From an optimization exercise on the open Yosys and OpenROAD flow, aimed at small area, a short achievable clock period and few clock cycles; shortcuts taken in it are not production practice.
Where RTL was checked, it was by simulation tests only, not by an equivalence proof against the original.
Not every run is shown, and edits may drop behaviour that the tests do not exercise.
For runs 6 to 9, only the layout was checked, not whether the RTL still works.

==> design/flow/run.sh <==
#!/bin/bash
# synth_recipe.tcl (not shown) runs the flow's synth.tcl, then flattens the netlist and writes it again
# the make line also repeats each setting of config.mk as NAME=value (left out here)
make -C /OpenROAD-flow-scripts/flow DESIGN_CONFIG=/design/flow/config.mk WORK_HOME=/design/flow/orfs CLKGATE_MAP_FILE= SYNTH_SCRIPT=/design/flow/synth_recipe.tcl finish
==> design/flow/config.mk <==
export PLATFORM = sky130hd
export DESIGN_NAME = RISC_SPM
export DESIGN_NICKNAME = RISC_SPM
export VERILOG_FILES = /design/flow/design.v
export SDC_FILE = /design/flow/constraint.sdc
export NUM_CORES = 4
export LEC_CHECK = 0
export CAP_MARGIN = 20
export CORE_MARGIN = 2
export CORE_UTILIZATION = 40
export SLEW_MARGIN = 20
==> design/flow/constraint.sdc <==
create_clock -name core_clock -period 5.0 [get_ports {clk}]
set_input_delay 1.0000 -clock core_clock [delete_from_list [all_inputs] [get_ports {clk}]]
set_output_delay 1.0000 -clock core_clock [all_outputs]
set_load 0.01 [all_outputs]
==> design/flow/design.v <==
module RISC_SPM (clk, rst, mem_rdata, mem_addr, mem_wdata, mem_we, halted);
  parameter word_size = 8;
  parameter Sel1_size = 3;
  parameter Sel2_size = 2;
  wire [Sel1_size-1: 0] Sel_Bus_1_Mux;
  wire [Sel2_size-1: 0] Sel_Bus_2_Mux;
  input clk, rst;
  input  [word_size-1: 0] mem_rdata;
  output [word_size-1: 0] mem_addr, mem_wdata;
  output mem_we;
  output halted;
  wire zero;
  wire [word_size-1: 0] instruction, address, Bus_1, mem_word;
  wire Load_R0, Load_R1, Load_R2, Load_R3, Load_PC, Inc_PC, Load_IR;   
  wire Load_Add_R, Load_Reg_Y, Load_Reg_Z;
  wire write;
  Processing_Unit M0_Processor (instruction, zero, address, Bus_1, mem_word, Load_R0, Load_R1,
    Load_R2, Load_R3, Load_PC, Inc_PC, Sel_Bus_1_Mux, Load_IR, Load_Add_R, Load_Reg_Y,
    Load_Reg_Z,  Sel_Bus_2_Mux, clk, rst);
  Control_Unit M1_Controller (Load_R0, Load_R1, Load_R2, Load_R3, Load_PC, Inc_PC, 
    Sel_Bus_1_Mux, Sel_Bus_2_Mux , Load_IR, Load_Add_R, Load_Reg_Y, Load_Reg_Z, 
    write, halted, instruction, zero, clk, rst);
  assign mem_word  = mem_rdata;
  assign mem_addr  = address;
  assign mem_wdata = Bus_1;
  assign mem_we    = write;
endmodule
module Processing_Unit (instruction, Zflag, address, Bus_1, mem_word, Load_R0, Load_R1, Load_R2, 
  Load_R3, Load_PC, Inc_PC, Sel_Bus_1_Mux, Load_IR, Load_Add_R, Load_Reg_Y, Load_Reg_Z, 
  Sel_Bus_2_Mux, clk, rst);
  parameter word_size = 8;
  parameter op_size = 4;
  parameter Sel1_size = 3;
  parameter Sel2_size = 2;
  output [word_size-1: 0] 	instruction, address, Bus_1;
  output Zflag;
  input [word_size-1: 0]  	mem_word;
  input 			Load_R0, Load_R1, Load_R2, Load_R3, Load_PC, Inc_PC;
  input [Sel1_size-1: 0] 	Sel_Bus_1_Mux;
  input [Sel2_size-1: 0] 	Sel_Bus_2_Mux;
  input 			Load_IR, Load_Add_R, Load_Reg_Y, Load_Reg_Z;
  input 			clk, rst;
  wire			Load_R0, Load_R1, Load_R2, Load_R3;
  wire [word_size-1: 0] 	Bus_2;
  wire [word_size-1: 0] 	R0_out, R1_out, R2_out, R3_out;
  wire [word_size-1: 0] 	PC_count, Y_value, alu_out;
  wire 			alu_zero_flag;
  wire [op_size-1 : 0] 	opcode = instruction [word_size-1: word_size-op_size];
  Register_Unit 		R0 	(R0_out, Bus_2, Load_R0, clk, rst);
  Register_Unit 		R1 	(R1_out, Bus_2, Load_R1, clk, rst);
  Register_Unit 		R2 	(R2_out, Bus_2, Load_R2, clk, rst);
  Register_Unit 		R3 	(R3_out, Bus_2, Load_R3, clk, rst);
  Register_Unit 		Reg_Y 	(Y_value, Bus_2, Load_Reg_Y, clk, rst);
  D_flop 			Reg_Z 	(Zflag, alu_zero_flag, Load_Reg_Z, clk, rst);
  Address_Register 	Add_R	(address, Bus_2, Load_Add_R, clk, rst);
  Instruction_Register	IR	(instruction, Bus_2, Load_IR, clk, rst);
  Program_Counter 	PC	(PC_count, Bus_2, Load_PC, Inc_PC, clk, rst);
  Multiplexer_5ch 		Mux_1 	(Bus_1, R0_out, R1_out, R2_out, R3_out, PC_count, Sel_Bus_1_Mux);
  Multiplexer_3ch 		Mux_2	(Bus_2, alu_out, Bus_1, mem_word, Sel_Bus_2_Mux);
  Alu_RISC 		ALU	(alu_zero_flag, alu_out, Y_value, Bus_1, opcode);
endmodule 
module Register_Unit (data_out, data_in, load, clk, rst);
  parameter 		word_size = 8;
  output [word_size-1: 0] 	data_out;
  input 	[word_size-1: 0] 	data_in;
  input 			load;
  input 			clk, rst;
  reg 	[word_size-1: 0]	data_out;
  always @ (posedge clk or negedge rst)
    if (rst == 0) data_out <= 0; else if (load) data_out <= data_in;
endmodule
module D_flop (data_out, data_in, load, clk, rst);
  output 		data_out;
  input 		data_in;
  input 		load;
  input 		clk, rst;
  reg 		data_out;
  always @ (posedge clk or negedge rst)
    if (rst == 0) data_out <= 0; else if (load == 1)data_out <= data_in;
endmodule
 module Address_Register (data_out, data_in, load, clk, rst);
  parameter word_size = 8;
  output [word_size-1: 0] 	data_out;
  input 	[word_size-1: 0] 	data_in;
  input 			load, clk, rst;
  reg 	[word_size-1: 0]	data_out;
  always @ (posedge clk or negedge rst)
    if (rst == 0) data_out <= 0; else if (load) data_out <= data_in;
endmodule
module Instruction_Register (data_out, data_in, load, clk, rst);
  parameter word_size = 8;
  output [word_size-1: 0] 	data_out;
  input 	[word_size-1: 0] 	data_in;
  input 			load;
  input 			clk, rst;
  reg 	[word_size-1: 0]	data_out;
  always @ (posedge clk or negedge rst)
    if (rst == 0) data_out <= 0; else if (load) data_out <= data_in; 
endmodule
module Program_Counter (count, data_in, Load_PC, Inc_PC, clk, rst);
  parameter word_size = 8;
  output [word_size-1: 0] 	count;
  input 	[word_size-1: 0] 	data_in;
  input 			Load_PC, Inc_PC;
  input 			clk, rst;
  reg 	[word_size-1: 0]	count;
  always @ (posedge clk or negedge rst)
    if (rst == 0) count <= 0; else if (Load_PC) count <= data_in; else if  (Inc_PC) count <= count +1;
endmodule
module Multiplexer_5ch (mux_out, data_a, data_b, data_c, data_d, data_e, sel);
  parameter word_size = 8;
  output [word_size-1: 0] 	mux_out;
  input 	[word_size-1: 0] 	data_a, data_b, data_c, data_d, data_e;
  input 	[2: 0] sel;
  assign  mux_out = (sel == 0) 	? data_a: (sel == 1) 
? data_b : (sel == 2) 
? data_c: (sel == 3) 
? data_d : (sel == 4) 
? data_e : {word_size{1'b0}};
endmodule
module Multiplexer_3ch (mux_out, data_a, data_b, data_c, sel);
  parameter 	word_size = 8;
  output 		[word_size-1: 0]	 mux_out;
  input 		[word_size-1: 0] 	data_a, data_b, data_c;
  input 		[1: 0] sel;
  assign  mux_out = (sel == 0) ? data_a: (sel == 1) ? data_b : (sel == 2) ? data_c: {word_size{1'b0}};
endmodule
module Alu_RISC (alu_zero_flag, alu_out, data_1, data_2, sel);
  parameter word_size = 8;
  parameter op_size = 4;
  parameter NOP 	= 4'b0000;
  parameter ADD 	= 4'b0001;
  parameter SUB 	= 4'b0010;
  parameter AND 	= 4'b0011;
  parameter NOT 	= 4'b0100;
  parameter RD  		= 4'b0101;
  parameter WR		= 4'b0110;
  parameter BR		= 4'b0111;
  parameter BRZ 		= 4'b1000;
  output 			alu_zero_flag;
  output [word_size-1: 0] 	alu_out;
  input 	[word_size-1: 0] 	data_1, data_2;
  input 	[op_size-1: 0] 	sel;
  reg 	[word_size-1: 0]	alu_out;
  assign  alu_zero_flag = ~|alu_out;
  always @ (sel or data_1 or data_2)  
     case  (sel)
      NOP:	alu_out = 0;
      ADD:	alu_out = data_1 + data_2;   
      SUB:	alu_out = data_2 - data_1;
      AND:	alu_out = data_1 & data_2;
      NOT:	alu_out = ~ data_2;	  
      default: 	alu_out = 0;
    endcase 
endmodule
module Control_Unit (
  Load_R0, Load_R1, 
  Load_R2, Load_R3, 
  Load_PC, Inc_PC, 
  Sel_Bus_1_Mux, Sel_Bus_2_Mux,
  Load_IR, Load_Add_R, Load_Reg_Y, Load_Reg_Z, 
  write, halted, instruction, zero, clk, rst);
  parameter word_size = 8, op_size = 4, state_size = 4;
  parameter src_size = 2, dest_size = 2, Sel1_size = 3, Sel2_size = 2;
  parameter S_idle = 0, S_fet1 = 1, S_fet2 = 2, S_dec = 3;
  parameter  S_ex1 = 4, S_rd1 = 5, S_rd2 = 6;  
  parameter S_wr1 = 7, S_wr2 = 8, S_br1 = 9, S_br2 = 10, S_halt = 11;  
  parameter NOP = 0, ADD = 1, SUB = 2, AND = 3, NOT = 4;
  parameter RD  = 5, WR =  6,  BR =  7, BRZ = 8;  
  parameter R0 = 0, R1 = 1, R2 = 2, R3 = 3;  
  output Load_R0, Load_R1, Load_R2, Load_R3;
  output Load_PC, Inc_PC;
  output [Sel1_size-1:0] Sel_Bus_1_Mux;
  output Load_IR, Load_Add_R;
  output Load_Reg_Y, Load_Reg_Z;
  output [Sel2_size-1: 0] Sel_Bus_2_Mux;
  output write;
  output halted;
  input [word_size-1: 0] instruction;
  input zero;
  input clk, rst;
  reg [state_size-1: 0] state, next_state;
  reg Load_R0, Load_R1, Load_R2, Load_R3, Load_PC, Inc_PC;
  reg Load_IR, Load_Add_R, Load_Reg_Y;
  reg Sel_ALU, Sel_Bus_1, Sel_Mem;
  reg Sel_R0, Sel_R1, Sel_R2, Sel_R3, Sel_PC;
  reg Load_Reg_Z, write;
  reg err_flag;
  assign halted = (state == S_halt);
  wire [op_size-1:0] opcode = instruction [word_size-1: word_size - op_size];
  wire [src_size-1: 0] src = instruction [src_size + dest_size -1: dest_size];
  wire [dest_size-1:0] dest = instruction [dest_size -1:0];
  assign  Sel_Bus_1_Mux[Sel1_size-1:0] = Sel_R0 ? 0:
				 Sel_R1 ? 1:
				 Sel_R2 ? 2:
				 Sel_R3 ? 3:
				 Sel_PC ? 4: 3'b000;   
  assign  Sel_Bus_2_Mux[Sel2_size-1:0] = Sel_ALU ? 0:
				 Sel_Bus_1 ? 1:
				 Sel_Mem ? 2: 2'b00;
  always @ (posedge clk or negedge rst) begin: State_transitions
    if (rst == 0) state <= S_idle; else state <= next_state; end
  always @ (state or opcode or zero) begin: Output_and_next_state 
    Sel_R0 = 0; 	Sel_R1 = 0;     	Sel_R2 = 0;    	Sel_R3 = 0;     	Sel_PC = 0;
    Load_R0 = 0; 	Load_R1 = 0; 	Load_R2 = 0; 	Load_R3 = 0;	Load_PC = 0;
    Load_IR = 0;	Load_Add_R = 0;	Load_Reg_Y = 0;	Load_Reg_Z = 0;
    Inc_PC = 0; 
    Sel_Bus_1 = 0; 
    Sel_ALU = 0; 
    Sel_Mem = 0; 
    write = 0; 
    err_flag = 0;	 
    next_state = state;
     case  (state)	S_idle:		next_state = S_fet1;      
S_fet1:		begin       	  	  	
  next_state = S_fet2; 
      	  	  		  Sel_PC = 1;
      	  	  		  Sel_Bus_1 = 1;
      	  	   		  Load_Add_R = 1; 
    				end
      		S_fet2:		begin 		
  next_state = S_dec; 
  Sel_Mem = 1;
      	  	  		  Load_IR = 1; 
      	  	  		  Inc_PC = 1;
    				end
      		S_dec:  	 	case  (opcode) 
      		 		  NOP: next_state = S_fet1;
		  		  ADD, SUB, AND: begin
 		    		    next_state = S_ex1;
		    		    Sel_Bus_1 = 1;
		    		    Load_Reg_Y = 1;
		     		    case  (src)
		      		      R0: 		Sel_R0 = 1; 
		      		      R1: 		Sel_R1 = 1; 
		      		      R2: 		Sel_R2 = 1;
		      		      R3: 		Sel_R3 = 1; 
		      		      default : 	err_flag = 1;
		    		    endcase   
  end  
			 	  NOT: begin
			    	    next_state = S_fet1;
			    	    Load_Reg_Z = 1;
			    	    Sel_Bus_1 = 1; 
			    	    Sel_ALU = 1; 
		 	     	    case  (src)
			      	      R0: 		Sel_R0 = 1;			      
      				      R1: 		Sel_R1 = 1;
			      	      R2: 		Sel_R2 = 1;			      
 			      	      R3: 		Sel_R3 = 1; 
			      	      default : 	err_flag = 1;
			    	    endcase   
  			     	    case  (dest)
			      	      R0: 		Load_R0 = 1; 
			      	      R1: 		Load_R1 = 1;			      
      				      R2: 		Load_R2 = 1;
			      	      R3: 		Load_R3 = 1;			      
      				      default: 	err_flag = 1;
			    	    endcase   
  end  
  RD: begin
			    	    next_state = S_rd1;
			    	    Sel_PC = 1; Sel_Bus_1 = 1; Load_Add_R = 1; 
  end  
			  	  WR: begin
			    	    next_state = S_wr1;
			    	    Sel_PC = 1; Sel_Bus_1 = 1; Load_Add_R = 1; 
  end   
			  	  BR: begin 
			    	    next_state = S_br1;  
    Sel_PC = 1; Sel_Bus_1 = 1; Load_Add_R = 1; 
			    	  end   
  				  BRZ: if (zero == 1) begin
			    	    next_state = S_br1; 
    Sel_PC = 1; Sel_Bus_1 = 1; Load_Add_R = 1; 
			    	  end  
			  	  else begin 
    next_state = S_fet1; 
    Inc_PC = 1; 
  end
        		  		  default : next_state = S_halt;
				endcase   
    	      	S_ex1:		begin 
  			  	  next_state = S_fet1;
			  	  Load_Reg_Z = 1;
			  	  Sel_ALU = 1; 
		 	   	  case  (dest)
  	    		    	    R0: begin Sel_R0 = 1; Load_R0 = 1; end
			    	    R1: begin Sel_R1 = 1; Load_R1 = 1; end
			    	    R2: begin Sel_R2 = 1; Load_R2 = 1; end
			    	    R3: begin Sel_R3 = 1; Load_R3 = 1; end
			    	    default : err_flag = 1; 
			   	  endcase  
				end 
    	      	S_rd1:		begin 
  next_state = S_rd2;
			  	  Sel_Mem = 1;
			  	  Load_Add_R = 1; 
			  	  Inc_PC = 1;
				end
    	      	S_wr1: 		begin
			  	  next_state = S_wr2;
			  	  Sel_Mem = 1;
			  	  Load_Add_R = 1; 
			  	  Inc_PC = 1;
				end 
      		S_rd2:		begin 
  			  	  next_state = S_fet1;
			  	  Sel_Mem = 1;
		 	   	  case  (dest) 
    			    	    R0: 		Load_R0 = 1; 
		 	    	    R1: 		Load_R1 = 1; 
		 	    	    R2: 		Load_R2 = 1; 
		 	    	    R3: 		Load_R3 = 1; 
			    	    default : 	err_flag = 1;
			  	  endcase  
				end
    	      	S_wr2:		begin 
     			  	  next_state = S_fet1;
			  	  write = 1;
		 	  	  case  (src)
    			    	    R0: 		Sel_R0 = 1;		 	    
    				    R1: 		Sel_R1 = 1;		 	    
   				    R2: 		Sel_R2 = 1; 		 	    
   				    R3: 		Sel_R3 = 1;			    
    				    default : 	err_flag = 1;
			  	  endcase  
				end
    	      	S_br1:		begin next_state = S_br2; Sel_Mem = 1; Load_Add_R = 1; end
    	      	S_br2:		begin next_state = S_fet1; Sel_Mem = 1; Load_PC = 1; end
    	      	S_halt:  		next_state = S_halt;
		default:		next_state = S_idle;
     endcase    
  end
endmodule
==> results.cfg, run 1 <==
[route]
final_antenna_net_count = 0
top_layer = met4
routed_wl_um = 12800
remaining_drc_errors = 0
drt_iter0_markers = 342
vias_per_cell = 5.95
wl_per_cell_um = 19.8
vias = 3826
wl_met1_um = 5820

[final_layout]
fin_nets = 526
final_layout_size_suffix_gt1_frac = 0.144
num_antenna_cells = 0
design_area_mm2 = 0.00499
area_growth_pct = 15.2

[floorplan]
io_pins = 28
die_width_um = 108
initial_core_util = 0.416

[synthesis]
synth_edf_count = 0
synthTopCellsByCount = dfrtp_1, nor2_1, a21oi_1
synth_top_area_frac = 0.399
syn_area_mm2 = 0.00433
async_reset_ff_frac = 1.00
synth_seq_cells = 69
syn_nets = 503
synthTopCellsByArea = dfrtp_1, a21oi_1, mux2_2, nor2_1, o21ai_0
netlist_instances = 481
yosysTopAreaCell = dfrtp_1
synth.avg_cell_area_um2 = 9.00
seq_area_frac_synth = 0.399
synth_cell_types = 72
synth_ff_type = dfrtp_1
yosysWarnings = 7

[worst_setup_path]
slowest_stage = or4_1
crit_cells = 16
critical_path_required_ns = 5.24
r2r_setup_slack_ns = 0.25
worstRegToRegCells = 16
crit_arrival_ns = 4.99
crit_path_cell_trace = o21a_1 -> or4_1 -> and2_4 -> nand4_2 -> o211a_2 -> ha_1 -> inv_1 -> fa_1 -> a21o_1 -> a21oi_1 -> o21bai_1 -> a21oi_1 -> xnor2_1 -> a221oi_1 -> o21bai_2 -> mux2_2
crit_buf_inv = 1
path_common_cell = a21oi_1
cp_top_family = compound AO/OA/AOI/OAI gates
worstSetupPathType = reg2reg
r2r-end = M0_Processor.R2.data_out[6]$_DFFE_PN0P_
reg2reg_from = M0_Processor.IR.data_out[5]$_DFFE_PN0P_
max_stage_delay_ns = 0.65
critPathMaxFanout = 12

[placed_design]
gp_congestion = 0.974
post-place-ws_ns = 0.108
place_inst = 629

[cts]
cts_tree = built
clkSlewWorstSetupHoldPaths_ns = 0.07
postCtsHoldBufs = 0
cts_made_buffers = 9
insertion_delay_ns = 0.36
ctsResizeCount = 0
post_cts_buffers = 0

[global_route]
grt-ovfl-total = 0
grt_max_degree = 37
grt_pass1_wl_um = 20100
grt_pass1_vias = 3598
globalRouteTotalUtil = 0.228
antenna_found_initial = 0

[run_status]
outcome = finished clean

[sta]
final_max_slew_viol_count = 0
final-hold-violation-count = 0
setup_viol = 0
slew_headroom = 0.304
worst_pin_slew_ns = 1.04
max_freq_mhz = 210

[min_path]
hold_end = M0_Processor.Add_R.data_out[2]$_DFFE_PN0P_
hold_depth = 2
hp-start = M0_Processor.Add_R.data_out[2]$_DFFE_PN0P_
hold_path_class = reg2reg

[flow_run]
drv_cap = 0
Testbench counts for the RTL of run 1, summed over its fixed seeds: cycles 86,277.
[run 1: how the worst max path moves through the flow]
| stage | start | slack (ns) | end |
|---|---|---|---|
| 2_1_floorplan | M1_Controller.state[3]$_DFF_PN0_ | 0.89 | M0_Processor.R0.data_out[6]$_DFFE_PN0P_ |
| 3_3_place_gp | M1_Controller.state[1]$_DFF_PN0_ | 0.22 | M0_Processor.Reg_Y.data_out[6]$_DFFE_PN0P_ |
| 3_5_place_dp | M1_Controller.state[1]$_DFF_PN0_ | 0.11 | M0_Processor.R2.data_out[6]$_DFFE_PN0P_ |
| 5_1_grt | M0_Processor.IR.data_out[5]$_DFFE_PN0P_ | -0.008 | M0_Processor.R1.data_out[6]$_DFFE_PN0P_ |
| 6_report | M0_Processor.IR.data_out[5]$_DFFE_PN0P_ | 0.25 | M0_Processor.R2.data_out[6]$_DFFE_PN0P_ |
| 4_1_cts | M1_Controller.state[1]$_DFF_PN0_ | 0.07 | M0_Processor.R2.data_out[6]$_DFFE_PN0P_ |
[run 1: flip-flops by register name, summed over array words and instances, names as in the netlist]
register	cells
M0_Processor.Add_R.data_out	8
M0_Processor.IR.data_out	8
M0_Processor.PC.count	8
M0_Processor.R0.data_out	8
M0_Processor.R1.data_out	8
M0_Processor.R2.data_out	8
M0_Processor.R3.data_out	8
M0_Processor.Reg_Y.data_out	8
M0_Processor.Reg_Z.data_out	1
M1_Controller.state	4
[run 1: cell families (layout without fill, tap and decap cells)]
| group | Yosys count | after routing | synth area share |
|---|---|---|---|
| compound gates | 156 | 156 | 0.244 |
| buf+inv | 46 | 72 | 0.0410 |
| xor+xnor | 13 | 13 | 0.0263 |
| fa+ha+maj | 12 | 12 | 0.0364 |
| flops | 69 | 69 | 0.399 |
| mux | 21 | 21 | 0.0535 |
| simple gates | 164 | 164 | 0.200 |
[run 1: layout by cell type (no fill, tap or decap), drive strengths merged, types with 10 or more instances in the layout]
cell,n
nand2,43
nand3,11
nor2,47
dfrtp,69
clkbuf,10
inv,18
a21oi,46
clkdlybuf4s50,26
ha,11
o21ai,39
buf,14
xnor2,12
mux2,17
[run 1: metal layers]
layer  GRT usage  up-vias
met5           0        -
met4      0.0907        0
met3      0.0579       22
met2       0.341      149
met1       0.317     1844
li1            -     1811
[run 1: cell type report]
class	instances	area, um^2
Sequential cell	69	1730
Clock inverter	4	73.8
Multi-Input combinational cell	366	2450
Fill cell	983	5430
Inverter	18	67.6
Tap cell	136	170
Clock buffer	10	138
Timing Repair Buffer	40	363
[run 1: tightest hold or removal path, stage by stage, from the launching register on]
cell and delay, ns:
dfrtp_1 0.35, nand2_1 0.05, o21ai_0 0.06
Figure 1. Path with the least slack (run 1).
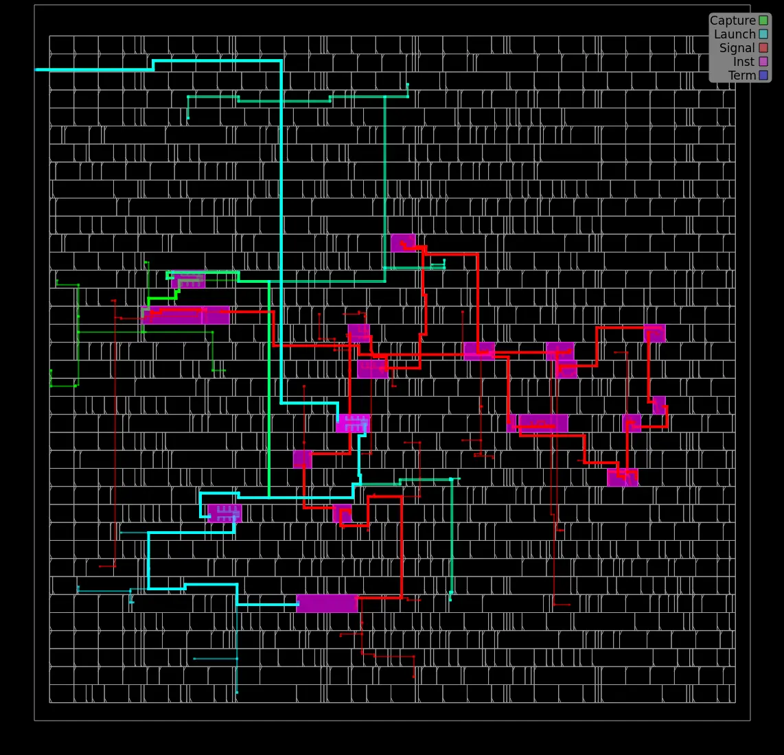
setup TNS: 0 ns
final core utilization: 0.479
Final Critical Period: 4.75 ns

Figure 2. Clock tree after CTS (run 1).
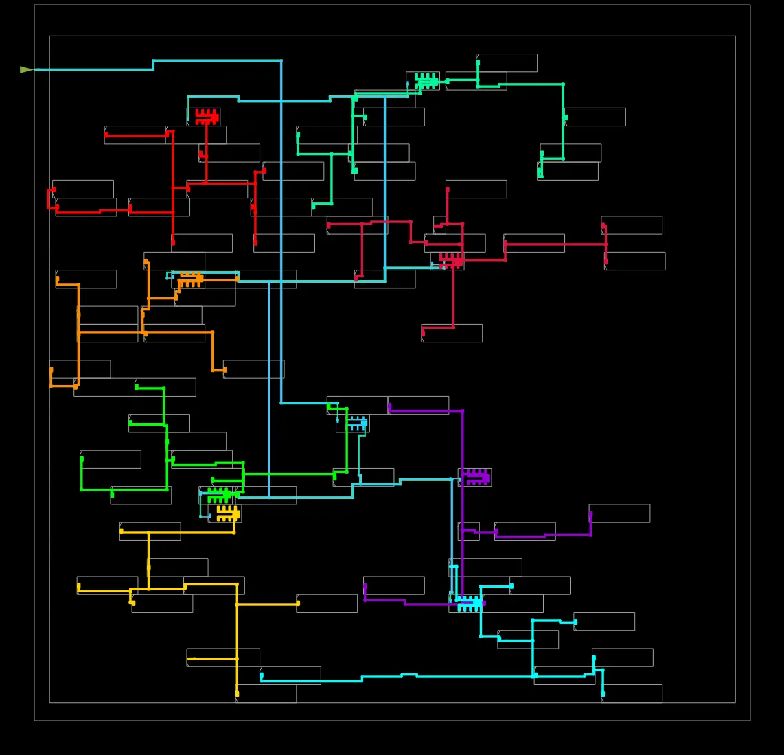
CTS sink count: 69
H-tree depth: 3
Root Driver: clkbuf_8

Figure 3. Floorplan with the power grid (run 1).
Pins as bars on the die edge.
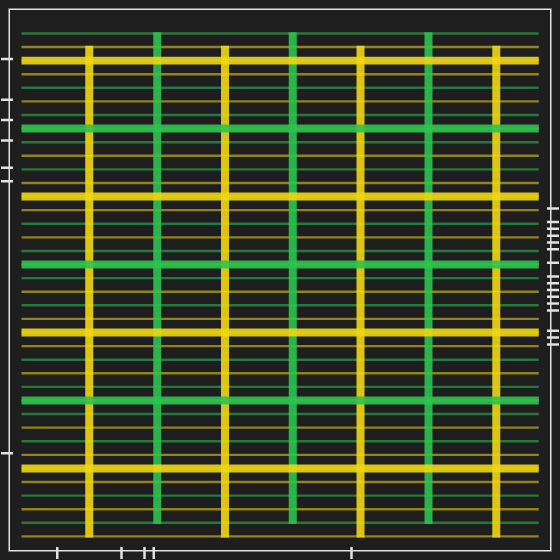
| net | colour |
|---|---|
| VDD | green |
| VSS | yellow |
met5 straps: 7
rows: 37
met1 rails: 38
core footprint: 0.0104 mm^2
Die Y: 108 um

Figure 4. Placement by cell class (run 1).
The bar under the picture is 20 um long. Fill, decap, tap and diode cells in grey.
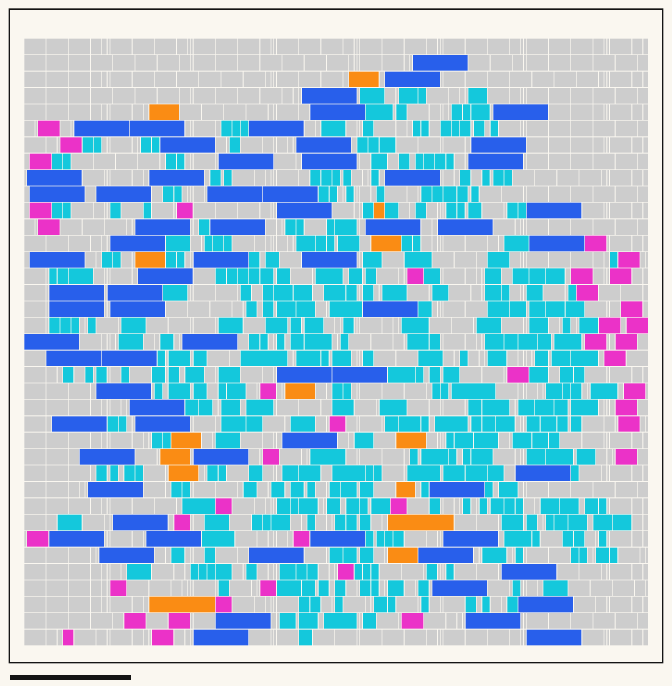

==> run 1 -> run 2 <==
==> design/flow/design.v (replaced) <==
module RISC_SPM (clk, rst, mem_rdata, mem_addr, mem_wdata, mem_we, halted);
  input        clk, rst;
  input  [7:0] mem_rdata;
  output [7:0] mem_addr, mem_wdata;
  output       mem_we;
  output       halted;
  reg [7:0] R0, R1, R2, R3;
  reg [7:0] PC, MA;
  reg [6:0] IR;           
  reg       sA, sD;       
  reg       Z;
  reg       halted;
  wire       sF  = ~sA & ~sD & ~halted;
  wire [2:0] iop = IR[6:4];
  wire [1:0] src = IR[3:2];
  wire [1:0] dst = IR[1:0];
  wire i_add = (iop == 3'd1);
  wire i_sub = (iop == 3'd2);
  wire i_and = (iop == 3'd3);
  wire i_not = (iop == 3'd4);
  wire ex    = sF & (i_add | i_sub | i_and | i_not);
  reg [7:0] opA, opB;
  always @* begin
    case (dst)
      2'd0: opA = R0; 2'd1: opA = R1; 2'd2: opA = R2; default: opA = R3;
    endcase
    case (src)
      2'd0: opB = R0; 2'd1: opB = R1; 2'd2: opB = R2; default: opB = R3;
    endcase
  end
  reg [7:0] alu;
  always @* begin
    case (iop)
      3'd1:    alu = opA + opB;
      3'd2:    alu = opA - opB;
      3'd3:    alu = opA & opB;
      default: alu = ~opB;
    endcase
  end
  wire [7:0] axb  = opA ^ opB;
  wire [7:0] aob  = opA | opB;
  wire       zadd = ~|(axb ^ {aob[6:0], 1'b0});
  wire       zsub = ~|axb;
  wire       zand = ~|(opA & opB);
  wire       znot = &opB;
  reg        zt;
  always @* begin
    case (iop)
      3'd1:    zt = zadd;
      3'd2:    zt = zsub;
      3'd3:    zt = zand;
      default: zt = znot;
    endcase
  end
  wire Zn = ex ? zt : Z;
  wire [3:0] fo     = mem_rdata[7:4];
  wire       f_two  = ~fo[3] & fo[2] & (fo[1] | fo[0]);    
  wire       f_brz  = (fo == 4'd8);
  wire       f_halt = fo[3] & (|fo[2:0]);
  wire       f_skip = f_brz & ~Zn;
  wire d_rd = sD & (iop == 3'd5);
  wire d_wr = sD & (iop == 3'd6);
  wire d_br = sD & ~iop[2] | sD & iop[1] & iop[0];       
  wire [7:0] PC1 = PC + 8'd1;
  wire [7:0] PC2 = PC + 8'd2;
  wire [7:0] T1  = mem_rdata + 8'd1;
  wire [3:0] wsel = 4'b1 << dst;
  wire [7:0] wdat = d_rd ? mem_rdata : alu;
  wire       wen  = ex | d_rd;
  always @(posedge clk or negedge rst)
    if (!rst) begin
      R0 <= 8'd0; R1 <= 8'd0; R2 <= 8'd0; R3 <= 8'd0;
    end else begin
      if (wen & wsel[0]) R0 <= wdat;
      if (wen & wsel[1]) R1 <= wdat;
      if (wen & wsel[2]) R2 <= wdat;
      if (wen & wsel[3]) R3 <= wdat;
    end
  always @(posedge clk or negedge rst)
    if (!rst) Z <= 1'b0;
    else if (ex) Z <= zt;
  always @(posedge clk or negedge rst)
    if (!rst) begin
      PC <= 8'd1; MA <= 8'd0; IR <= 7'd0;
      sA <= 1'b0; sD <= 1'b0; halted <= 1'b0;
    end else if (sF) begin
      IR <= {fo[2:0], mem_rdata[3:0]};
      if (f_halt) halted <= 1'b1;
      else if (f_skip) begin MA <= PC1; PC <= PC2; end
      else begin
        MA <= PC; PC <= PC1;
        sA <= f_two | f_brz;
      end
    end else if (sA) begin
      MA <= mem_rdata; sA <= 1'b0; sD <= 1'b1;
    end else if (sD) begin
      sD <= 1'b0;
      if (d_br) begin MA <= mem_rdata; PC <= T1; end
      else begin MA <= PC; PC <= PC1; end
    end
  assign mem_addr  = MA;
  assign mem_wdata = opB;
  assign mem_we    = d_wr;
endmodule
--- a/design/flow/config.mk
+++ b/design/flow/config.mk
@@ -5,7 +5,9 @@
 export SDC_FILE = /design/flow/constraint.sdc
 export NUM_CORES = 4
 export LEC_CHECK = 0
+export ABC_CLOCK_PERIOD_IN_PS = 2500
 export CAP_MARGIN = 20
 export CORE_MARGIN = 2
 export CORE_UTILIZATION = 40
+export SETUP_SLACK_MARGIN = 2.0
 export SLEW_MARGIN = 20
Figure 5. Placement by cell class (run 2).
The bar under the picture is 20 um long. Fill, decap, tap and diode cells in grey.
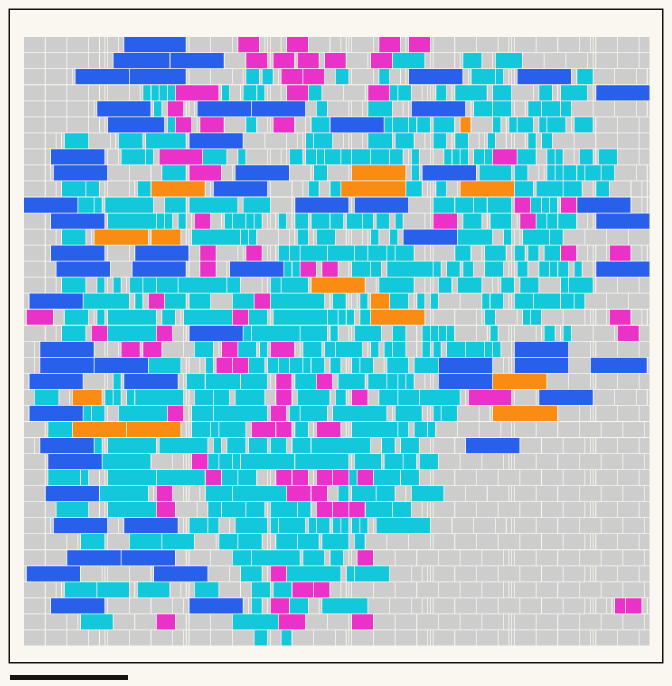
| class | colour | cells | share of their area |
|---|---|---|---|
| registers | blue | 59 | 25% |
| clock drivers and dummy loads | orange | 15 | 5.4% |
| remaining buffers and delay cells | magenta | 81 | 12% |
| remaining logic cells | cyan | 399 | 57% |
core footprint: 0.0110 mm^2
sequential cell area share: 0.241

Figure 6. Layout detail (run 2).
Window x 68 to 98, y 13 to 43 um. Cells in grey, sequential cells in the stronger grey; small squares are vias.
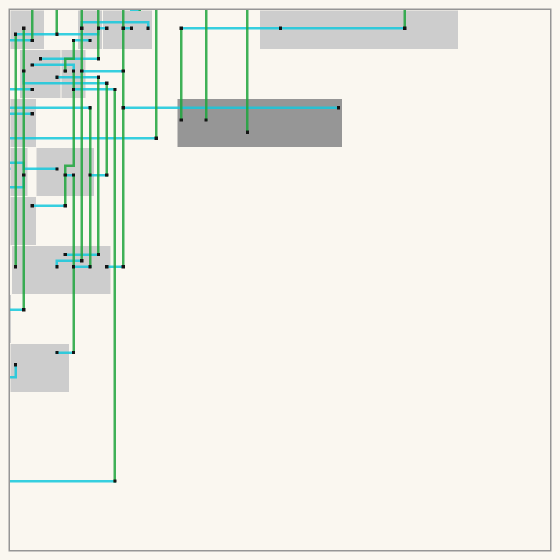
| layer | colour |
|---|---|
| M2 | green |
| M1 | cyan |
sequential cells in the window: 1
netlist names of flops here include: `IR` (1)
cells with their middle in the window: 8

Figure 7. Clock tree after CTS (run 2).
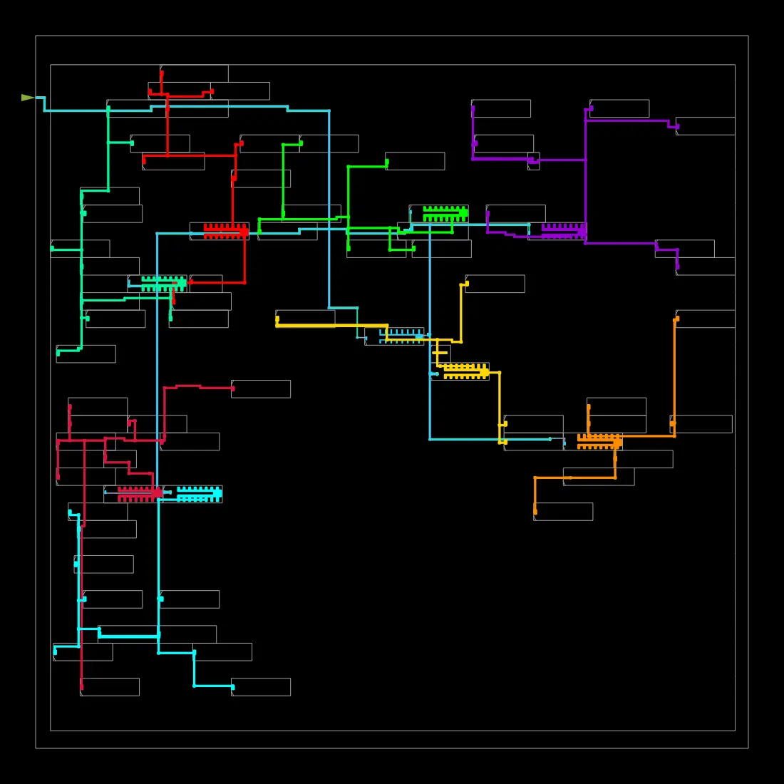
seq_cells: 59
Root Driver: clkbuf_16
CTS sink count: 59

==> results.cfg, run 2 <==
[synthesis]
netlist_instances = 484
synthTopCellsByCount = dfrtp_1, nand2_1, nor2_1
yosysWarnings = 1
async_reset_ff_frac = 1.00
synth_top_area_frac = 0.319
synth.avg_cell_area_um2 = 9.39
synthTopCellsByArea = dfrtp_1, mux4_2, ha_1, mux2_2, nand2_1
synth_ff_type = dfrtp_1
syn_nets = 523
yosysTopAreaCell = dfrtp_1
synth_seq_cells = 59
synth_most_common_cell = dfrtp_1
seq_area_frac_synth = 0.325
synth_cell_types = 59
synth_edf_count = 0
syn_area_mm2 = 0.00455

[cts]
cts_tree = built
clockBufferDepth = 2
htree_levels = 3
cts_made_buffers = 9
clkSlewWorstSetupHoldPaths_ns = 0.05
insertion_delay_ns = 0.33
postCtsHoldBufs = 0

[placed_design]
dpl.hpwl_um = 9410
port_buffers = 27
place_inst = 626
post-place-ws_ns = 1.19
gp_congestion = 0.909

[worst_setup_path]
r2r_setup_slack_ns = 1.59
worstSetupPathType = reg2reg
crit_end = R0[7]$_DFFE_PN0P_
end_kind = flop
reg2reg_from = IR[2]$_DFFE_PN0P_
critPathMaxFanout = 6
critical_path_required_ns = 5.22
crit_path_start = IR[2]$_DFFE_PN0P_
start_kind = flop
crit_arrival_ns = 3.63
r2r-end = R0[7]$_DFFE_PN0P_
worstRegToRegCells = 13

[global_route]
grt_max_degree = 60
antenna_found_initial = 0
grt_pass1_vias = 3981
globalRouteTotalUtil = 0.222
grt-ovfl-total = 0
grt_pass1_wl_um = 21600

[sta]
fin_crit_ns = 3.41
rsz0062_at_grt = yes
fin_tns_setup_ns = 0
slew_headroom = 0.397
worst_pin_slew_ns = 0.905
final_max_slew_viol_count = 0
max_freq_mhz = 293
period_share = 0.683
final-hold-violation-count = 0
setup_viol = 0
finalClockSkew_ns = 0.00870
setup_ws_ns = 1.59

[floorplan]
initial_core_util = 0.414
die_height_um = 111
dieArea_mm2 = 0.0122
io_pins = 28
rows = 38
die_width_um = 111

[final_layout]
num_antenna_cells = 0
stdcell_count = 694
fin_nets = 589
regArea_mm2 = 0.00149
area_growth_pct = 35.7
fill_cells = 932
final_layout_size_suffix_gt1_frac = 0.348
layout_commonest_cell = nand2_1
final_cell_mix = nand2_1, dfrtp_1, buf_4
multi_input_area_mm2 = 0.00334

[min_path]
hold_path_class = reg2reg

[route]
remaining_drc_errors = 0
drt_iter0_markers = 358
routed_wl_um = 15000
vias_per_cell = 6.07
vias = 4214
dr.pass1.iters = 8
wl_per_cell_um = 21.5
final_antenna_net_count = 0

[flow_run]
drv_cap = 0

[run_status]
outcome = finished clean
Testbench counts for the RTL of run 2, summed over its fixed seeds: cycles 39,150.
[run 2: cell count changes in the layout (fill, tap and decap cells not counted), sizes merged, moves of 13 or more]
cell and change:
a21oi -21, ha +17, mux4 +17, xor2 +14, o21ai -28, nand2 +13
buf +41
[run 2: worst min path at each step]
stage	startpoint	end	slack [ns]	cells past startpoint
6_report	MA[1]$_DFFE_PN0P_	MA[1]$_DFFE_PN0P_	0.50	2
5_1_grt	R3[1]$_DFFE_PN0P_	R3[1]$_DFFE_PN0P_	0.52	2
4_1_cts	MA[1]$_DFFE_PN0P_	MA[1]$_DFFE_PN0P_	0.50	2
3_5_place_dp	R3[1]$_DFFE_PN0P_	R3[1]$_DFFE_PN0P_	0.49	2
3_3_place_gp	MA[1]$_DFFE_PN0P_	MA[1]$_DFFE_PN0P_	0.47	2
2_1_floorplan	R3[1]$_DFFE_PN0P_	R3[1]$_DFFE_PN0P_	0.46	2
[run 2: timing repair]
| action | CTS | global route |
|---|---|---|
| pin swaps | 12 | 33 |
| hold endpoints to repair | 0 | 0 |
| buffers inserted | 25 | 28 |
| setup endpoints to repair | 57 | 51 |
| resized for setup | 23 | 84 |
[run 2: logic make-up after synthesis]
family	Yosys count	share of synthesized area
compound gates	94	0.141
xor+xnor	30	0.0578
fa+ha+maj	29	0.0815
buf+inv	51	0.0446
flops	59	0.325
mux	50	0.164
simple gates	171	0.186
[run 2: metal layers]
metal / routed length [um] / global-route usage
met1: 6070 / 0.297
met4: 577 / 0.0742
met5: 0 / 0
met2: 7510 / 0.365
met3: 796 / 0.0373
[run 2: through the flow]
step                area (um^2)  hold slack (ns)  utilization
floorplan                  4580            0.457            -
global placement           4920            0.471        0.448
detailed placement         4920            0.488        0.448
CTS                        5510            0.499        0.501
global route               6170            0.518        0.562
finish                     6170            0.497        0.562
[run 2: layout make-up]
| cell class | instances | area share |
|---|---|---|
| inverters | 25 | 0.0168 |
| clock inverters | 4 | 0.0120 |
| repair buffers | 81 | 0.120 |
| multi-input cells | 374 | 0.541 |
| well taps | 140 | 0.0284 |
| clock buffers | 11 | 0.0410 |
| flip-flops and latches | 59 | 0.241 |
[run 2: critical path, cell delays in order, from the launching register on]
cell      delay [ns]
dfrtp_2         0.37
buf_12          0.13
mux4_2          0.62
inv_4           0.14
ha_4            0.16
nor2_1          0.06
xnor2_1         0.13
ha_1            0.37
o2111a_2        0.27
nor3_4          0.06
or3_4           0.39
a31oi_4         0.19
nand3_2         0.12
mux2_2          0.28
Figure 8. Cell density map (run 2).
The bar under the picture is 20 um long. 11 x 11 tiles, from black (low) to pale yellow (high), 0 to 100% covered.
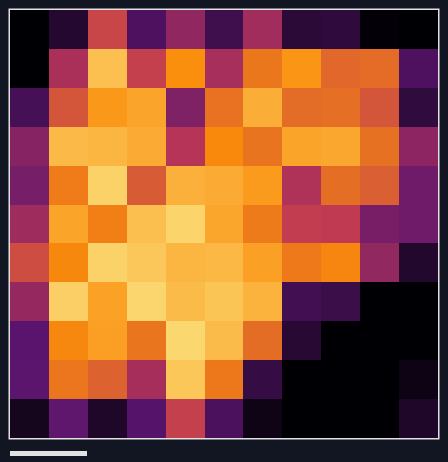

==> run 2 -> run 3 <==
==> design/flow/config.mk (replaced) <==
export PLATFORM = sky130hd
export DESIGN_NAME = RISC_SPM
export DESIGN_NICKNAME = RISC_SPM
export VERILOG_FILES = /design/flow/design.v
export SDC_FILE = /design/flow/constraint.sdc
export NUM_CORES = 4
export LEC_CHECK = 0
export ABC_AREA = 1
export CAP_MARGIN = 20
export CORE_MARGIN = 2
export CORE_UTILIZATION = 40
export SLEW_MARGIN = 20
Figure 9. Cell density map (run 3).
The bar under the picture is 20 um long. 11 x 11 tiles, from black (low) to pale yellow (high), 0 to 100% covered.
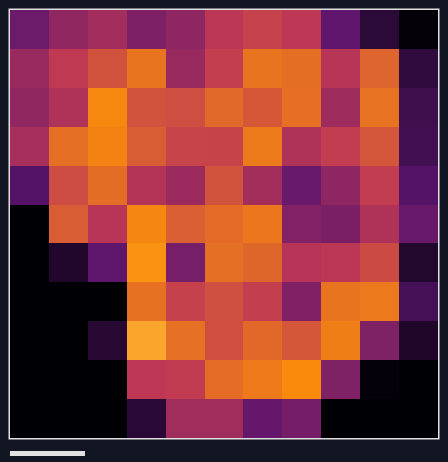
fullest tile: 80%
tiles over 75% full: 1.7%
mean over tiles: 41%
emptiest ninth of the die: south-west
nearly empty tiles: 16%
starting density of the core: 0.405
core footprint: 0.0119 mm^2
final core utilization: 0.460

Figure 10. Path with the least slack (run 3).
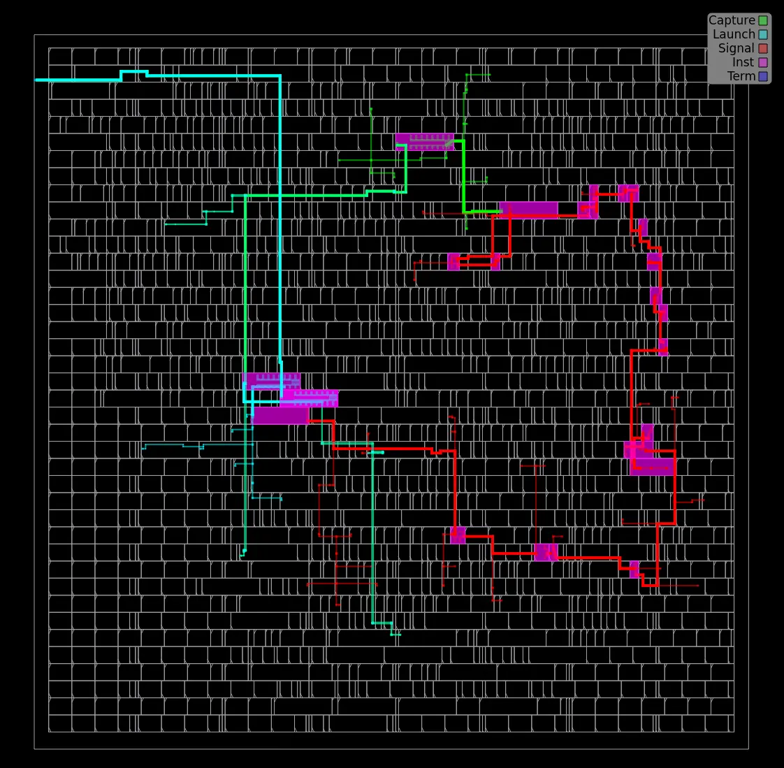
Post-Layout Cell Count: 887
Final Critical Period: 3.93 ns

Figure 11. Layout detail (run 3).
Window x 70 to 100, y 13 to 43 um. Cells in grey, sequential cells in the stronger grey; small squares are vias.
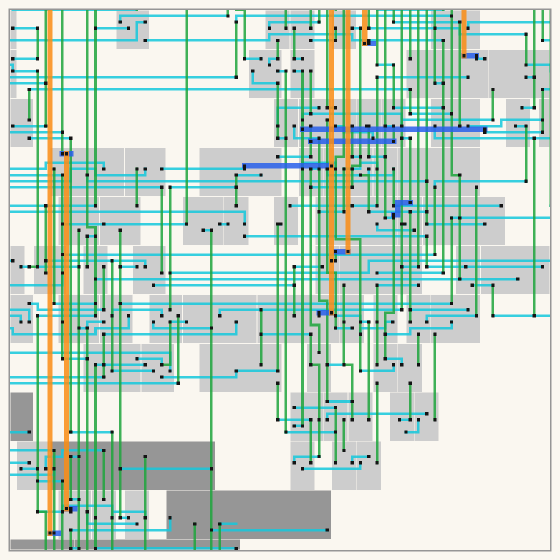
| layer | colour |
|---|---|
| M1 | cyan |
| M2 | green |
| M4 | orange |
| M3 | blue |
cells with their middle in the window: 71
netlist names of flops here include: `R3` (2)
most frequent: nand2_1 (15), nor2_1 (13)
sequential cells in the window: 2

==> results.cfg, run 3 <==
[synthesis]
synth_cell_types = 42
netlist_instances = 717
synth_seq_cells = 59
synthTopCellsByArea = dfrtp_1, nand2_1, nand3_1, o21ai_0, ha_1
synth_compound_area_frac = 0.149
yosysTopAreaCell = dfrtp_1
seq_area_frac_synth = 0.307
synthXorXnorAreaFrac = 0.0383
synth_most_common_cell = nand2_1
synthTopCellsByCount = nand2_1, nand3_1, o21ai_0
async_reset_ff_frac = 1.00
synthSimpleGateAreaFrac = 0.334
synth_edf_count = 0
synth_top_family_by_area = simple AND/OR/NAND/NOR gates
yosys.area_share.adder = 0.0770
muxShareOfSynthArea = 0
synth_top_area_frac = 0.302
synth_ff_type = dfrtp_1
syn_area_mm2 = 0.00481

[worst_setup_path]
max_stage_delay_ns = 0.70
path_common_cell = nand2_1
start_kind = flop
critical_path_required_ns = 5.26
reg2reg_from = IR[2]$_DFFE_PN0P_
worstSetupPathType = reg2reg

[cts]
ctsRootBufferMaster = clkbuf_16
postCtsHoldBufs = 0
clockBufferDepth = 2
insertion_delay_ns = 0.33
ctsResizeCount = 0
clkSinkCount = 59
post_cts_buffers = 0
cts_made_buffers = 9
htree_levels = 3
clkSlewWorstSetupHoldPaths_ns = 0.05

[sta]
period_share = 0.786
slew_headroom = 0.480
setup_viol = 0
worst_pin_slew_ns = 0.777
final-hold-violation-count = 0
finalClockSkew_ns = 0.00977
rsz0062_at_grt = no
max_freq_mhz = 254

[route]
wl_per_cell_um = 16.4
dr.pass1.iters = 5
routed_wl_um = 14600
final_antenna_net_count = 0
vias_per_cell = 5.40
vias = 4789

[global_route]
antenna_found_initial = 0
grt-ovfl-total = 0

[run_status]
outcome = finished clean

[floorplan]
rows = 40
die_width_um = 114
die_height_um = 114

[final_layout]
fin_nets = 774
area_growth_pct = 13.5
num_antenna_cells = 0
layout_commonest_cell = nand2_1

[min_path]
hold_end = sD$_DFFE_PN0N_
hold_depth = 0
hp-start = sA$_DFFE_PN0P_

[placed_design]
gp_congestion = 0.894
-- run 3: changes by cell type in the layout (fill, tap and decap cells not counted), moves of 27 or more --
cell and change:
buf_4 -40, nand3_1 +69, o21ai_0 +73, nand2_1 +125, nor2_1 +27, inv_1 +59
-- run 3: worst max-delay path by stage --
stage,start,slack [ns],cells after the start,to
final,IR[2]$_DFFE_PN0P_,1.07,19,R3[6]$_DFFE_PN0P_
after global routing,IR[2]$_DFFE_PN0P_,0.60,20,R1[6]$_DFFE_PN0P_
after CTS,IR[2]$_DFFE_PN0P_,1.09,19,R3[6]$_DFFE_PN0P_
after detailed placement,IR[2]$_DFFE_PN0P_,1.12,19,R3[6]$_DFFE_PN0P_
after global placement,IR[2]$_DFFE_PN0P_,1.31,19,R0[6]$_DFFE_PN0P_
after floorplan,IR[2]$_DFFE_PN0P_,1.86,21,R0[6]$_DFFE_PN0P_
-- run 3: metrics by stage --
step / std cells / cell area, um^2 / hold slack, ns / setup slack (ns)
global placement: 871 / 5160 / 0.438 / 1.31
detailed placement: 871 / 5160 / 0.459 / 1.12
finish: 887 / 5460 / 0.474 / 1.07
CTS: 887 / 5460 / 0.472 / 1.09
floorplan: 717 / 4810 / 0.449 / 1.86
global route: 887 / 5460 / 0.495 / 0.599
-- run 3: area by class of cell --
type                       count  area (um^2)
sequential                    59         1480
clock buffer                  11          243
timing repair buffer          30          288
clock inverter                 5         52.6
fill                        1213         6400
tap                          147          184
inverter                      88          330
multi-input combinational    547         2880
-- run 3: critical path: cells and delay by family, from the launching register on --
kind	cells	cell delay, ns
and+or+nand+nor	11	1.31
buffers and inverters	2	0.19
AOI/OAI and AO/OA	4	0.88
adders and majority gates	2	0.79
DFF	1	0.70
-- run 3: kinds of logic after synthesis --
logic type,count (synthesis)
DFF,59
adders and majority gates,29
buffers and inverters,111
and+or+nand+nor,364
xor gates and xnor gates,21
AOI/OAI and AO/OA,133
-- run 3: metal layers --
layer	wire, um	GRT usage	vias to the layer above
met5	0	0	-
met4	576	0.113	0
met3	478	0.0271	35
met2	7020	0.387	143
met1	6510	0.305	2230
li1	-	-	2381
Figure 12. Floorplan with the power grid (run 3).
Pins as bars on the die edge.
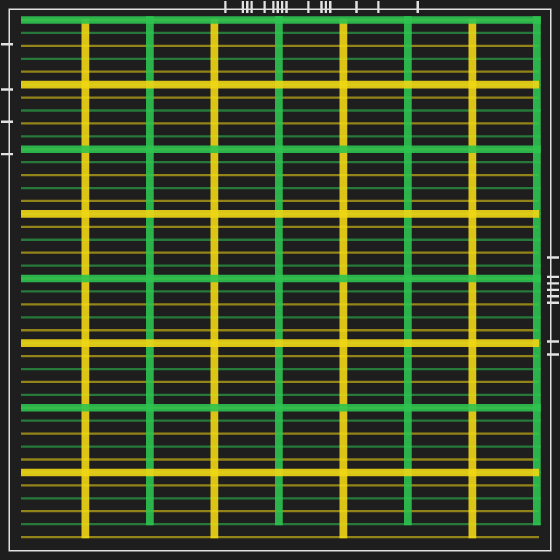

==> run 3 -> run 4 <==
--- a/design/flow/config.mk
+++ b/design/flow/config.mk
@@ -5,7 +5,6 @@
 export SDC_FILE = /design/flow/constraint.sdc
 export NUM_CORES = 4
 export LEC_CHECK = 0
-export ABC_AREA = 1
 export CAP_MARGIN = 20
 export CORE_MARGIN = 2
 export CORE_UTILIZATION = 40
Figure 13. Floorplan with the power grid (run 4).
Pins as bars on the die edge.
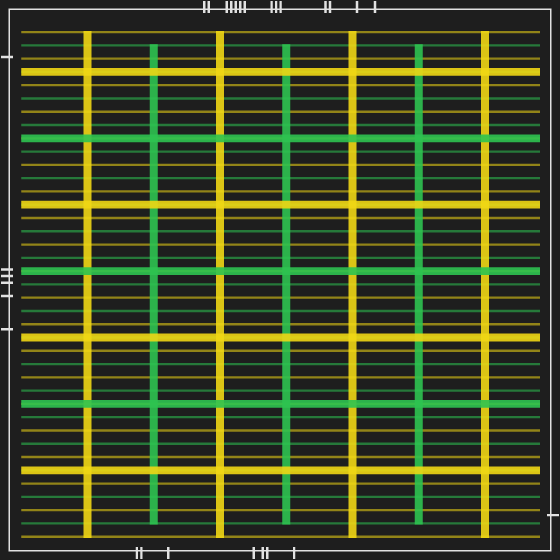
| net | colour |
|---|---|
| VSS | yellow |
| VDD | green |
signal pins: 28
met5 straps: 7
Die Y: 111 um
DIE WIDTH: 111 um
core footprint: 0.0110 mm^2

Figure 14. Clock tree after CTS (run 4).
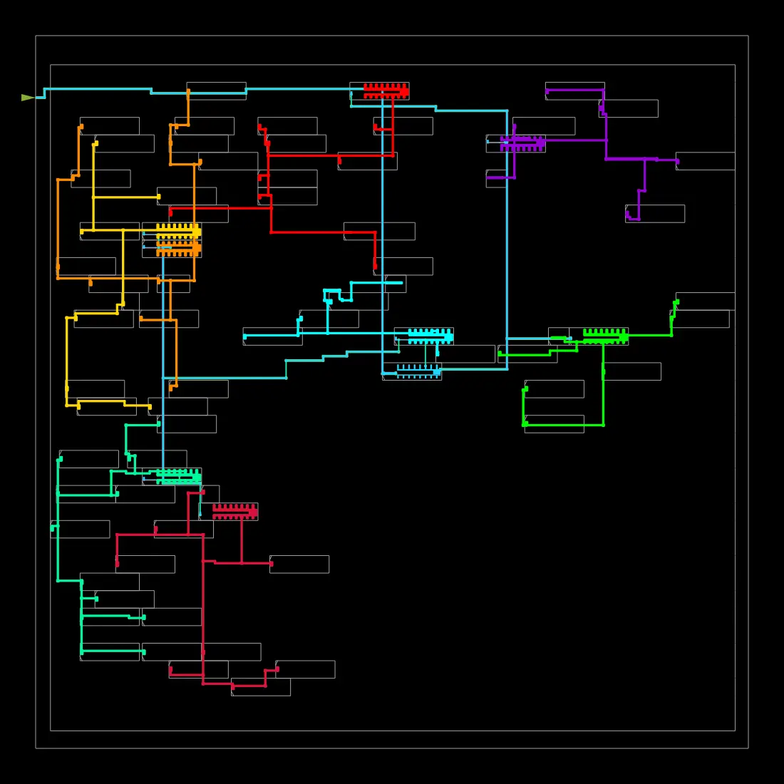
cts bufs inserted: 9

Figure 15. Cell density map (run 4).
The bar under the picture is 20 um long. 11 x 11 tiles, from black (low) to pale yellow (high), 0 to 100% covered.
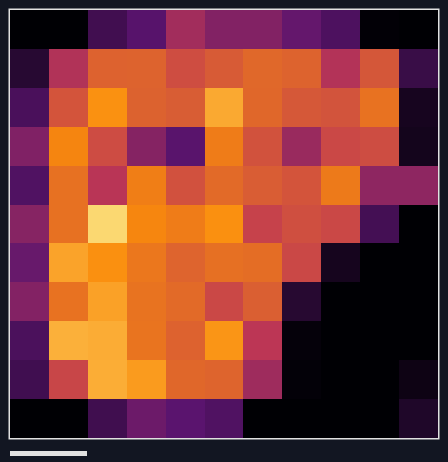
tiles over 75% full: 9.9%
mean over tiles: 41%
emptiest ninth of the die: south-east
fullest tile: 92%
nearly empty tiles: 19%
final core utilization: 0.475
starting density of the core: 0.414

==> results.cfg, run 4 <==
[run_status]
outcome = finished clean

[synthesis]
syn_nets = 523
synth_edf_count = 0
synth_most_common_cell = dfrtp_1
seq_area_frac_synth = 0.325
yosysTopAreaCell = dfrtp_1
synthTopCellsByArea = dfrtp_1, mux4_2, ha_1, mux2_2, nand2_1
synth_top_area_frac = 0.319
syn_area_mm2 = 0.00455
async_reset_ff_frac = 1.00
synth_cell_types = 59
synth_seq_cells = 59
netlist_instances = 484
synthTopCellsByCount = dfrtp_1, nand2_1, nor2_1
yosysWarnings = 1
synth_ff_type = dfrtp_1

[worst_setup_path]
r2r_setup_slack_ns = 1.13
critical_path_required_ns = 5.22
reg2reg_from = IR[2]$_DFFE_PN0P_
crit_buf_inv = 1
crit_path_cell_trace = mux4_2 -> inv_1 -> ha_1 -> a31oi_1 -> xnor2_1 -> ha_1 -> o2111a_1 -> nor3_1 -> or3_1 -> a31oi_1 -> nand3_1 -> mux2_2
critPathMaxFanout = 10
max_stage_delay_ns = 0.70
start_kind = flop
worstSetupPathType = reg2reg
cp_top_family = multiplexers
slowest_stage = dfrtp_1
worstRegToRegCells = 12
r2r-end = R0[7]$_DFFE_PN0P_

[cts]
ctsRootBufferMaster = clkbuf_16
clkSinkCount = 59
htree_levels = 3
post_cts_buffers = 0
ctsResizeCount = 0
postCtsHoldBufs = 0
cts_tree = built
clockBufferDepth = 2
insertion_delay_ns = 0.34
clkSlewWorstSetupHoldPaths_ns = 0.06

[final_layout]
area_growth_pct = 14.7
stdcell_count = 643
layout_commonest_cell = dfrtp_1
num_antenna_cells = 0
final_cell_mix = dfrtp_1, nand2_1, nor2_1
fin_nets = 537
design_area_mm2 = 0.00521

[sta]
slew_headroom = 0.381
finalClockSkew_ns = 0.00852
setup_viol = 0
max_freq_mhz = 258
final-hold-violation-count = 0
worst_pin_slew_ns = 0.925
period_share = 0.775
fin_tns_setup_ns = 0
fin_crit_ns = 3.87
rsz0062_at_grt = no

[global_route]
antenna_found_initial = 0
grt-ovfl-total = 0
grt_pass1_wl_um = 21200

[placed_design]
place_area_mm2 = 0.00490
port_buffers = 27
place_inst = 627
gp_congestion = 0.927

[route]
vias_per_cell = 6.11
wl_per_cell_um = 20.2
final_antenna_net_count = 0
dr.pass1.iters = 5
routed_wl_um = 13000
vias = 3930
drt_iter0_markers = 392

[floorplan]
rows = 38
io_pins = 28
dieArea_mm2 = 0.0122

[min_path]
hp-start = R3[5]$_DFFE_PN0P_
hold_depth = 2
hold_end = R3[5]$_DFFE_PN0P_
[run 4: kinds of logic (layout without fill, tap and decap cells)]
group / count (synthesis) / after routing / synth area share
and+or+nand+nor: 171 / 171 / 0.186
AOI/OAI and AO/OA: 94 / 94 / 0.141
DFF: 59 / 59 / 0.325
buffers and inverters: 51 / 70 / 0.0446
muxes: 50 / 50 / 0.164
xor gates and xnor gates: 30 / 30 / 0.0578
adders and majority gates: 29 / 29 / 0.0815
[run 4: worst reg2reg max path: stages (launching register included)]
cell and delay [ns]:
dfrtp_1 0.70, mux4_2 0.65, inv_1 0.17, ha_1 0.22
a31oi_1 0.10, xnor2_1 0.16, ha_1 0.39, o2111a_1 0.24
nor3_1 0.07, or3_1 0.41, a31oi_1 0.18, nand3_1 0.15
mux2_2 0.30
[run 4: stage by stage]
step           setup WS, ns  hold WS [ns]
4_1_cts                1.13         0.506
3_3_place_gp           1.24         0.485
6_report               1.13         0.503
2_1_floorplan          1.50         0.457
5_1_grt               0.835         0.532
3_5_place_dp           1.17         0.492
[run 4: area by class of cell]
class                      instances  area (um^2)
timing repair buffer              29          280
clock buffer                      10          239
tap                              140          175
sequential                        59         1480
fill                            1042         5770
multi-input combinational        374         2880
inverter                          25         93.8
clock inverter                     6         71.3
[run 4: how the worst max path moves through the flow]
stage,start,endpoint,slack (ns),cells after the start
floorplan,IR[0]$_DFFE_PN0P_,MA[0]$_DFFE_PN0P_,1.50,12
global placement,IR[2]$_DFFE_PN0P_,R2[7]$_DFFE_PN0P_,1.24,13
global route,IR[2]$_DFFE_PN0P_,R2[7]$_DFFE_PN0P_,0.83,12
CTS,IR[2]$_DFFE_PN0P_,R0[7]$_DFFE_PN0P_,1.13,12
detailed placement,IR[2]$_DFFE_PN0P_,R0[7]$_DFFE_PN0P_,1.17,12
finish,IR[2]$_DFFE_PN0P_,R0[7]$_DFFE_PN0P_,1.13,12
[run 4: metal layers]
metal	vias up	global-route usage	routed length (um)	share of wire
li1	1812	-	-	-
met1	1934	0.303	5750	0.44
met2	159	0.340	5980	0.46
met3	25	0.0510	952	0.073
met4	0	0.0692	314	0.024
met5	-	0	0	0
Figure 16. Path with the least slack (run 4).
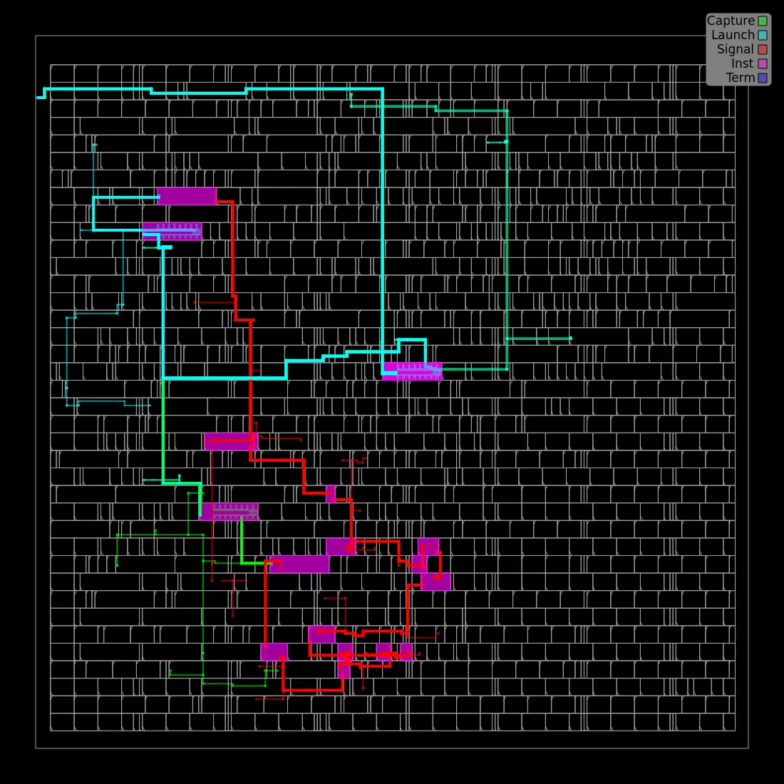

==> run 4 -> run 5 <==
--- a/design/flow/config.mk
+++ b/design/flow/config.mk
@@ -5,7 +5,9 @@
 export SDC_FILE = /design/flow/constraint.sdc
 export NUM_CORES = 4
 export LEC_CHECK = 0
+export ABC_CLOCK_PERIOD_IN_PS = 1800
 export CAP_MARGIN = 20
 export CORE_MARGIN = 2
 export CORE_UTILIZATION = 40
+export SETUP_SLACK_MARGIN = 3.0
 export SLEW_MARGIN = 20
Figure 17. Path with the least slack (run 5).
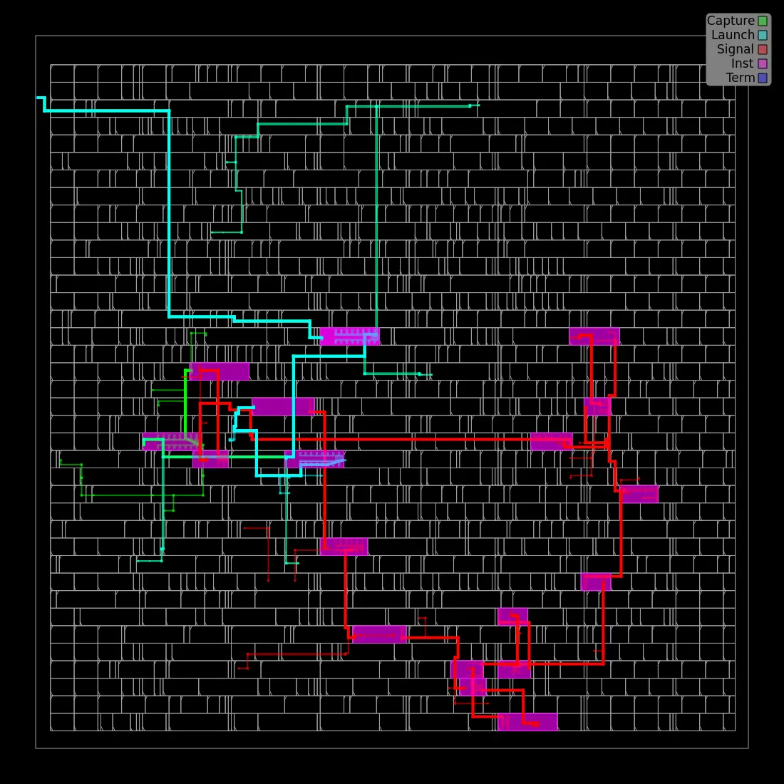
Post-Layout Cell Count: 716
final core utilization: 0.595
Worst Slack Setup Final: 1.55 ns
Final Critical Period: 3.45 ns

Figure 18. Clock tree after CTS (run 5).
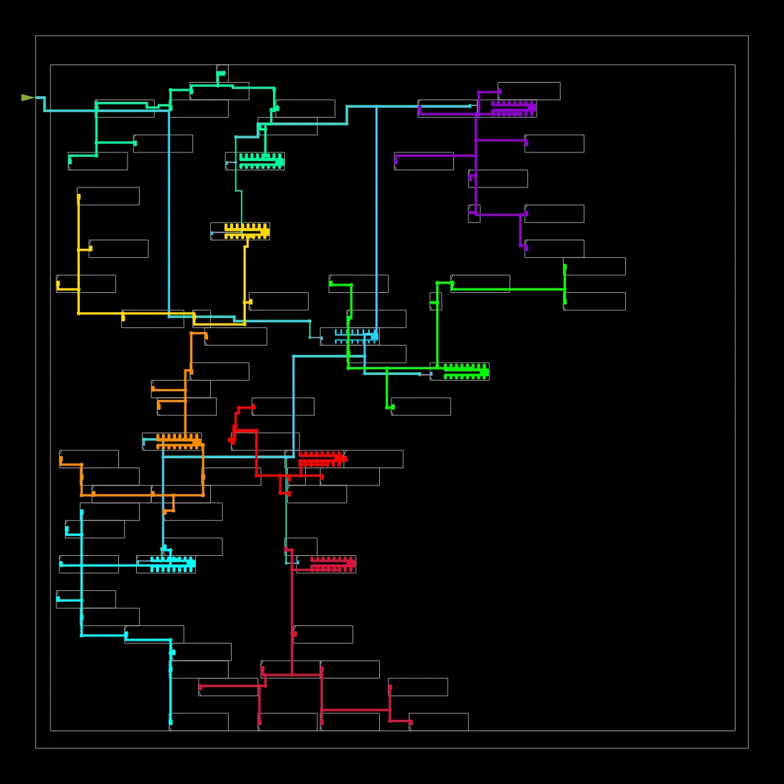

Figure 19. Layout detail (run 5).
Window x 68 to 98, y 13 to 43 um. Cells in grey, sequential cells in the stronger grey; small squares are vias.
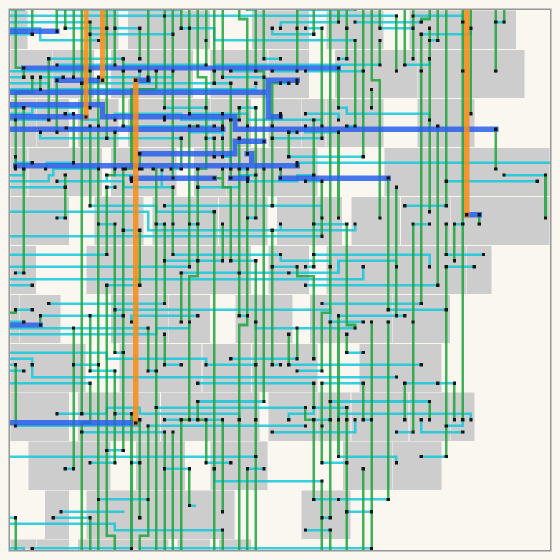

==> results.cfg, run 5 <==
[cts]
clkSinkCount = 59
clkSlewWorstSetupHoldPaths_ns = 0.05
insertion_delay_ns = 0.33
cts_tree = built
ctsRootBufferMaster = clkbuf_16
clockBufferDepth = 2
htree_levels = 3
cts_made_buffers = 9

[worst_setup_path]
max_stage_delay_ns = 0.57
reg2reg_from = IR[2]$_DFFE_PN0P_
slowest_stage = mux4_2
crit_arrival_ns = 3.67
start_kind = flop
crit_path_cell_trace = buf_12 -> mux4_2 -> buf_6 -> ha_4 -> mux2i_2 -> ha_1 -> nor2b_4 -> o2111a_2 -> nor3_4 -> or3_4 -> a31oi_4 -> nand3_4 -> mux2_4
critPathMaxFanout = 5
worstSetupPathType = reg2reg
critical_path_required_ns = 5.21
end_kind = flop
crit_path_start = IR[2]$_DFFE_PN0P_

[placed_design]
place_inst = 628
port_buffers = 27
place_area_mm2 = 0.00495
gp_congestion = 0.913
post-place-ws_ns = 0.956

[floorplan]
initial_core_util = 0.414
die_width_um = 111
die_height_um = 111
core_mm2 = 0.0110
io_pins = 28
dieArea_mm2 = 0.0122
rows = 38

[synthesis]
synth_top_area_frac = 0.319
yosysWarnings = 1
synthSimpleGateAreaFrac = 0.186
synth_seq_cells = 59
syn_nets = 523
synthTopCellsByArea = dfrtp_1, mux4_2, ha_1, mux2_2, nand2_1
muxShareOfSynthArea = 0.164
synth_edf_count = 0
yosysTopAreaCell = dfrtp_1
synth_ff_type = dfrtp_1
synthTopCellsByCount = dfrtp_1, nand2_1, nor2_1
synth_most_common_cell = dfrtp_1
syn_area_mm2 = 0.00455
synthXorXnorAreaFrac = 0.0578
seq_area_frac_synth = 0.325
synth_cell_types = 59
netlist_instances = 484
synth_top_family_by_area = simple AND/OR/NAND/NOR gates
yosys.area_share.adder = 0.0815
synth_compound_area_frac = 0.141
async_reset_ff_frac = 1.00

[min_path]
hp-start = R3[4]$_DFFE_PN0P_
hold_path_class = reg2reg

[sta]
final-hold-violation-count = 0
max_freq_mhz = 290
finalClockSkew_ns = 0.00701
slew_headroom = 0.281
worst_pin_slew_ns = 1.07
period_share = 0.690
fin_tns_setup_ns = 0
setup_viol = 0
rsz0062_at_grt = yes

[global_route]
grt-ovfl-total = 0
grt_pass1_vias = 4066
grt_pass1_wl_um = 22300
globalRouteTotalUtil = 0.229
antenna_found_initial = 0
grt_max_degree = 60

[final_layout]
fill_cells = 870
num_antenna_cells = 0
area_growth_pct = 43.7
fin_nets = 611
design_area_mm2 = 0.00653
layout_commonest_cell = nand2_1
final_layout_size_suffix_gt1_frac = 0.429
final_cell_mix = nand2_1, dfrtp_1, buf_4

[run_status]
outcome = finished clean

[route]
final_antenna_net_count = 0
vias_per_cell = 6.21
wl_per_cell_um = 21.0
drt_iter0_markers = 482
vias = 4446
routed_wl_um = 15000
dr.pass1.iters = 5

[flow_run]
drv_cap = 0
==> run 5: final timing paths <==
kind	end	slack, ns	cells past startpoint
hold / removal	R3[4]$_DFFE_PN0P_	0.50	2
max in group asynchronous	IR[0]$_DFFE_PN0P_	3.60	2
setup reg to reg	R2[7]$_DFFE_PN0P_	1.55	13
min in group asynchronous	R0[3]$_DFFE_PN0P_	0.83	2
setup / recovery	R2[7]$_DFFE_PN0P_	1.55	13
hold reg to reg	R3[4]$_DFFE_PN0P_	0.50	2
==> run 5: cell type report <==
type,instances,area [um^2],area share
multi-input combinational,375,3520,0.539
timing repair buffer,102,980,0.150
inverter,25,98.8,0.0151
clock inverter,5,30.0,0.00460
tap,140,175,0.0268
sequential,59,1490,0.228
clock buffer,10,239,0.0366
==> run 5: cells by family after synthesis <==
| group | Yosys count |
|---|---|
| simple gates | 171 |
| fa+ha+maj | 29 |
| flops | 59 |
| compound gates | 94 |
| buf+inv | 51 |
| mux | 50 |
| xor+xnor | 30 |
==> run 5: repair_timing <==
action | in CTS | in global routing
hold buffers | 0 | 0
gates cloned | 0 | 1
resized for setup | 123 | 97
setup endpoints to repair | 69 | 65
pin swaps | 28 | 50
setup buffers | 37 | 35
==> run 5: per-stage QoR <==
stage          hold slack, ns   util
2_1_floorplan           0.457      -
3_3_place_gp            0.472  0.451
3_5_place_dp            0.483  0.451
4_1_cts                 0.489  0.526
5_1_grt                 0.528  0.595
6_report                0.499  0.595
==> run 5: layer usage <==
metal	GRT usage	wire, um
met5	0	0
met4	0.0667	365
met3	0.0401	1100
met2	0.344	6840
met1	0.338	6740
==> run 5: critical path: cells and delay by family (launching register included) <==
family / cells / cell delay, ns
simple gates: 4 / 0.70
compound gates: 2 / 0.47
flops: 1 / 0.40
fa+ha+maj: 2 / 0.57
buf+inv: 2 / 0.28
mux: 3 / 0.92
Figure 20. Placement by cell class (run 5).
The bar under the picture is 20 um long. Fill, decap, tap and diode cells in grey.
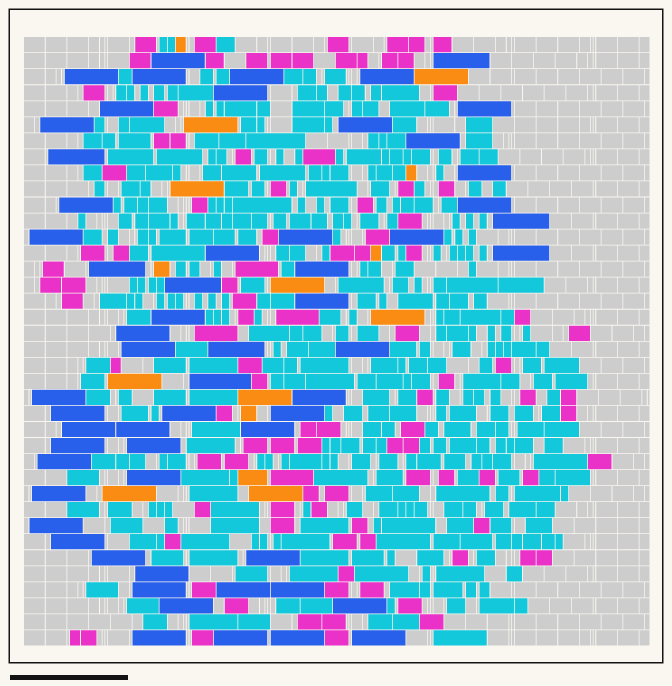

==> run 5 -> run 6 <==
--- a/design/flow/design.v
+++ b/design/flow/design.v
@@ -28,13 +28,39 @@
       2'd0: opB = R0; 2'd1: opB = R1; 2'd2: opB = R2; default: opB = R3;
     endcase
   end
+  wire [7:0] bx = opB ^ {8{i_sub}};
+  wire [7:0] p0 = opA ^ bx;
+  wire [7:0] g0 = opA & bx;
+  wire [8:0] G0 = {g0, i_sub}, P0 = {p0, 1'b0};
+  wire [8:0] G1, P1, G2, P2, G3;
+  genvar k;
+  generate
+    for (k = 0; k < 9; k = k + 1) begin : ks
+      if (k >= 1) begin : a1
+        assign G1[k] = G0[k] | P0[k] & G0[k-1]; assign P1[k] = P0[k] & P0[k-1];
+      end else begin : b1
+        assign G1[k] = G0[k]; assign P1[k] = P0[k];
+      end
+      if (k >= 2) begin : a2
+        assign G2[k] = G1[k] | P1[k] & G1[k-2]; assign P2[k] = P1[k] & P1[k-2];
+      end else begin : b2
+        assign G2[k] = G1[k]; assign P2[k] = P1[k];
+      end
+      if (k >= 4) begin : a3
+        assign G3[k] = G2[k] | P2[k] & G2[k-4];
+      end else begin : b3
+        assign G3[k] = G2[k];
+      end
+    end
+  endgenerate
+  wire [7:0] cin = G3[7:0];
+  wire [7:0] sum = p0 ^ cin;
   reg [7:0] alu;
   always @* begin
     case (iop)
-      3'd1:    alu = opA + opB;
-      3'd2:    alu = opA - opB;
-      3'd3:    alu = opA & opB;
-      default: alu = ~opB;
+      3'd1, 3'd2: alu = sum;
+      3'd3:       alu = opA & opB;
+      default:    alu = ~opB;
     endcase
   end
   wire [7:0] axb  = opA ^ opB;
@@ -61,42 +87,42 @@
   wire d_rd = sD & (iop == 3'd5);
   wire d_wr = sD & (iop == 3'd6);
   wire d_br = sD & ~iop[2] | sD & iop[1] & iop[0];       
-  wire [7:0] PC1 = PC + 8'd1;
-  wire [7:0] PC2 = PC + 8'd2;
-  wire [7:0] T1  = mem_rdata + 8'd1;
+  wire [6:0] hi1 = PC[7:1] + 7'd1;
+  wire [7:0] PC1 = {PC[0] ? hi1 : PC[7:1], ~PC[0]};
+  wire [7:0] PC2 = {hi1, PC[0]};
   wire [3:0] wsel = 4'b1 << dst;
-  wire [7:0] wdat = d_rd ? mem_rdata : alu;
-  wire       wen  = ex | d_rd;
+  wire [3:0] wa   = {4{ex}} & wsel;
+  wire [3:0] wr   = {4{d_rd}} & wsel;
   always @(posedge clk or negedge rst)
     if (!rst) begin
       R0 <= 8'd0; R1 <= 8'd0; R2 <= 8'd0; R3 <= 8'd0;
     end else begin
-      if (wen & wsel[0]) R0 <= wdat;
-      if (wen & wsel[1]) R1 <= wdat;
-      if (wen & wsel[2]) R2 <= wdat;
-      if (wen & wsel[3]) R3 <= wdat;
+      R0 <= wa[0] ? alu : wr[0] ? mem_rdata : R0;
+      R1 <= wa[1] ? alu : wr[1] ? mem_rdata : R1;
+      R2 <= wa[2] ? alu : wr[2] ? mem_rdata : R2;
+      R3 <= wa[3] ? alu : wr[3] ? mem_rdata : R3;
     end
   always @(posedge clk or negedge rst)
     if (!rst) Z <= 1'b0;
     else if (ex) Z <= zt;
   always @(posedge clk or negedge rst)
     if (!rst) begin
-      PC <= 8'd1; MA <= 8'd0; IR <= 7'd0;
+      PC <= 8'd0; MA <= 8'd0; IR <= 7'd0;
       sA <= 1'b0; sD <= 1'b0; halted <= 1'b0;
     end else if (sF) begin
       IR <= {fo[2:0], mem_rdata[3:0]};
       if (f_halt) halted <= 1'b1;
-      else if (f_skip) begin MA <= PC1; PC <= PC2; end
       else begin
-        MA <= PC; PC <= PC1;
-        sA <= f_two | f_brz;
+        MA <= f_skip ? PC2 : PC1;
+        PC <= f_skip ? PC2 : PC1;
+        sA <= f_two | f_brz & Zn;
       end
     end else if (sA) begin
-      MA <= mem_rdata; sA <= 1'b0; sD <= 1'b1;
+      MA <= mem_rdata; PC <= PC1; sA <= 1'b0; sD <= 1'b1;
     end else if (sD) begin
       sD <= 1'b0;
-      if (d_br) begin MA <= mem_rdata; PC <= T1; end
-      else begin MA <= PC; PC <= PC1; end
+      if (d_br) begin MA <= mem_rdata; PC <= mem_rdata; end
+      else MA <= PC;
     end
   assign mem_addr  = MA;
   assign mem_wdata = opB;
==> design/flow/config.mk (replaced) <==
export PLATFORM = sky130hd
export DESIGN_NAME = RISC_SPM
export DESIGN_NICKNAME = RISC_SPM
export VERILOG_FILES = /design/flow/design.v
export SDC_FILE = /design/flow/constraint.sdc
export NUM_CORES = 4
export LEC_CHECK = 0
export CAP_MARGIN = 20
export CORE_MARGIN = 2
export CORE_UTILIZATION = 40
export SLEW_MARGIN = 20
Figure 21. Placement by cell class (run 6).
The bar under the picture is 20 um long. Fill, decap, tap and diode cells in grey.
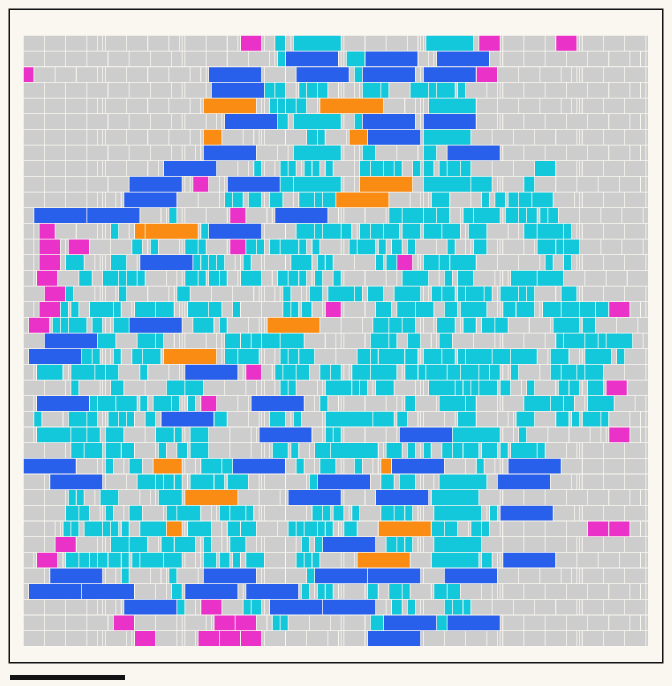
| class | colour | cells | share of their area |
|---|---|---|---|
| remaining buffers and delay cells | magenta | 35 | 6.2% |
| clock drivers and dummy loads | orange | 16 | 5.8% |
| registers | blue | 59 | 28% |
| remaining logic cells | cyan | 473 | 60% |
core footprint: 0.0115 mm^2
final core utilization: 0.471
sequential cell area share: 0.272

Figure 22. Clock tree after CTS (run 6).
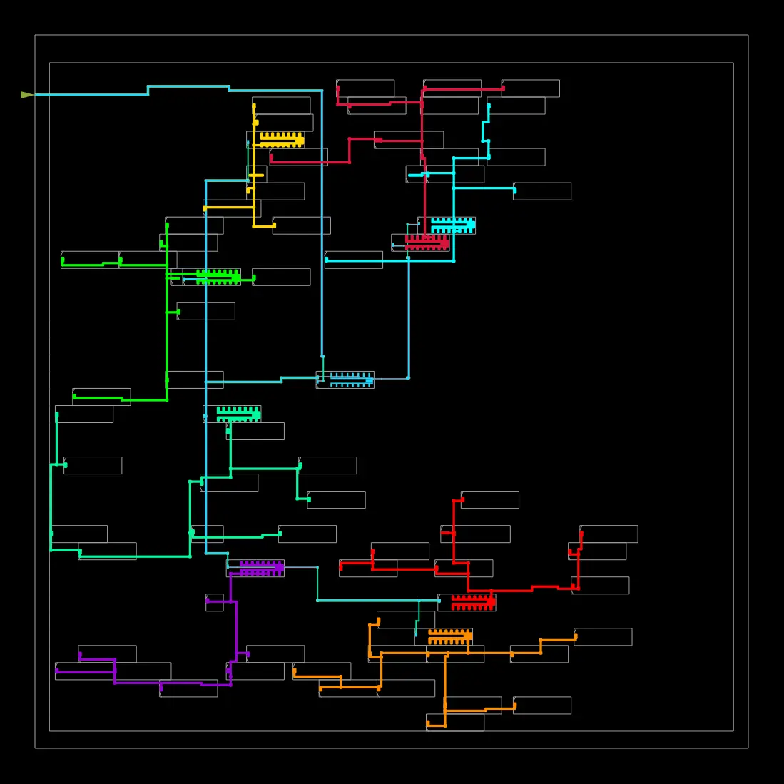

Figure 23. Path with the least slack (run 6).
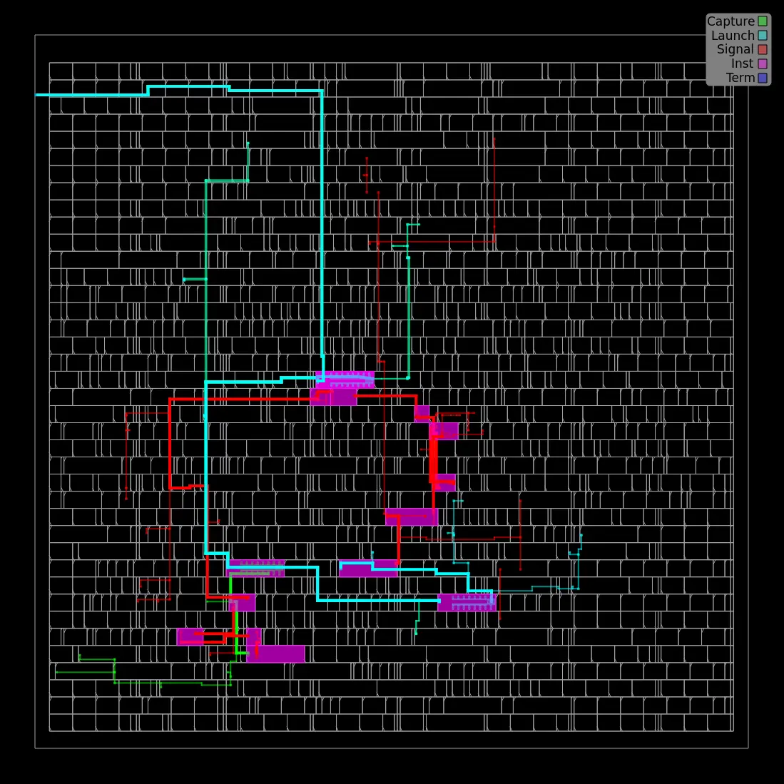
Worst Slack Setup Final: 1.07 ns
Final Critical Period: 3.93 ns

==> results.cfg, run 6 <==
[synthesis]
muxShareOfSynthArea = 0.106
synth_seq_cells = 59
async_reset_ff_frac = 1.00
syn_area_mm2 = 0.00477
synth_most_common_cell = nand2_1
synthXorXnorAreaFrac = 0.0587
yosys.area_share.adder = 0.0603
synth_top_family_by_area = simple AND/OR/NAND/NOR gates
netlist_instances = 568
yosysWarnings = 1
synth_compound_area_frac = 0.191
synth.avg_cell_area_um2 = 8.40
synthTopCellsByCount = nand2_1, nor2_1, dfrtp_1
synth_ff_type = dfrtp_1
seq_area_frac_synth = 0.309
synth_edf_count = 0
syn_nets = 601
synthTopCellsByArea = dfrtp_1, mux4_2, nand2_1, ha_1, nor2_1
synth_top_area_frac = 0.309
synthSimpleGateAreaFrac = 0.224
synth_cell_types = 63
yosysTopAreaCell = dfrtp_1

[worst_setup_path]
critPathMaxFanout = 13
slowest_stage = dfrtp_1
crit_arrival_ns = 4.17
end_kind = flop
path_common_cell = mux2_2
max_stage_delay_ns = 0.77
cp_top_family = multiplexers
worstSetupPathType = reg2reg
crit_buf_inv = 0
start_kind = flop
critical_path_required_ns = 5.25
crit_path_cell_trace = mux4_2 -> ha_1 -> or4b_2 -> nor4_1 -> a2111o_1 -> o21ai_2 -> mux2_2 -> mux2_2 -> a31oi_1

[global_route]
antenna_found_initial = 0
globalRouteTotalUtil = 0.233
grt_pass1_vias = 4453
grt_max_degree = 38
grt-ovfl-total = 0
grt_pass1_wl_um = 23500

[min_path]
hold_path_class = reg2reg

[route]
remaining_drc_errors = 0
final_antenna_net_count = 0
vias = 4467
dr.pass1.iters = 16
vias_per_cell = 6.15
drt_iter0_markers = 438
wl_per_cell_um = 19.7
routed_wl_um = 14300

[cts]
clkSinkCount = 59
ctsRootBufferMaster = clkbuf_16
ctsResizeCount = 0
insertion_delay_ns = 0.33
htree_levels = 3
cts_made_buffers = 9
cts_tree = built
postCtsHoldBufs = 0
clkSlewWorstSetupHoldPaths_ns = 0.05
post_cts_buffers = 0
clockBufferDepth = 2

[sta]
period_share = 0.785
fin_tns_setup_ns = 0
max_freq_mhz = 255
final-hold-violation-count = 0
finalClockSkew_ns = 0.0112
slew_headroom = 0.396
worst_pin_slew_ns = 0.900
holdWs_ns = 0.493
final_max_slew_viol_count = 0
rsz0062_at_grt = no
setup_viol = 0

[floorplan]
dieArea_mm2 = 0.0128
rows = 39
initial_core_util = 0.414
die_width_um = 113
die_height_um = 113
io_pins = 28

[placed_design]
place_inst = 710
post-place-ws_ns = 0.818
gp_congestion = 0.922
dpl.hpwl_um = 10500
port_buffers = 27

[run_status]
outcome = finished clean

[final_layout]
area_growth_pct = 13.7
fill_cells = 1100
num_antenna_cells = 0
fin_nets = 611
final_layout_size_suffix_gt1_frac = 0.103
final_cell_mix = nand2_1, nor2_1, dfrtp_1
layout_commonest_cell = nand2_1
stdcell_count = 726

[flow_run]
drv_cap = 0
run 6: cell types whose count changed in the layout (fill, tap and decap cells not counted), moves of 11 or more:
cell             change
nand2_1             +37
buf_4               -36
buf_6               -33
nor2_1              +32
o21ai_0             +31
clkdlybuf4s50_1     +18
mux2_4              -15
a21oi_2             -11
xnor2_1             +11
run 6: stage by stage:
stage	cell area (um^2)	util
after floorplan	4770	-
after global placement	5120	0.445
after detailed placement	5120	0.445
after CTS	5430	0.471
after global routing	5430	0.471
final	5430	0.471
run 6: worst paths after layout:
path | start | to | slack (ns) | depth (start not counted)
setup / recovery | IR[0]$_DFFE_PN0P_ | MA[1]$_DFFE_PN0P_ | 1.07 | 9
hold / removal | MA[2]$_DFFE_PN0P_ | MA[2]$_DFFE_PN0P_ | 0.49 | 2
setup reg to reg | IR[0]$_DFFE_PN0P_ | MA[1]$_DFFE_PN0P_ | 1.07 | 9
hold reg to reg | MA[2]$_DFFE_PN0P_ | MA[2]$_DFFE_PN0P_ | 0.49 | 2
max in group asynchronous | rst | R1[0]$_DFFE_PN0P_ | 3.47 | 2
min in group asynchronous | rst | sA$_DFFE_PN0N_ | 0.64 | 1
run 6: worst reg2reg max path, stage by stage (launching register included):
cell and delay, ns:
dfrtp_1 0.77, mux4_2 0.65, ha_1 0.35, or4b_2 0.63
nor4_1 0.24, a2111o_1 0.21, o21ai_2 0.19, mux2_2 0.37
mux2_2 0.27, a31oi_1 0.16
run 6: metal layers:
| metal | track usage | share of wire |
|---|---|---|
| met5 | 0 | 0 |
| met4 | 0.101 | 0.022 |
| met3 | 0.0327 | 0.070 |
| met2 | 0.370 | 0.48 |
| met1 | 0.320 | 0.43 |
run 6: cell type report:
type | count | area, um^2 | share of cell area
Sequential cell | 59 | 1480 | 0.272
Tap cell | 143 | 179 | 0.0330
Timing Repair Buffer | 35 | 325 | 0.0600
Clock buffer | 10 | 239 | 0.0440
Multi-Input combinational cell | 453 | 3070 | 0.565
Clock inverter | 6 | 65.1 | 0.0120
Inverter | 20 | 75.1 | 0.0138
run 6: logic make-up after synthesis:
group,after synthesis
AND/OR/NAND/NOR,232
buffers and inverters,56
flip-flops,59
AO/OA/AOI/OAI,136
adder cells (fa/ha/maj),23
multiplexers,30
XOR/XNOR,32
Figure 24. Cell density map (run 6).
The bar under the picture is 20 um long. 11 x 11 tiles, from black (low) to pale yellow (high), 0 to 100% covered.
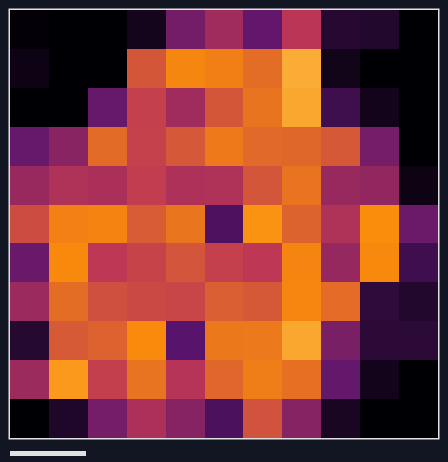

==> run 6 -> run 7 <==
--- a/design/flow/config.mk
+++ b/design/flow/config.mk
@@ -5,6 +5,7 @@
 export SDC_FILE = /design/flow/constraint.sdc
 export NUM_CORES = 4
 export LEC_CHECK = 0
+export ABC_AREA = 1
 export CAP_MARGIN = 20
 export CORE_MARGIN = 2
 export CORE_UTILIZATION = 40
Figure 25. Cell density map (run 7).
The bar under the picture is 20 um long. 11 x 11 tiles, from black (low) to pale yellow (high), 0 to 100% covered.
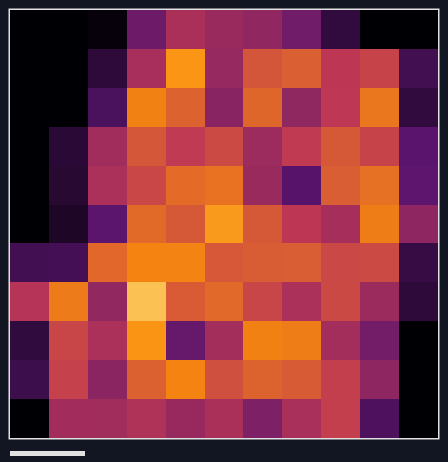
tiles over 75% full: 3.3%
fullest tile: 87%
nearly empty tiles: 13%
emptiest ninth of the die: north-west
densest ninth of the die: centre
mean over tiles: 41%
starting density of the core: 0.406
core footprint: 0.0119 mm^2
final core utilization: 0.461

Figure 26. Floorplan with the power grid (run 7).
Pins as bars on the die edge.
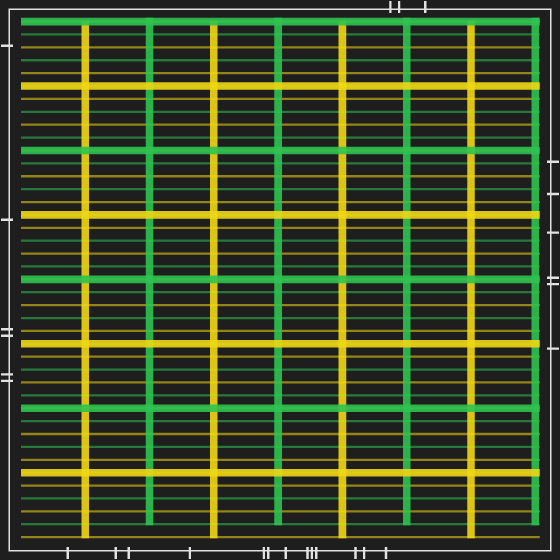
Die Y: 114 um

==> results.cfg, run 7 <==
[route]
final_antenna_net_count = 0
remaining_drc_errors = 0
dr.pass1.iters = 5
vias_per_cell = 5.52
wl_per_cell_um = 16.5
vias = 4799
routed_wl_um = 14400
drt_iter0_markers = 385

[min_path]
hold_path_class = reg2reg

[final_layout]
final_layout_size_suffix_gt1_frac = 0.119
final_cell_mix = nand2_1, nor2_1, inv_1
num_antenna_cells = 0
design_area_mm2 = 0.00550
layout_commonest_cell = nand2_1
area_growth_pct = 13.6
fin_nets = 752

[synthesis]
seq_area_frac_synth = 0.305
synthTopCellsByArea = dfrtp_1, nand2_1, o21ai_0, ha_1, nor2_1
syn_nets = 730
muxShareOfSynthArea = 0
synth_top_area_frac = 0.305
async_reset_ff_frac = 1.00
synth.avg_cell_area_um2 = 6.94
yosys.area_share.adder = 0.0595
synth_top_family_by_area = simple AND/OR/NAND/NOR gates
synth_compound_area_frac = 0.185
synth_edf_count = 0
synthXorXnorAreaFrac = 0.0272
synth_most_common_cell = nand2_1
netlist_instances = 697
yosysWarnings = 1
synth_ff_type = dfrtp_1
synth_cell_types = 41
synthSimpleGateAreaFrac = 0.339
synth_seq_cells = 59
yosysTopAreaCell = dfrtp_1
synthTopCellsByCount = nand2_1, nor2_1, inv_1
syn_area_mm2 = 0.00484

[floorplan]
rows = 40
dieArea_mm2 = 0.0130
die_width_um = 114
io_pins = 28

[worst_setup_path]
start_kind = flop
r2r-end = PC[2]$_DFFE_PN0P_
worstSetupPathType = reg2reg
crit_path_start = IR[0]$_DFFE_PN0P_
crit_arrival_ns = 3.68
r2r_setup_slack_ns = 1.54
end_kind = flop
crit_end = PC[2]$_DFFE_PN0P_
critical_path_required_ns = 5.21
worstRegToRegCells = 20
reg2reg_from = IR[0]$_DFFE_PN0P_
critPathMaxFanout = 11

[cts]
clkSlewWorstSetupHoldPaths_ns = 0.05
ctsRootBufferMaster = clkbuf_16
postCtsHoldBufs = 0
clockBufferDepth = 2
insertion_delay_ns = 0.33
cts_made_buffers = 9
htree_levels = 3
cts_tree = built
post_cts_buffers = 0
clkSinkCount = 59
ctsResizeCount = 0

[placed_design]
post-place-ws_ns = 1.64
gp_congestion = 0.923
dpl.hpwl_um = 10900
port_buffers = 27
place_area_mm2 = 0.00521
place_inst = 855

[global_route]
grt_pass1_wl_um = 23400
globalRouteTotalUtil = 0.232
antenna_found_initial = 0
grt_max_degree = 60
grt_pass1_vias = 4483
grt-ovfl-total = 0

[run_status]
outcome = finished clean

[flow_run]
drv_cap = 0

[sta]
finalClockSkew_ns = 0.00706
fin_tns_setup_ns = 0
slew_headroom = 0.425
final-hold-violation-count = 0
worst_pin_slew_ns = 0.854
holdWs_ns = 0.498
rsz0062_at_grt = no
period_share = 0.692
max_freq_mhz = 289
setup_viol = 0
final_max_slew_viol_count = 0
Figure 27. Path with the least slack (run 7).
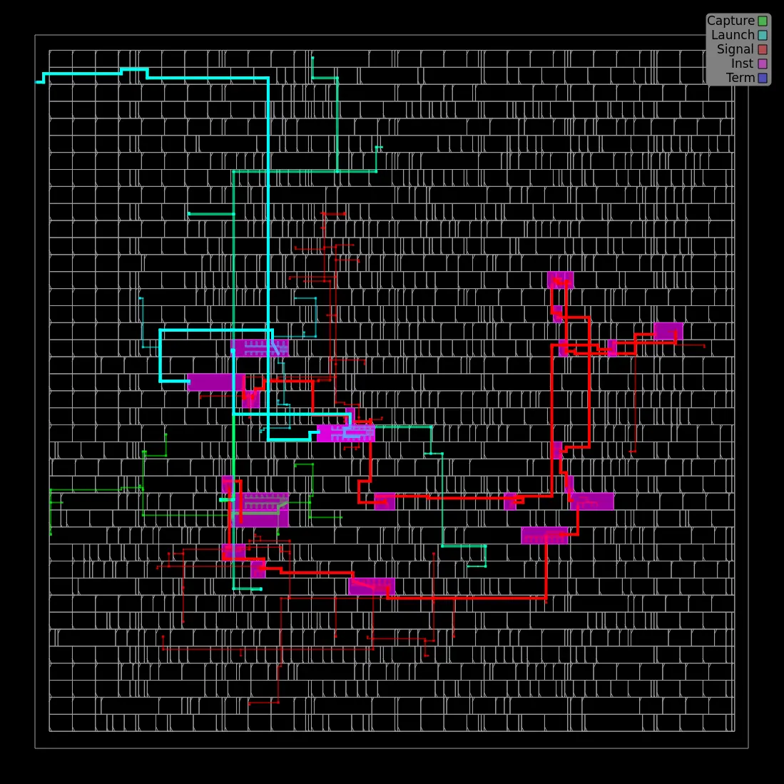
Post-Layout Cell Count: 870
Worst Slack Setup Final: 1.54 ns
Final Critical Period: 3.46 ns

-- run 7: changes by cell type after synthesis, moves of 22 or more --
| cell | change |
|---|---|
| nand2_1 | +73 |
| o21ai_0 | +33 |
| inv_1 | +48 |
| nand3_1 | +31 |
| a21oi_1 | +24 |
| nand3_2 | +22 |
-- run 7: layout make-up --
class,instances,area (um^2)
clock buffers,10,229
repair buffers,31,295
fillers,1188,6410
flip-flops and latches,59,1480
clock inverters,5,55.1
well taps,147,184
multi-input cells,538,2960
inverters,80,300
-- run 7: worst min-delay path by stage --
| stage | start | end | slack, ns | depth (start not counted) |
|---|---|---|---|---|
| global route | sA$_DFFE_PN0N_ | sD$_DFFE_PN0N_ | 0.51 | 0 |
| finish | sA$_DFFE_PN0N_ | sD$_DFFE_PN0N_ | 0.50 | 0 |
| detailed placement | sA$_DFFE_PN0N_ | sD$_DFFE_PN0N_ | 0.48 | 0 |
| global placement | sA$_DFFE_PN0N_ | sD$_DFFE_PN0N_ | 0.47 | 0 |
| floorplan | R3[5]$_DFFE_PN0P_ | R3[5]$_DFFE_PN0P_ | 0.46 | 2 |
| CTS | sA$_DFFE_PN0N_ | sD$_DFFE_PN0N_ | 0.49 | 0 |
-- run 7: cell families after synthesis --
kind of cell,count (synthesis)
and+or+nand+nor,346
AOI/OAI and AO/OA,154
buffers and inverters,100
DFF,59
adders and majority gates,23
xor gates and xnor gates,15
-- run 7: worst max-delay path: stages (launching register included) --
cell	delay, ns
dfrtp_1	0.54
inv_1	0.12
nor2_1	0.43
inv_1	0.18
o221ai_1	0.24
o21ai_0	0.22
inv_1	0.14
ha_1	0.28
nand2_1	0.08
inv_1	0.04
nor2_1	0.07
nand2_1	0.05
nor2_1	0.15
nand3_1	0.09
nand2_1	0.07
o21bai_4	0.13
nand2_8	0.14
nand2_8	0.14
nand2_2	0.07
nand3_2	0.08
a21oi_1	0.07
-- run 7: layer usage --
layer  wire [um]  global-route usage  vias up
met5           0                   0        -
met3         916              0.0377       29
met1        6680               0.327     2242
li1            -                   -     2348
met2        6340               0.354      180
met4         425              0.0951        0
Figure 28. Layout detail (run 7).
Window x 70 to 100, y 13 to 43 um. Cells in grey, sequential cells in the stronger grey; small squares are vias.
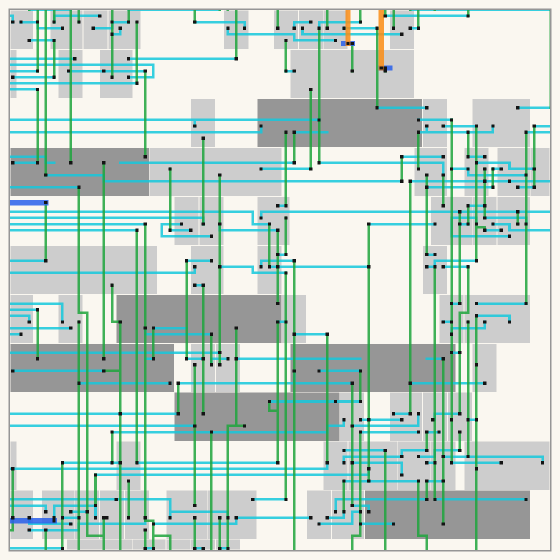

==> run 7 -> run 8 <==
--- a/design/flow/config.mk
+++ b/design/flow/config.mk
@@ -9,4 +9,5 @@
 export CAP_MARGIN = 20
 export CORE_MARGIN = 2
 export CORE_UTILIZATION = 40
+export SETUP_SLACK_MARGIN = 1.7
 export SLEW_MARGIN = 20
Figure 29. Layout detail (run 8).
Window x 70 to 100, y 13 to 43 um. Cells in grey, sequential cells in the stronger grey; small squares are vias.
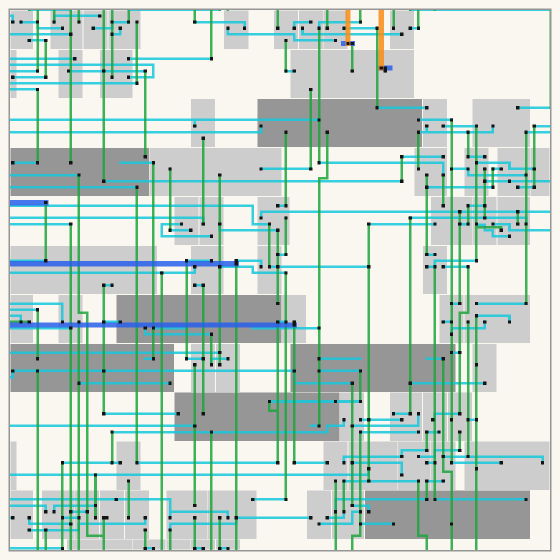

Figure 30. Clock tree after CTS (run 8).
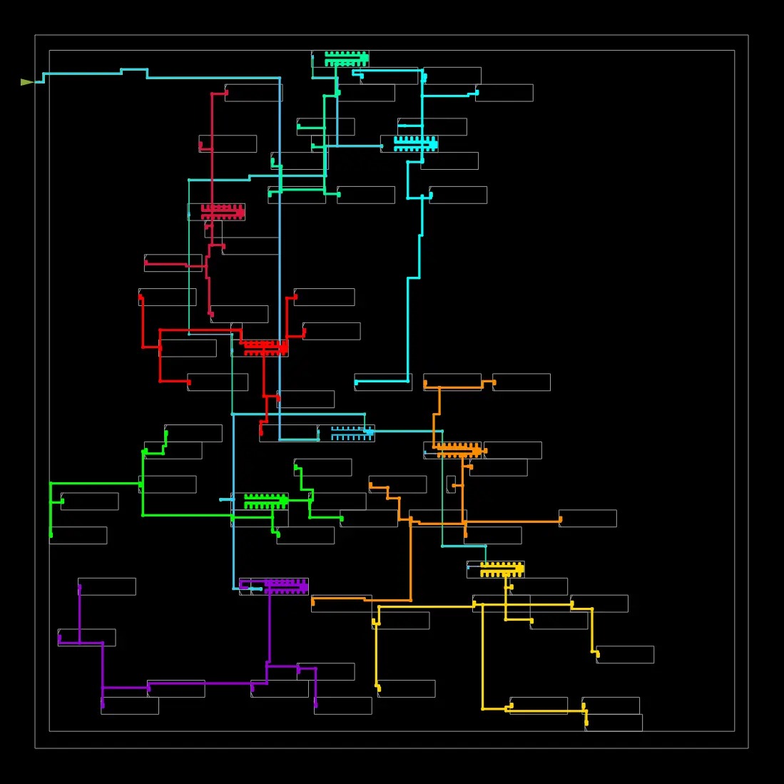

Figure 31. Cell density map (run 8).
The bar under the picture is 20 um long. 11 x 11 tiles, from black (low) to pale yellow (high), 0 to 100% covered.
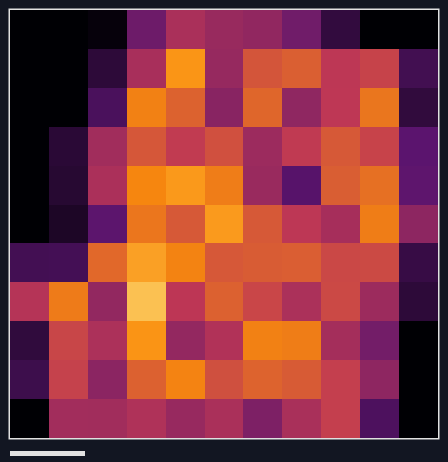
nearly empty tiles: 13%
densest ninth of the die: centre
fullest tile: 87%
emptiest ninth of the die: north-west
tiles over 75% full: 5.0%
mean over tiles: 41%
final core utilization: 0.466

==> results.cfg, run 8 <==
[placed_design]
dpl.hpwl_um = 10900
port_buffers = 27
gp_congestion = 0.923
place_area_mm2 = 0.00521
place_inst = 855

[global_route]
globalRouteTotalUtil = 0.232
antenna_found_initial = 0
grt-ovfl-total = 0
grt_pass1_vias = 4483
grt_max_degree = 60
grt_pass1_wl_um = 23300

[cts]
clkSinkCount = 59
postCtsHoldBufs = 0
cts_made_buffers = 9
ctsRootBufferMaster = clkbuf_16
htree_levels = 3
cts_tree = built
clockBufferDepth = 2
insertion_delay_ns = 0.33
clkSlewWorstSetupHoldPaths_ns = 0.06

[final_layout]
stdcell_count = 872
final_cell_mix = nand2_1, nor2_1, inv_1
fin_nets = 754
num_antenna_cells = 0
layout_commonest_cell = nand2_1
final_layout_size_suffix_gt1_frac = 0.128
design_area_mm2 = 0.00555
area_growth_pct = 14.7

[route]
remaining_drc_errors = 0
vias = 4814
wl_per_cell_um = 16.6
routed_wl_um = 14400
dr.pass1.iters = 6
vias_per_cell = 5.52
drt_iter0_markers = 488
final_antenna_net_count = 0

[floorplan]
io_pins = 28
core_mm2 = 0.0119
rows = 40
initial_core_util = 0.406
dieArea_mm2 = 0.0130
die_height_um = 114
die_width_um = 114

[sta]
slew_headroom = 0.389
rsz0062_at_grt = no
finalClockSkew_ns = 0.00747
period_share = 0.619
setup_viol = 0
max_freq_mhz = 323
fin_tns_setup_ns = 0
holdWs_ns = 0.492
final-hold-violation-count = 0
worst_pin_slew_ns = 0.907
final_max_slew_viol_count = 0
fin_crit_ns = 3.10

[synthesis]
yosysTopAreaCell = dfrtp_1
synthXorXnorAreaFrac = 0.0272
synth_ff_type = dfrtp_1
synth_top_area_frac = 0.305
muxShareOfSynthArea = 0
seq_area_frac_synth = 0.305
synth_most_common_cell = nand2_1
synth_top_family_by_area = simple AND/OR/NAND/NOR gates
synth_edf_count = 0
synth_compound_area_frac = 0.185
synthTopCellsByCount = nand2_1, nor2_1, inv_1
yosysWarnings = 1
async_reset_ff_frac = 1.00
synth_cell_types = 41
syn_nets = 730
synth_seq_cells = 59
syn_area_mm2 = 0.00484
synthTopCellsByArea = dfrtp_1, nand2_1, o21ai_0, ha_1, nor2_1
synthSimpleGateAreaFrac = 0.339
synth.avg_cell_area_um2 = 6.94
netlist_instances = 697
yosys.area_share.adder = 0.0595

[worst_setup_path]
worstRegToRegCells = 10
r2r-end = R0[1]$_DFFE_PN0P_
worstSetupPathType = reg2out
critical_path_required_ns = 4.00
crit_arrival_ns = 2.10
critPathMaxFanout = 12
reg2reg_from = sA$_DFFE_PN0N_
r2r_setup_slack_ns = 1.95
end_kind = output pin
start_kind = flop

[min_path]
hold_path_class = reg2reg
hold_end = sD$_DFFE_PN0N_
hold_depth = 0
hp-start = sA$_DFFE_PN0N_

[run_status]
outcome = finished clean

[flow_run]
drv_cap = 0
[run 8: what timing repair did]
item	CTS	global route
gates resized for setup	1	8
setup buffers	0	2
endpoints found under the setup margin	16	43
[run 8: how the worst max path moves through the flow]
stage | start | end | slack, ns | cells after the start
after global routing | IR[3]$_DFFE_PN0P_ | R3[4]$_DFFE_PN0P_ | 1.71 | 18
after CTS | IR[0]$_DFFE_PN0P_ | MA[0]$_DFFE_PN0P_ | 1.77 | 20
after floorplan | IR[0]$_DFFE_PN0P_ | PC[0]$_DFFE_PN0P_ | 2.53 | 20
final | IR[3]$_DFFE_PN0P_ | mem_wdata[7] | 1.90 | 6
after detailed placement | IR[0]$_DFFE_PN0P_ | MA[0]$_DFFE_PN0P_ | 1.64 | 20
after global placement | IR[0]$_DFFE_PN0P_ | MA[0]$_DFFE_PN0P_ | 1.59 | 20
[run 8: cells by family after synthesis]
family                     after synthesis
buffers and inverters                  100
adders and majority gates               23
AOI/OAI and AO/OA                      154
DFF                                     59
and+or+nand+nor                        346
xor gates and xnor gates                15
[run 8: cell type report]
type                    instances  area [um^2]
inverters                      80          300
well taps                     147          184
flip-flops and latches         59         1480
repair buffers                 33          323
clock buffers                  10          229
multi-input cells             538         2980
fillers                      1177         6360
clock inverters                 5         55.1
[run 8: critical path, cell delays in order, from the launching register on]
cell,delay [ns]
dfrtp_1,0.51
nor2_4,0.25
nand2_1,0.08
nand3_1,0.10
nand2_1,0.12
inv_1,0.16
clkdlybuf4s50_1,0.56
[run 8: through the flow]
step	worst slack (ns)	util
after floorplan	2.53	-
after global placement	1.59	0.438
after detailed placement	1.64	0.438
after CTS	1.77	0.462
after global routing	1.71	0.466
final	1.90	0.466
[run 8: layer usage]
layer	up-vias	part of all wire	GRT usage
li1	2355	-	-
met1	2255	0.45	0.327
met2	176	0.45	0.357
met3	28	0.068	0.0372
met4	0	0.026	0.0886
met5	-	0	0
Figure 32. Placement by cell class (run 8).
The bar under the picture is 20 um long. Fill, decap, tap and diode cells in grey.
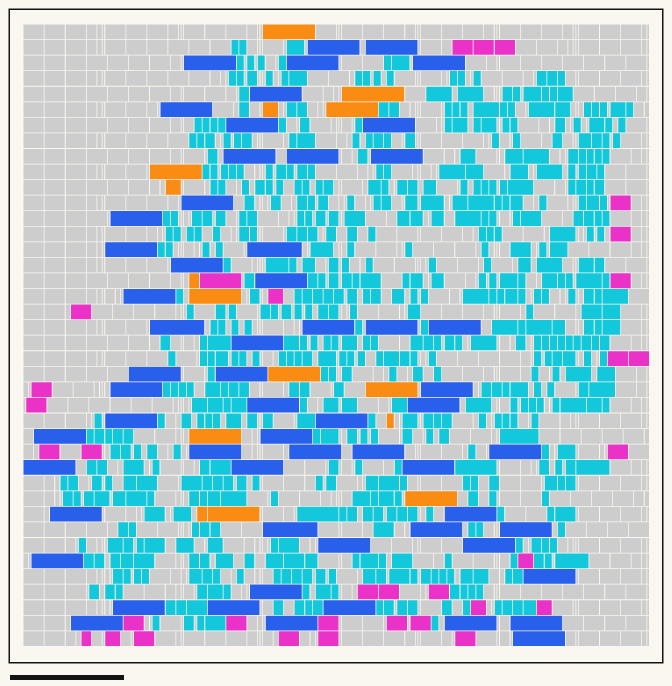

==> run 8 -> run 9 <==
--- a/design/flow/config.mk
+++ b/design/flow/config.mk
@@ -9,5 +9,5 @@
 export CAP_MARGIN = 20
 export CORE_MARGIN = 2
 export CORE_UTILIZATION = 40
-export SETUP_SLACK_MARGIN = 1.7
+export SETUP_SLACK_MARGIN = 2.0
 export SLEW_MARGIN = 20
Figure 33. Placement by cell class (run 9).
The bar under the picture is 20 um long. Fill, decap, tap and diode cells in grey.
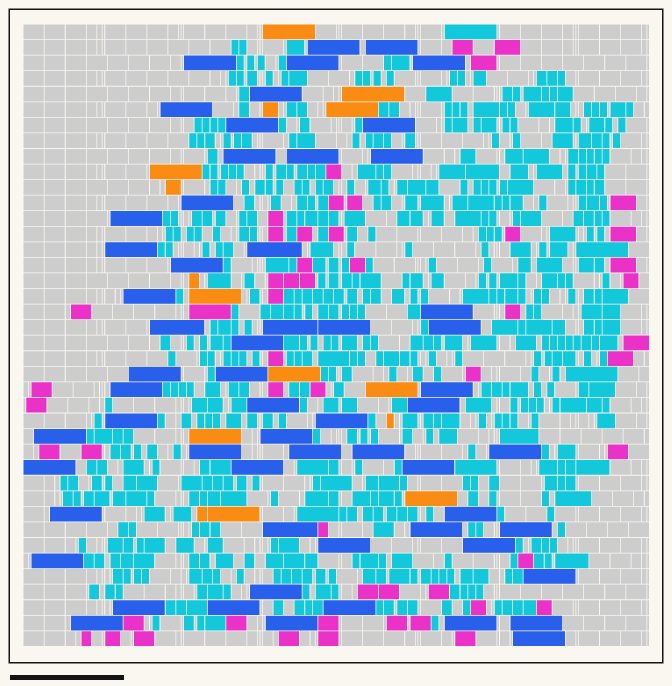
| class | colour | cells | share of their area |
|---|---|---|---|
| clock drivers and dummy loads | orange | 15 | 5.0% |
| remaining buffers and delay cells | magenta | 53 | 8.6% |
| remaining logic cells | cyan | 619 | 60% |
| registers | blue | 59 | 26% |
Non-Filler Cell Area, Final: 0.00585 mm^2
final core utilization: 0.491
FP Rows: 40
sequential cell area share: 0.253

Figure 34. Layout detail (run 9).
Window x 70 to 100, y 13 to 43 um. Cells in grey, sequential cells in the stronger grey; small squares are vias.
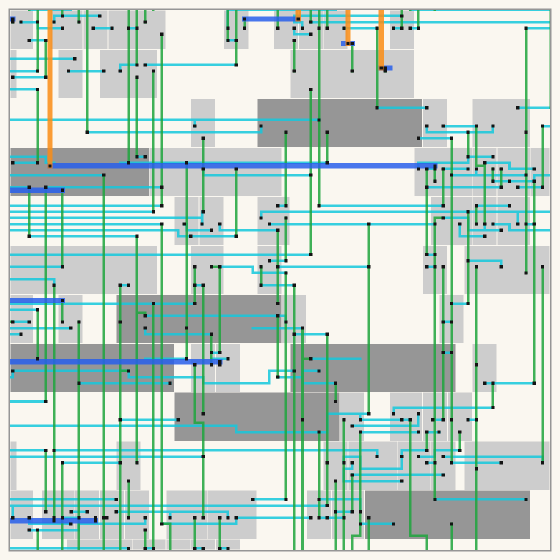
| layer | colour |
|---|---|
| M2 | green |
| M1 | cyan |
| M4 | orange |
| M3 | blue |
netlist names of flops here include: `IR` (2)
most frequent: nand2_1 (16), dfrtp_1 (7), inv_2 (6)
sequential cells in the window: 7
cells with their middle in the window: 62

Figure 35. Clock tree after CTS (run 9).
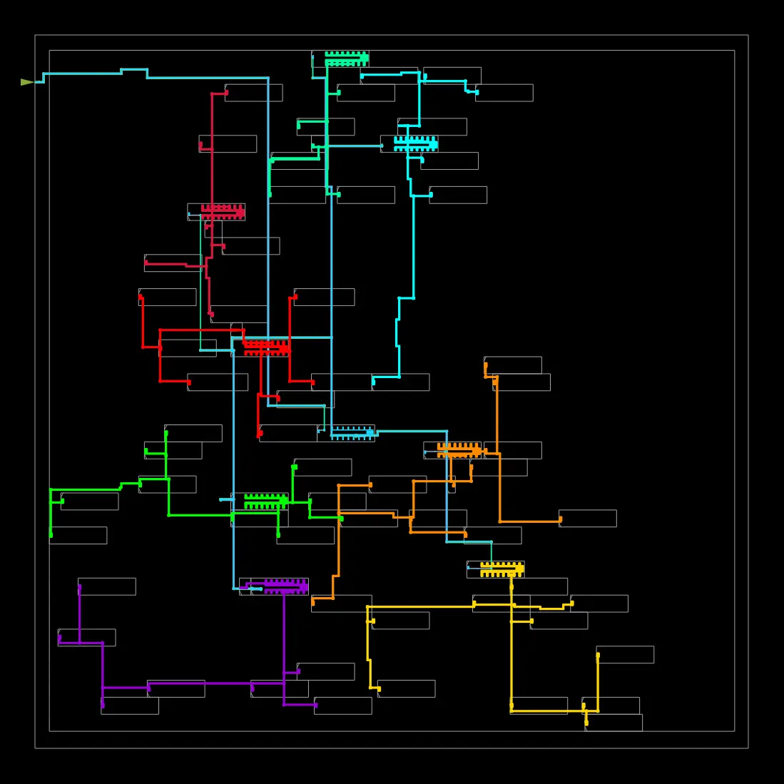

==> results.cfg, run 9 <==
[run_status]
outcome = finished clean

[final_layout]
final_layout_size_suffix_gt1_frac = 0.188
final_cell_mix = nand2_1, nor2_1, inv_1
layout_commonest_cell = nand2_1
area_growth_pct = 21.0
fin_nets = 775
num_antenna_cells = 0
fill_cells = 1144

[synthesis]
synth_ff_type = dfrtp_1
yosysWarnings = 1
synth_top_area_frac = 0.305
synth_seq_cells = 59
seq_area_frac_synth = 0.305
synth.avg_cell_area_um2 = 6.94
synthTopCellsByArea = dfrtp_1, nand2_1, o21ai_0, ha_1, nor2_1
yosysTopAreaCell = dfrtp_1
synthTopCellsByCount = nand2_1, nor2_1, inv_1
syn_nets = 730
synth_edf_count = 0
synth_most_common_cell = nand2_1
synth_cell_types = 41
async_reset_ff_frac = 1.00
syn_area_mm2 = 0.00484
netlist_instances = 697

[global_route]
grt_pass1_wl_um = 23600
globalRouteTotalUtil = 0.233
antenna_found_initial = 0
grt-ovfl-total = 0
grt_pass1_vias = 4536
grt_max_degree = 60

[cts]
clkSinkCount = 59
clkSlewWorstSetupHoldPaths_ns = 0.05
insertion_delay_ns = 0.34
ctsRootBufferMaster = clkbuf_16
htree_levels = 3
cts_made_buffers = 9
clockBufferDepth = 2
cts_tree = built

[floorplan]
die_width_um = 114
die_height_um = 114
core_mm2 = 0.0119
io_pins = 28
initial_core_util = 0.406
dieArea_mm2 = 0.0130

[sta]
fin_tns_setup_ns = 0
worst_pin_slew_ns = 0.820
fin_crit_ns = 2.93
rsz0062_at_grt = yes
final-hold-violation-count = 0
setup_ws_ns = 2.07
final_max_slew_viol_count = 0
period_share = 0.585
max_freq_mhz = 342
holdWs_ns = 0.486
slew_headroom = 0.453
finalClockSkew_ns = 0.00865
setup_viol = 0

[route]
remaining_drc_errors = 0
routed_wl_um = 15100
wl_per_cell_um = 16.9
vias = 4956
dr.pass1.iters = 5
final_antenna_net_count = 0
vias_per_cell = 5.55
drt_iter0_markers = 593

[placed_design]
dpl.hpwl_um = 10900
post-place-ws_ns = 1.64
gp_congestion = 0.923
port_buffers = 27
place_area_mm2 = 0.00521

[worst_setup_path]
start_kind = flop
end_kind = output pin
max_stage_delay_ns = 0.54
cp_top_family = buffers and inverters
worstRegToRegCells = 20
critical_path_required_ns = 4.00
crit_arrival_ns = 1.93
crit_cells = 6
worstSetupPathType = reg2out
crit_path_cell_trace = nor2_4 -> nand2_1 -> nand3_2 -> nand2_4 -> inv_1 -> clkdlybuf4s50_1
critPathMaxFanout = 8
crit_buf_inv = 2
slowest_stage = clkdlybuf4s50_1

[min_path]
hold_depth = 0
hold_path_class = reg2reg

[flow_run]
drv_cap = 0
==> run 9: cell types whose count changed in the layout (fill, tap and decap cells not counted), sizes merged <==
cell,change
clkdlybuf4s50,-7
dlymetal6s2s,+7
buf,+19
clkbuf,+1
nand2,+1
==> run 9: layout make-up <==
cell class / count / area [um^2] / area share
multi-input combinational: 539 / 3110 / 0.532
sequential: 59 / 1480 / 0.253
timing repair buffer: 53 / 488 / 0.0834
inverter: 80 / 300 / 0.0513
clock buffer: 10 / 229 / 0.0391
tap: 147 / 184 / 0.0314
clock inverter: 5 / 55.1 / 0.00941
==> run 9: path summary, 6_finish.rpt <==
check / to / slack [ns] / start
worst max-delay path: mem_wdata[6] / 2.07 / IR[3]$_DFFE_PN0P_
worst min-delay path: sD$_DFFE_PN0N_ / 0.49 / sA$_DFFE_PN0N_
worst max register to register: PC[2]$_DFFE_PN0P_ / 2.13 / IR[0]$_DFFE_PN0P_
worst min register to register: sD$_DFFE_PN0N_ / 0.49 / sA$_DFFE_PN0N_
max in group asynchronous: IR[2]$_DFFE_PN0P_ / 3.60 / rst
min in group asynchronous: MA[4]$_DFFE_PN0P_ / 0.82 / rst
==> run 9: per-stage QoR <==
step | util | instances
global placement | 0.438 | 855
detailed placement | 0.438 | 855
global route | 0.491 | 893
CTS | 0.466 | 874
finish | 0.491 | 893
floorplan | - | 697
==> run 9: logic make-up after synthesis <==
kind of cell             after synthesis  synth area share
XOR/XNOR                              15            0.0272
AO/OA/AOI/OAI                        154             0.185
flip-flops                            59             0.305
adder cells (fa/ha/maj)               23            0.0595
AND/OR/NAND/NOR                      346             0.339
buffers and inverters                100            0.0835
==> run 9: routing by layer <==
metal  track usage  share of wire  vias to the layer above
li1              -              -                     2394
met1         0.326           0.45                     2303
met2         0.360           0.45                      223
met3        0.0383          0.067                       36
met4        0.0927          0.031                        0
met5             0              0                        -
==> run 9: timing repair <==
item,CTS,global route
endpoints found under the setup margin,51,53
hold buffers,0,0
cloned,0,1
gates resized for setup,11,41
buffers inserted,4,18
pin swaps,1,5

==> layout pictures side by side <==
Path with the least slack.
shot_01.png
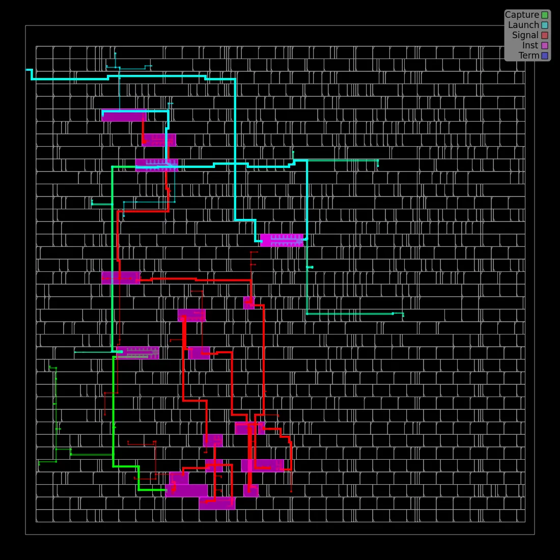
shot_02.png
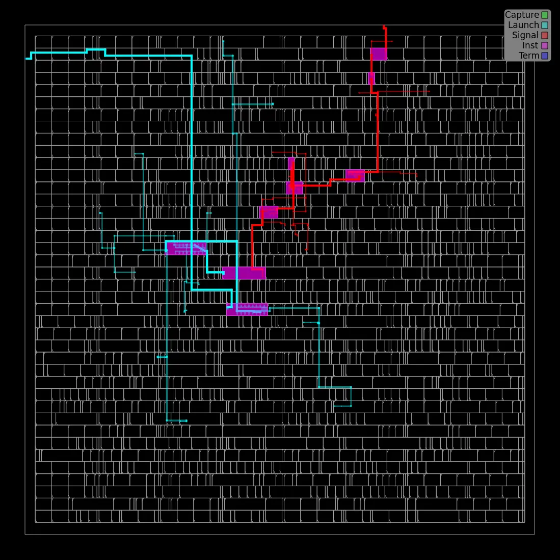
| from | picture |
|---|---|
| run 2 | shot_01.png |
| run 9 | shot_02.png |
- most cells: shot_02.png


==> screenshots <==
Placement by cell class.
The bar under the picture is 20 um long. Fill, decap, tap and diode cells in grey.
panel A
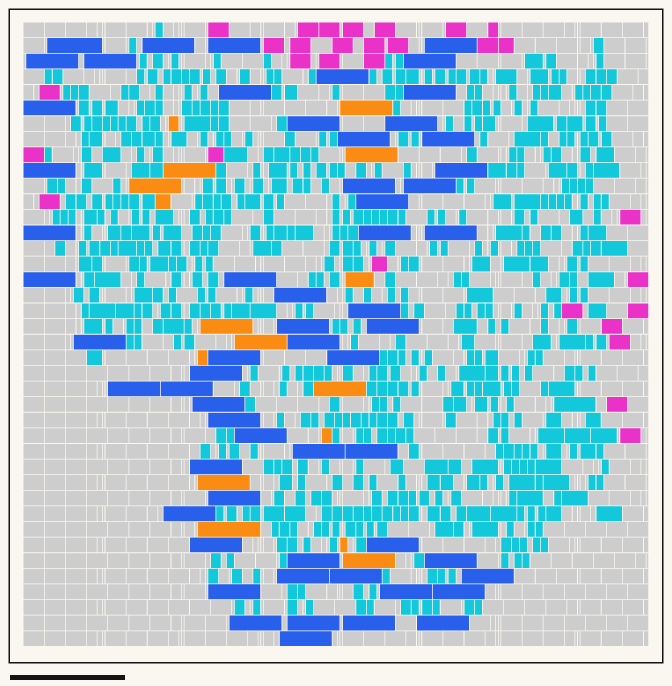
panel B
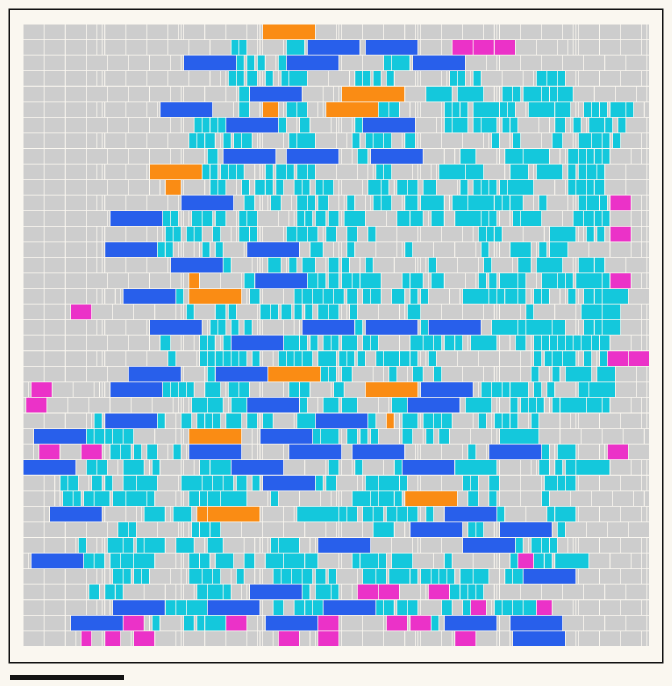
panel C
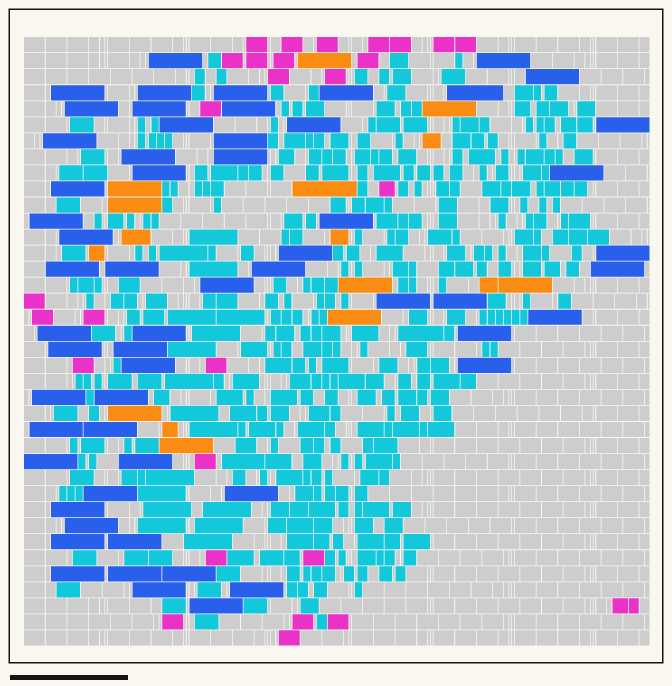
Panel A is run 3.
Panel C is run 4.
Panel B is run 7.
- fewest cells: panel C

## re-timing with driven ports
In the flow no input, the clock included, has a driving cell. The finished layouts below were timed again as built, in two steps. Step 1: set_driving_cell puts a clkbuf_16 on clk and a buf_2 on each other input, an assumption about the parent block. Step 2 times the ports against the registers' clock, not the clock port: input delays grow and output delays shrink by t, the midpoint of the rising clock arrivals with the driver on. Three values: ideal, step 1, step 2; two values: the first two.
run	t (ns)	setup slack, ns	hold WS [ns]	clock arrival spread, ns	pins driven straight from the clock port
run 1	0.389	0.249 / 0.249 / 0.249	0.487 / 0.487 / 0.487	0.007 / 0.007	1
run 2	0.366	1.585 / 1.585 / 1.359	0.497 / 0.497 / 0.497	0.009 / 0.009	1
run 3	0.362	1.069 / 1.069 / 1.069	0.474 / 0.474 / 0.474	0.010 / 0.010	1
run 4	0.373	1.126 / 1.126 / 1.126	0.503 / 0.503 / 0.503	0.008 / 0.008	1
run 5	0.368	1.548 / 1.548 / 1.345	0.499 / 0.499 / 0.499	0.007 / 0.007	1
run 6	0.362	1.075 / 1.075 / 0.778	0.493 / 0.493 / 0.493	0.011 / 0.011	1
run 7	0.369	1.538 / 1.538 / 1.538	0.498 / 0.498 / 0.498	0.007 / 0.007	1
run 8	0.370	1.903 / 1.863 / 1.950	0.492 / 0.492 / 0.492	0.008 / 0.008	1
run 9	0.376	2.075 / 2.034 / 1.929	0.486 / 0.486 / 0.486	0.008 / 0.009	1
After both steps every run listed still meets setup and hold. The setup slack of run 6, which loses most, moves by 0.000 ns with the drivers and by -0.297 ns with both steps.
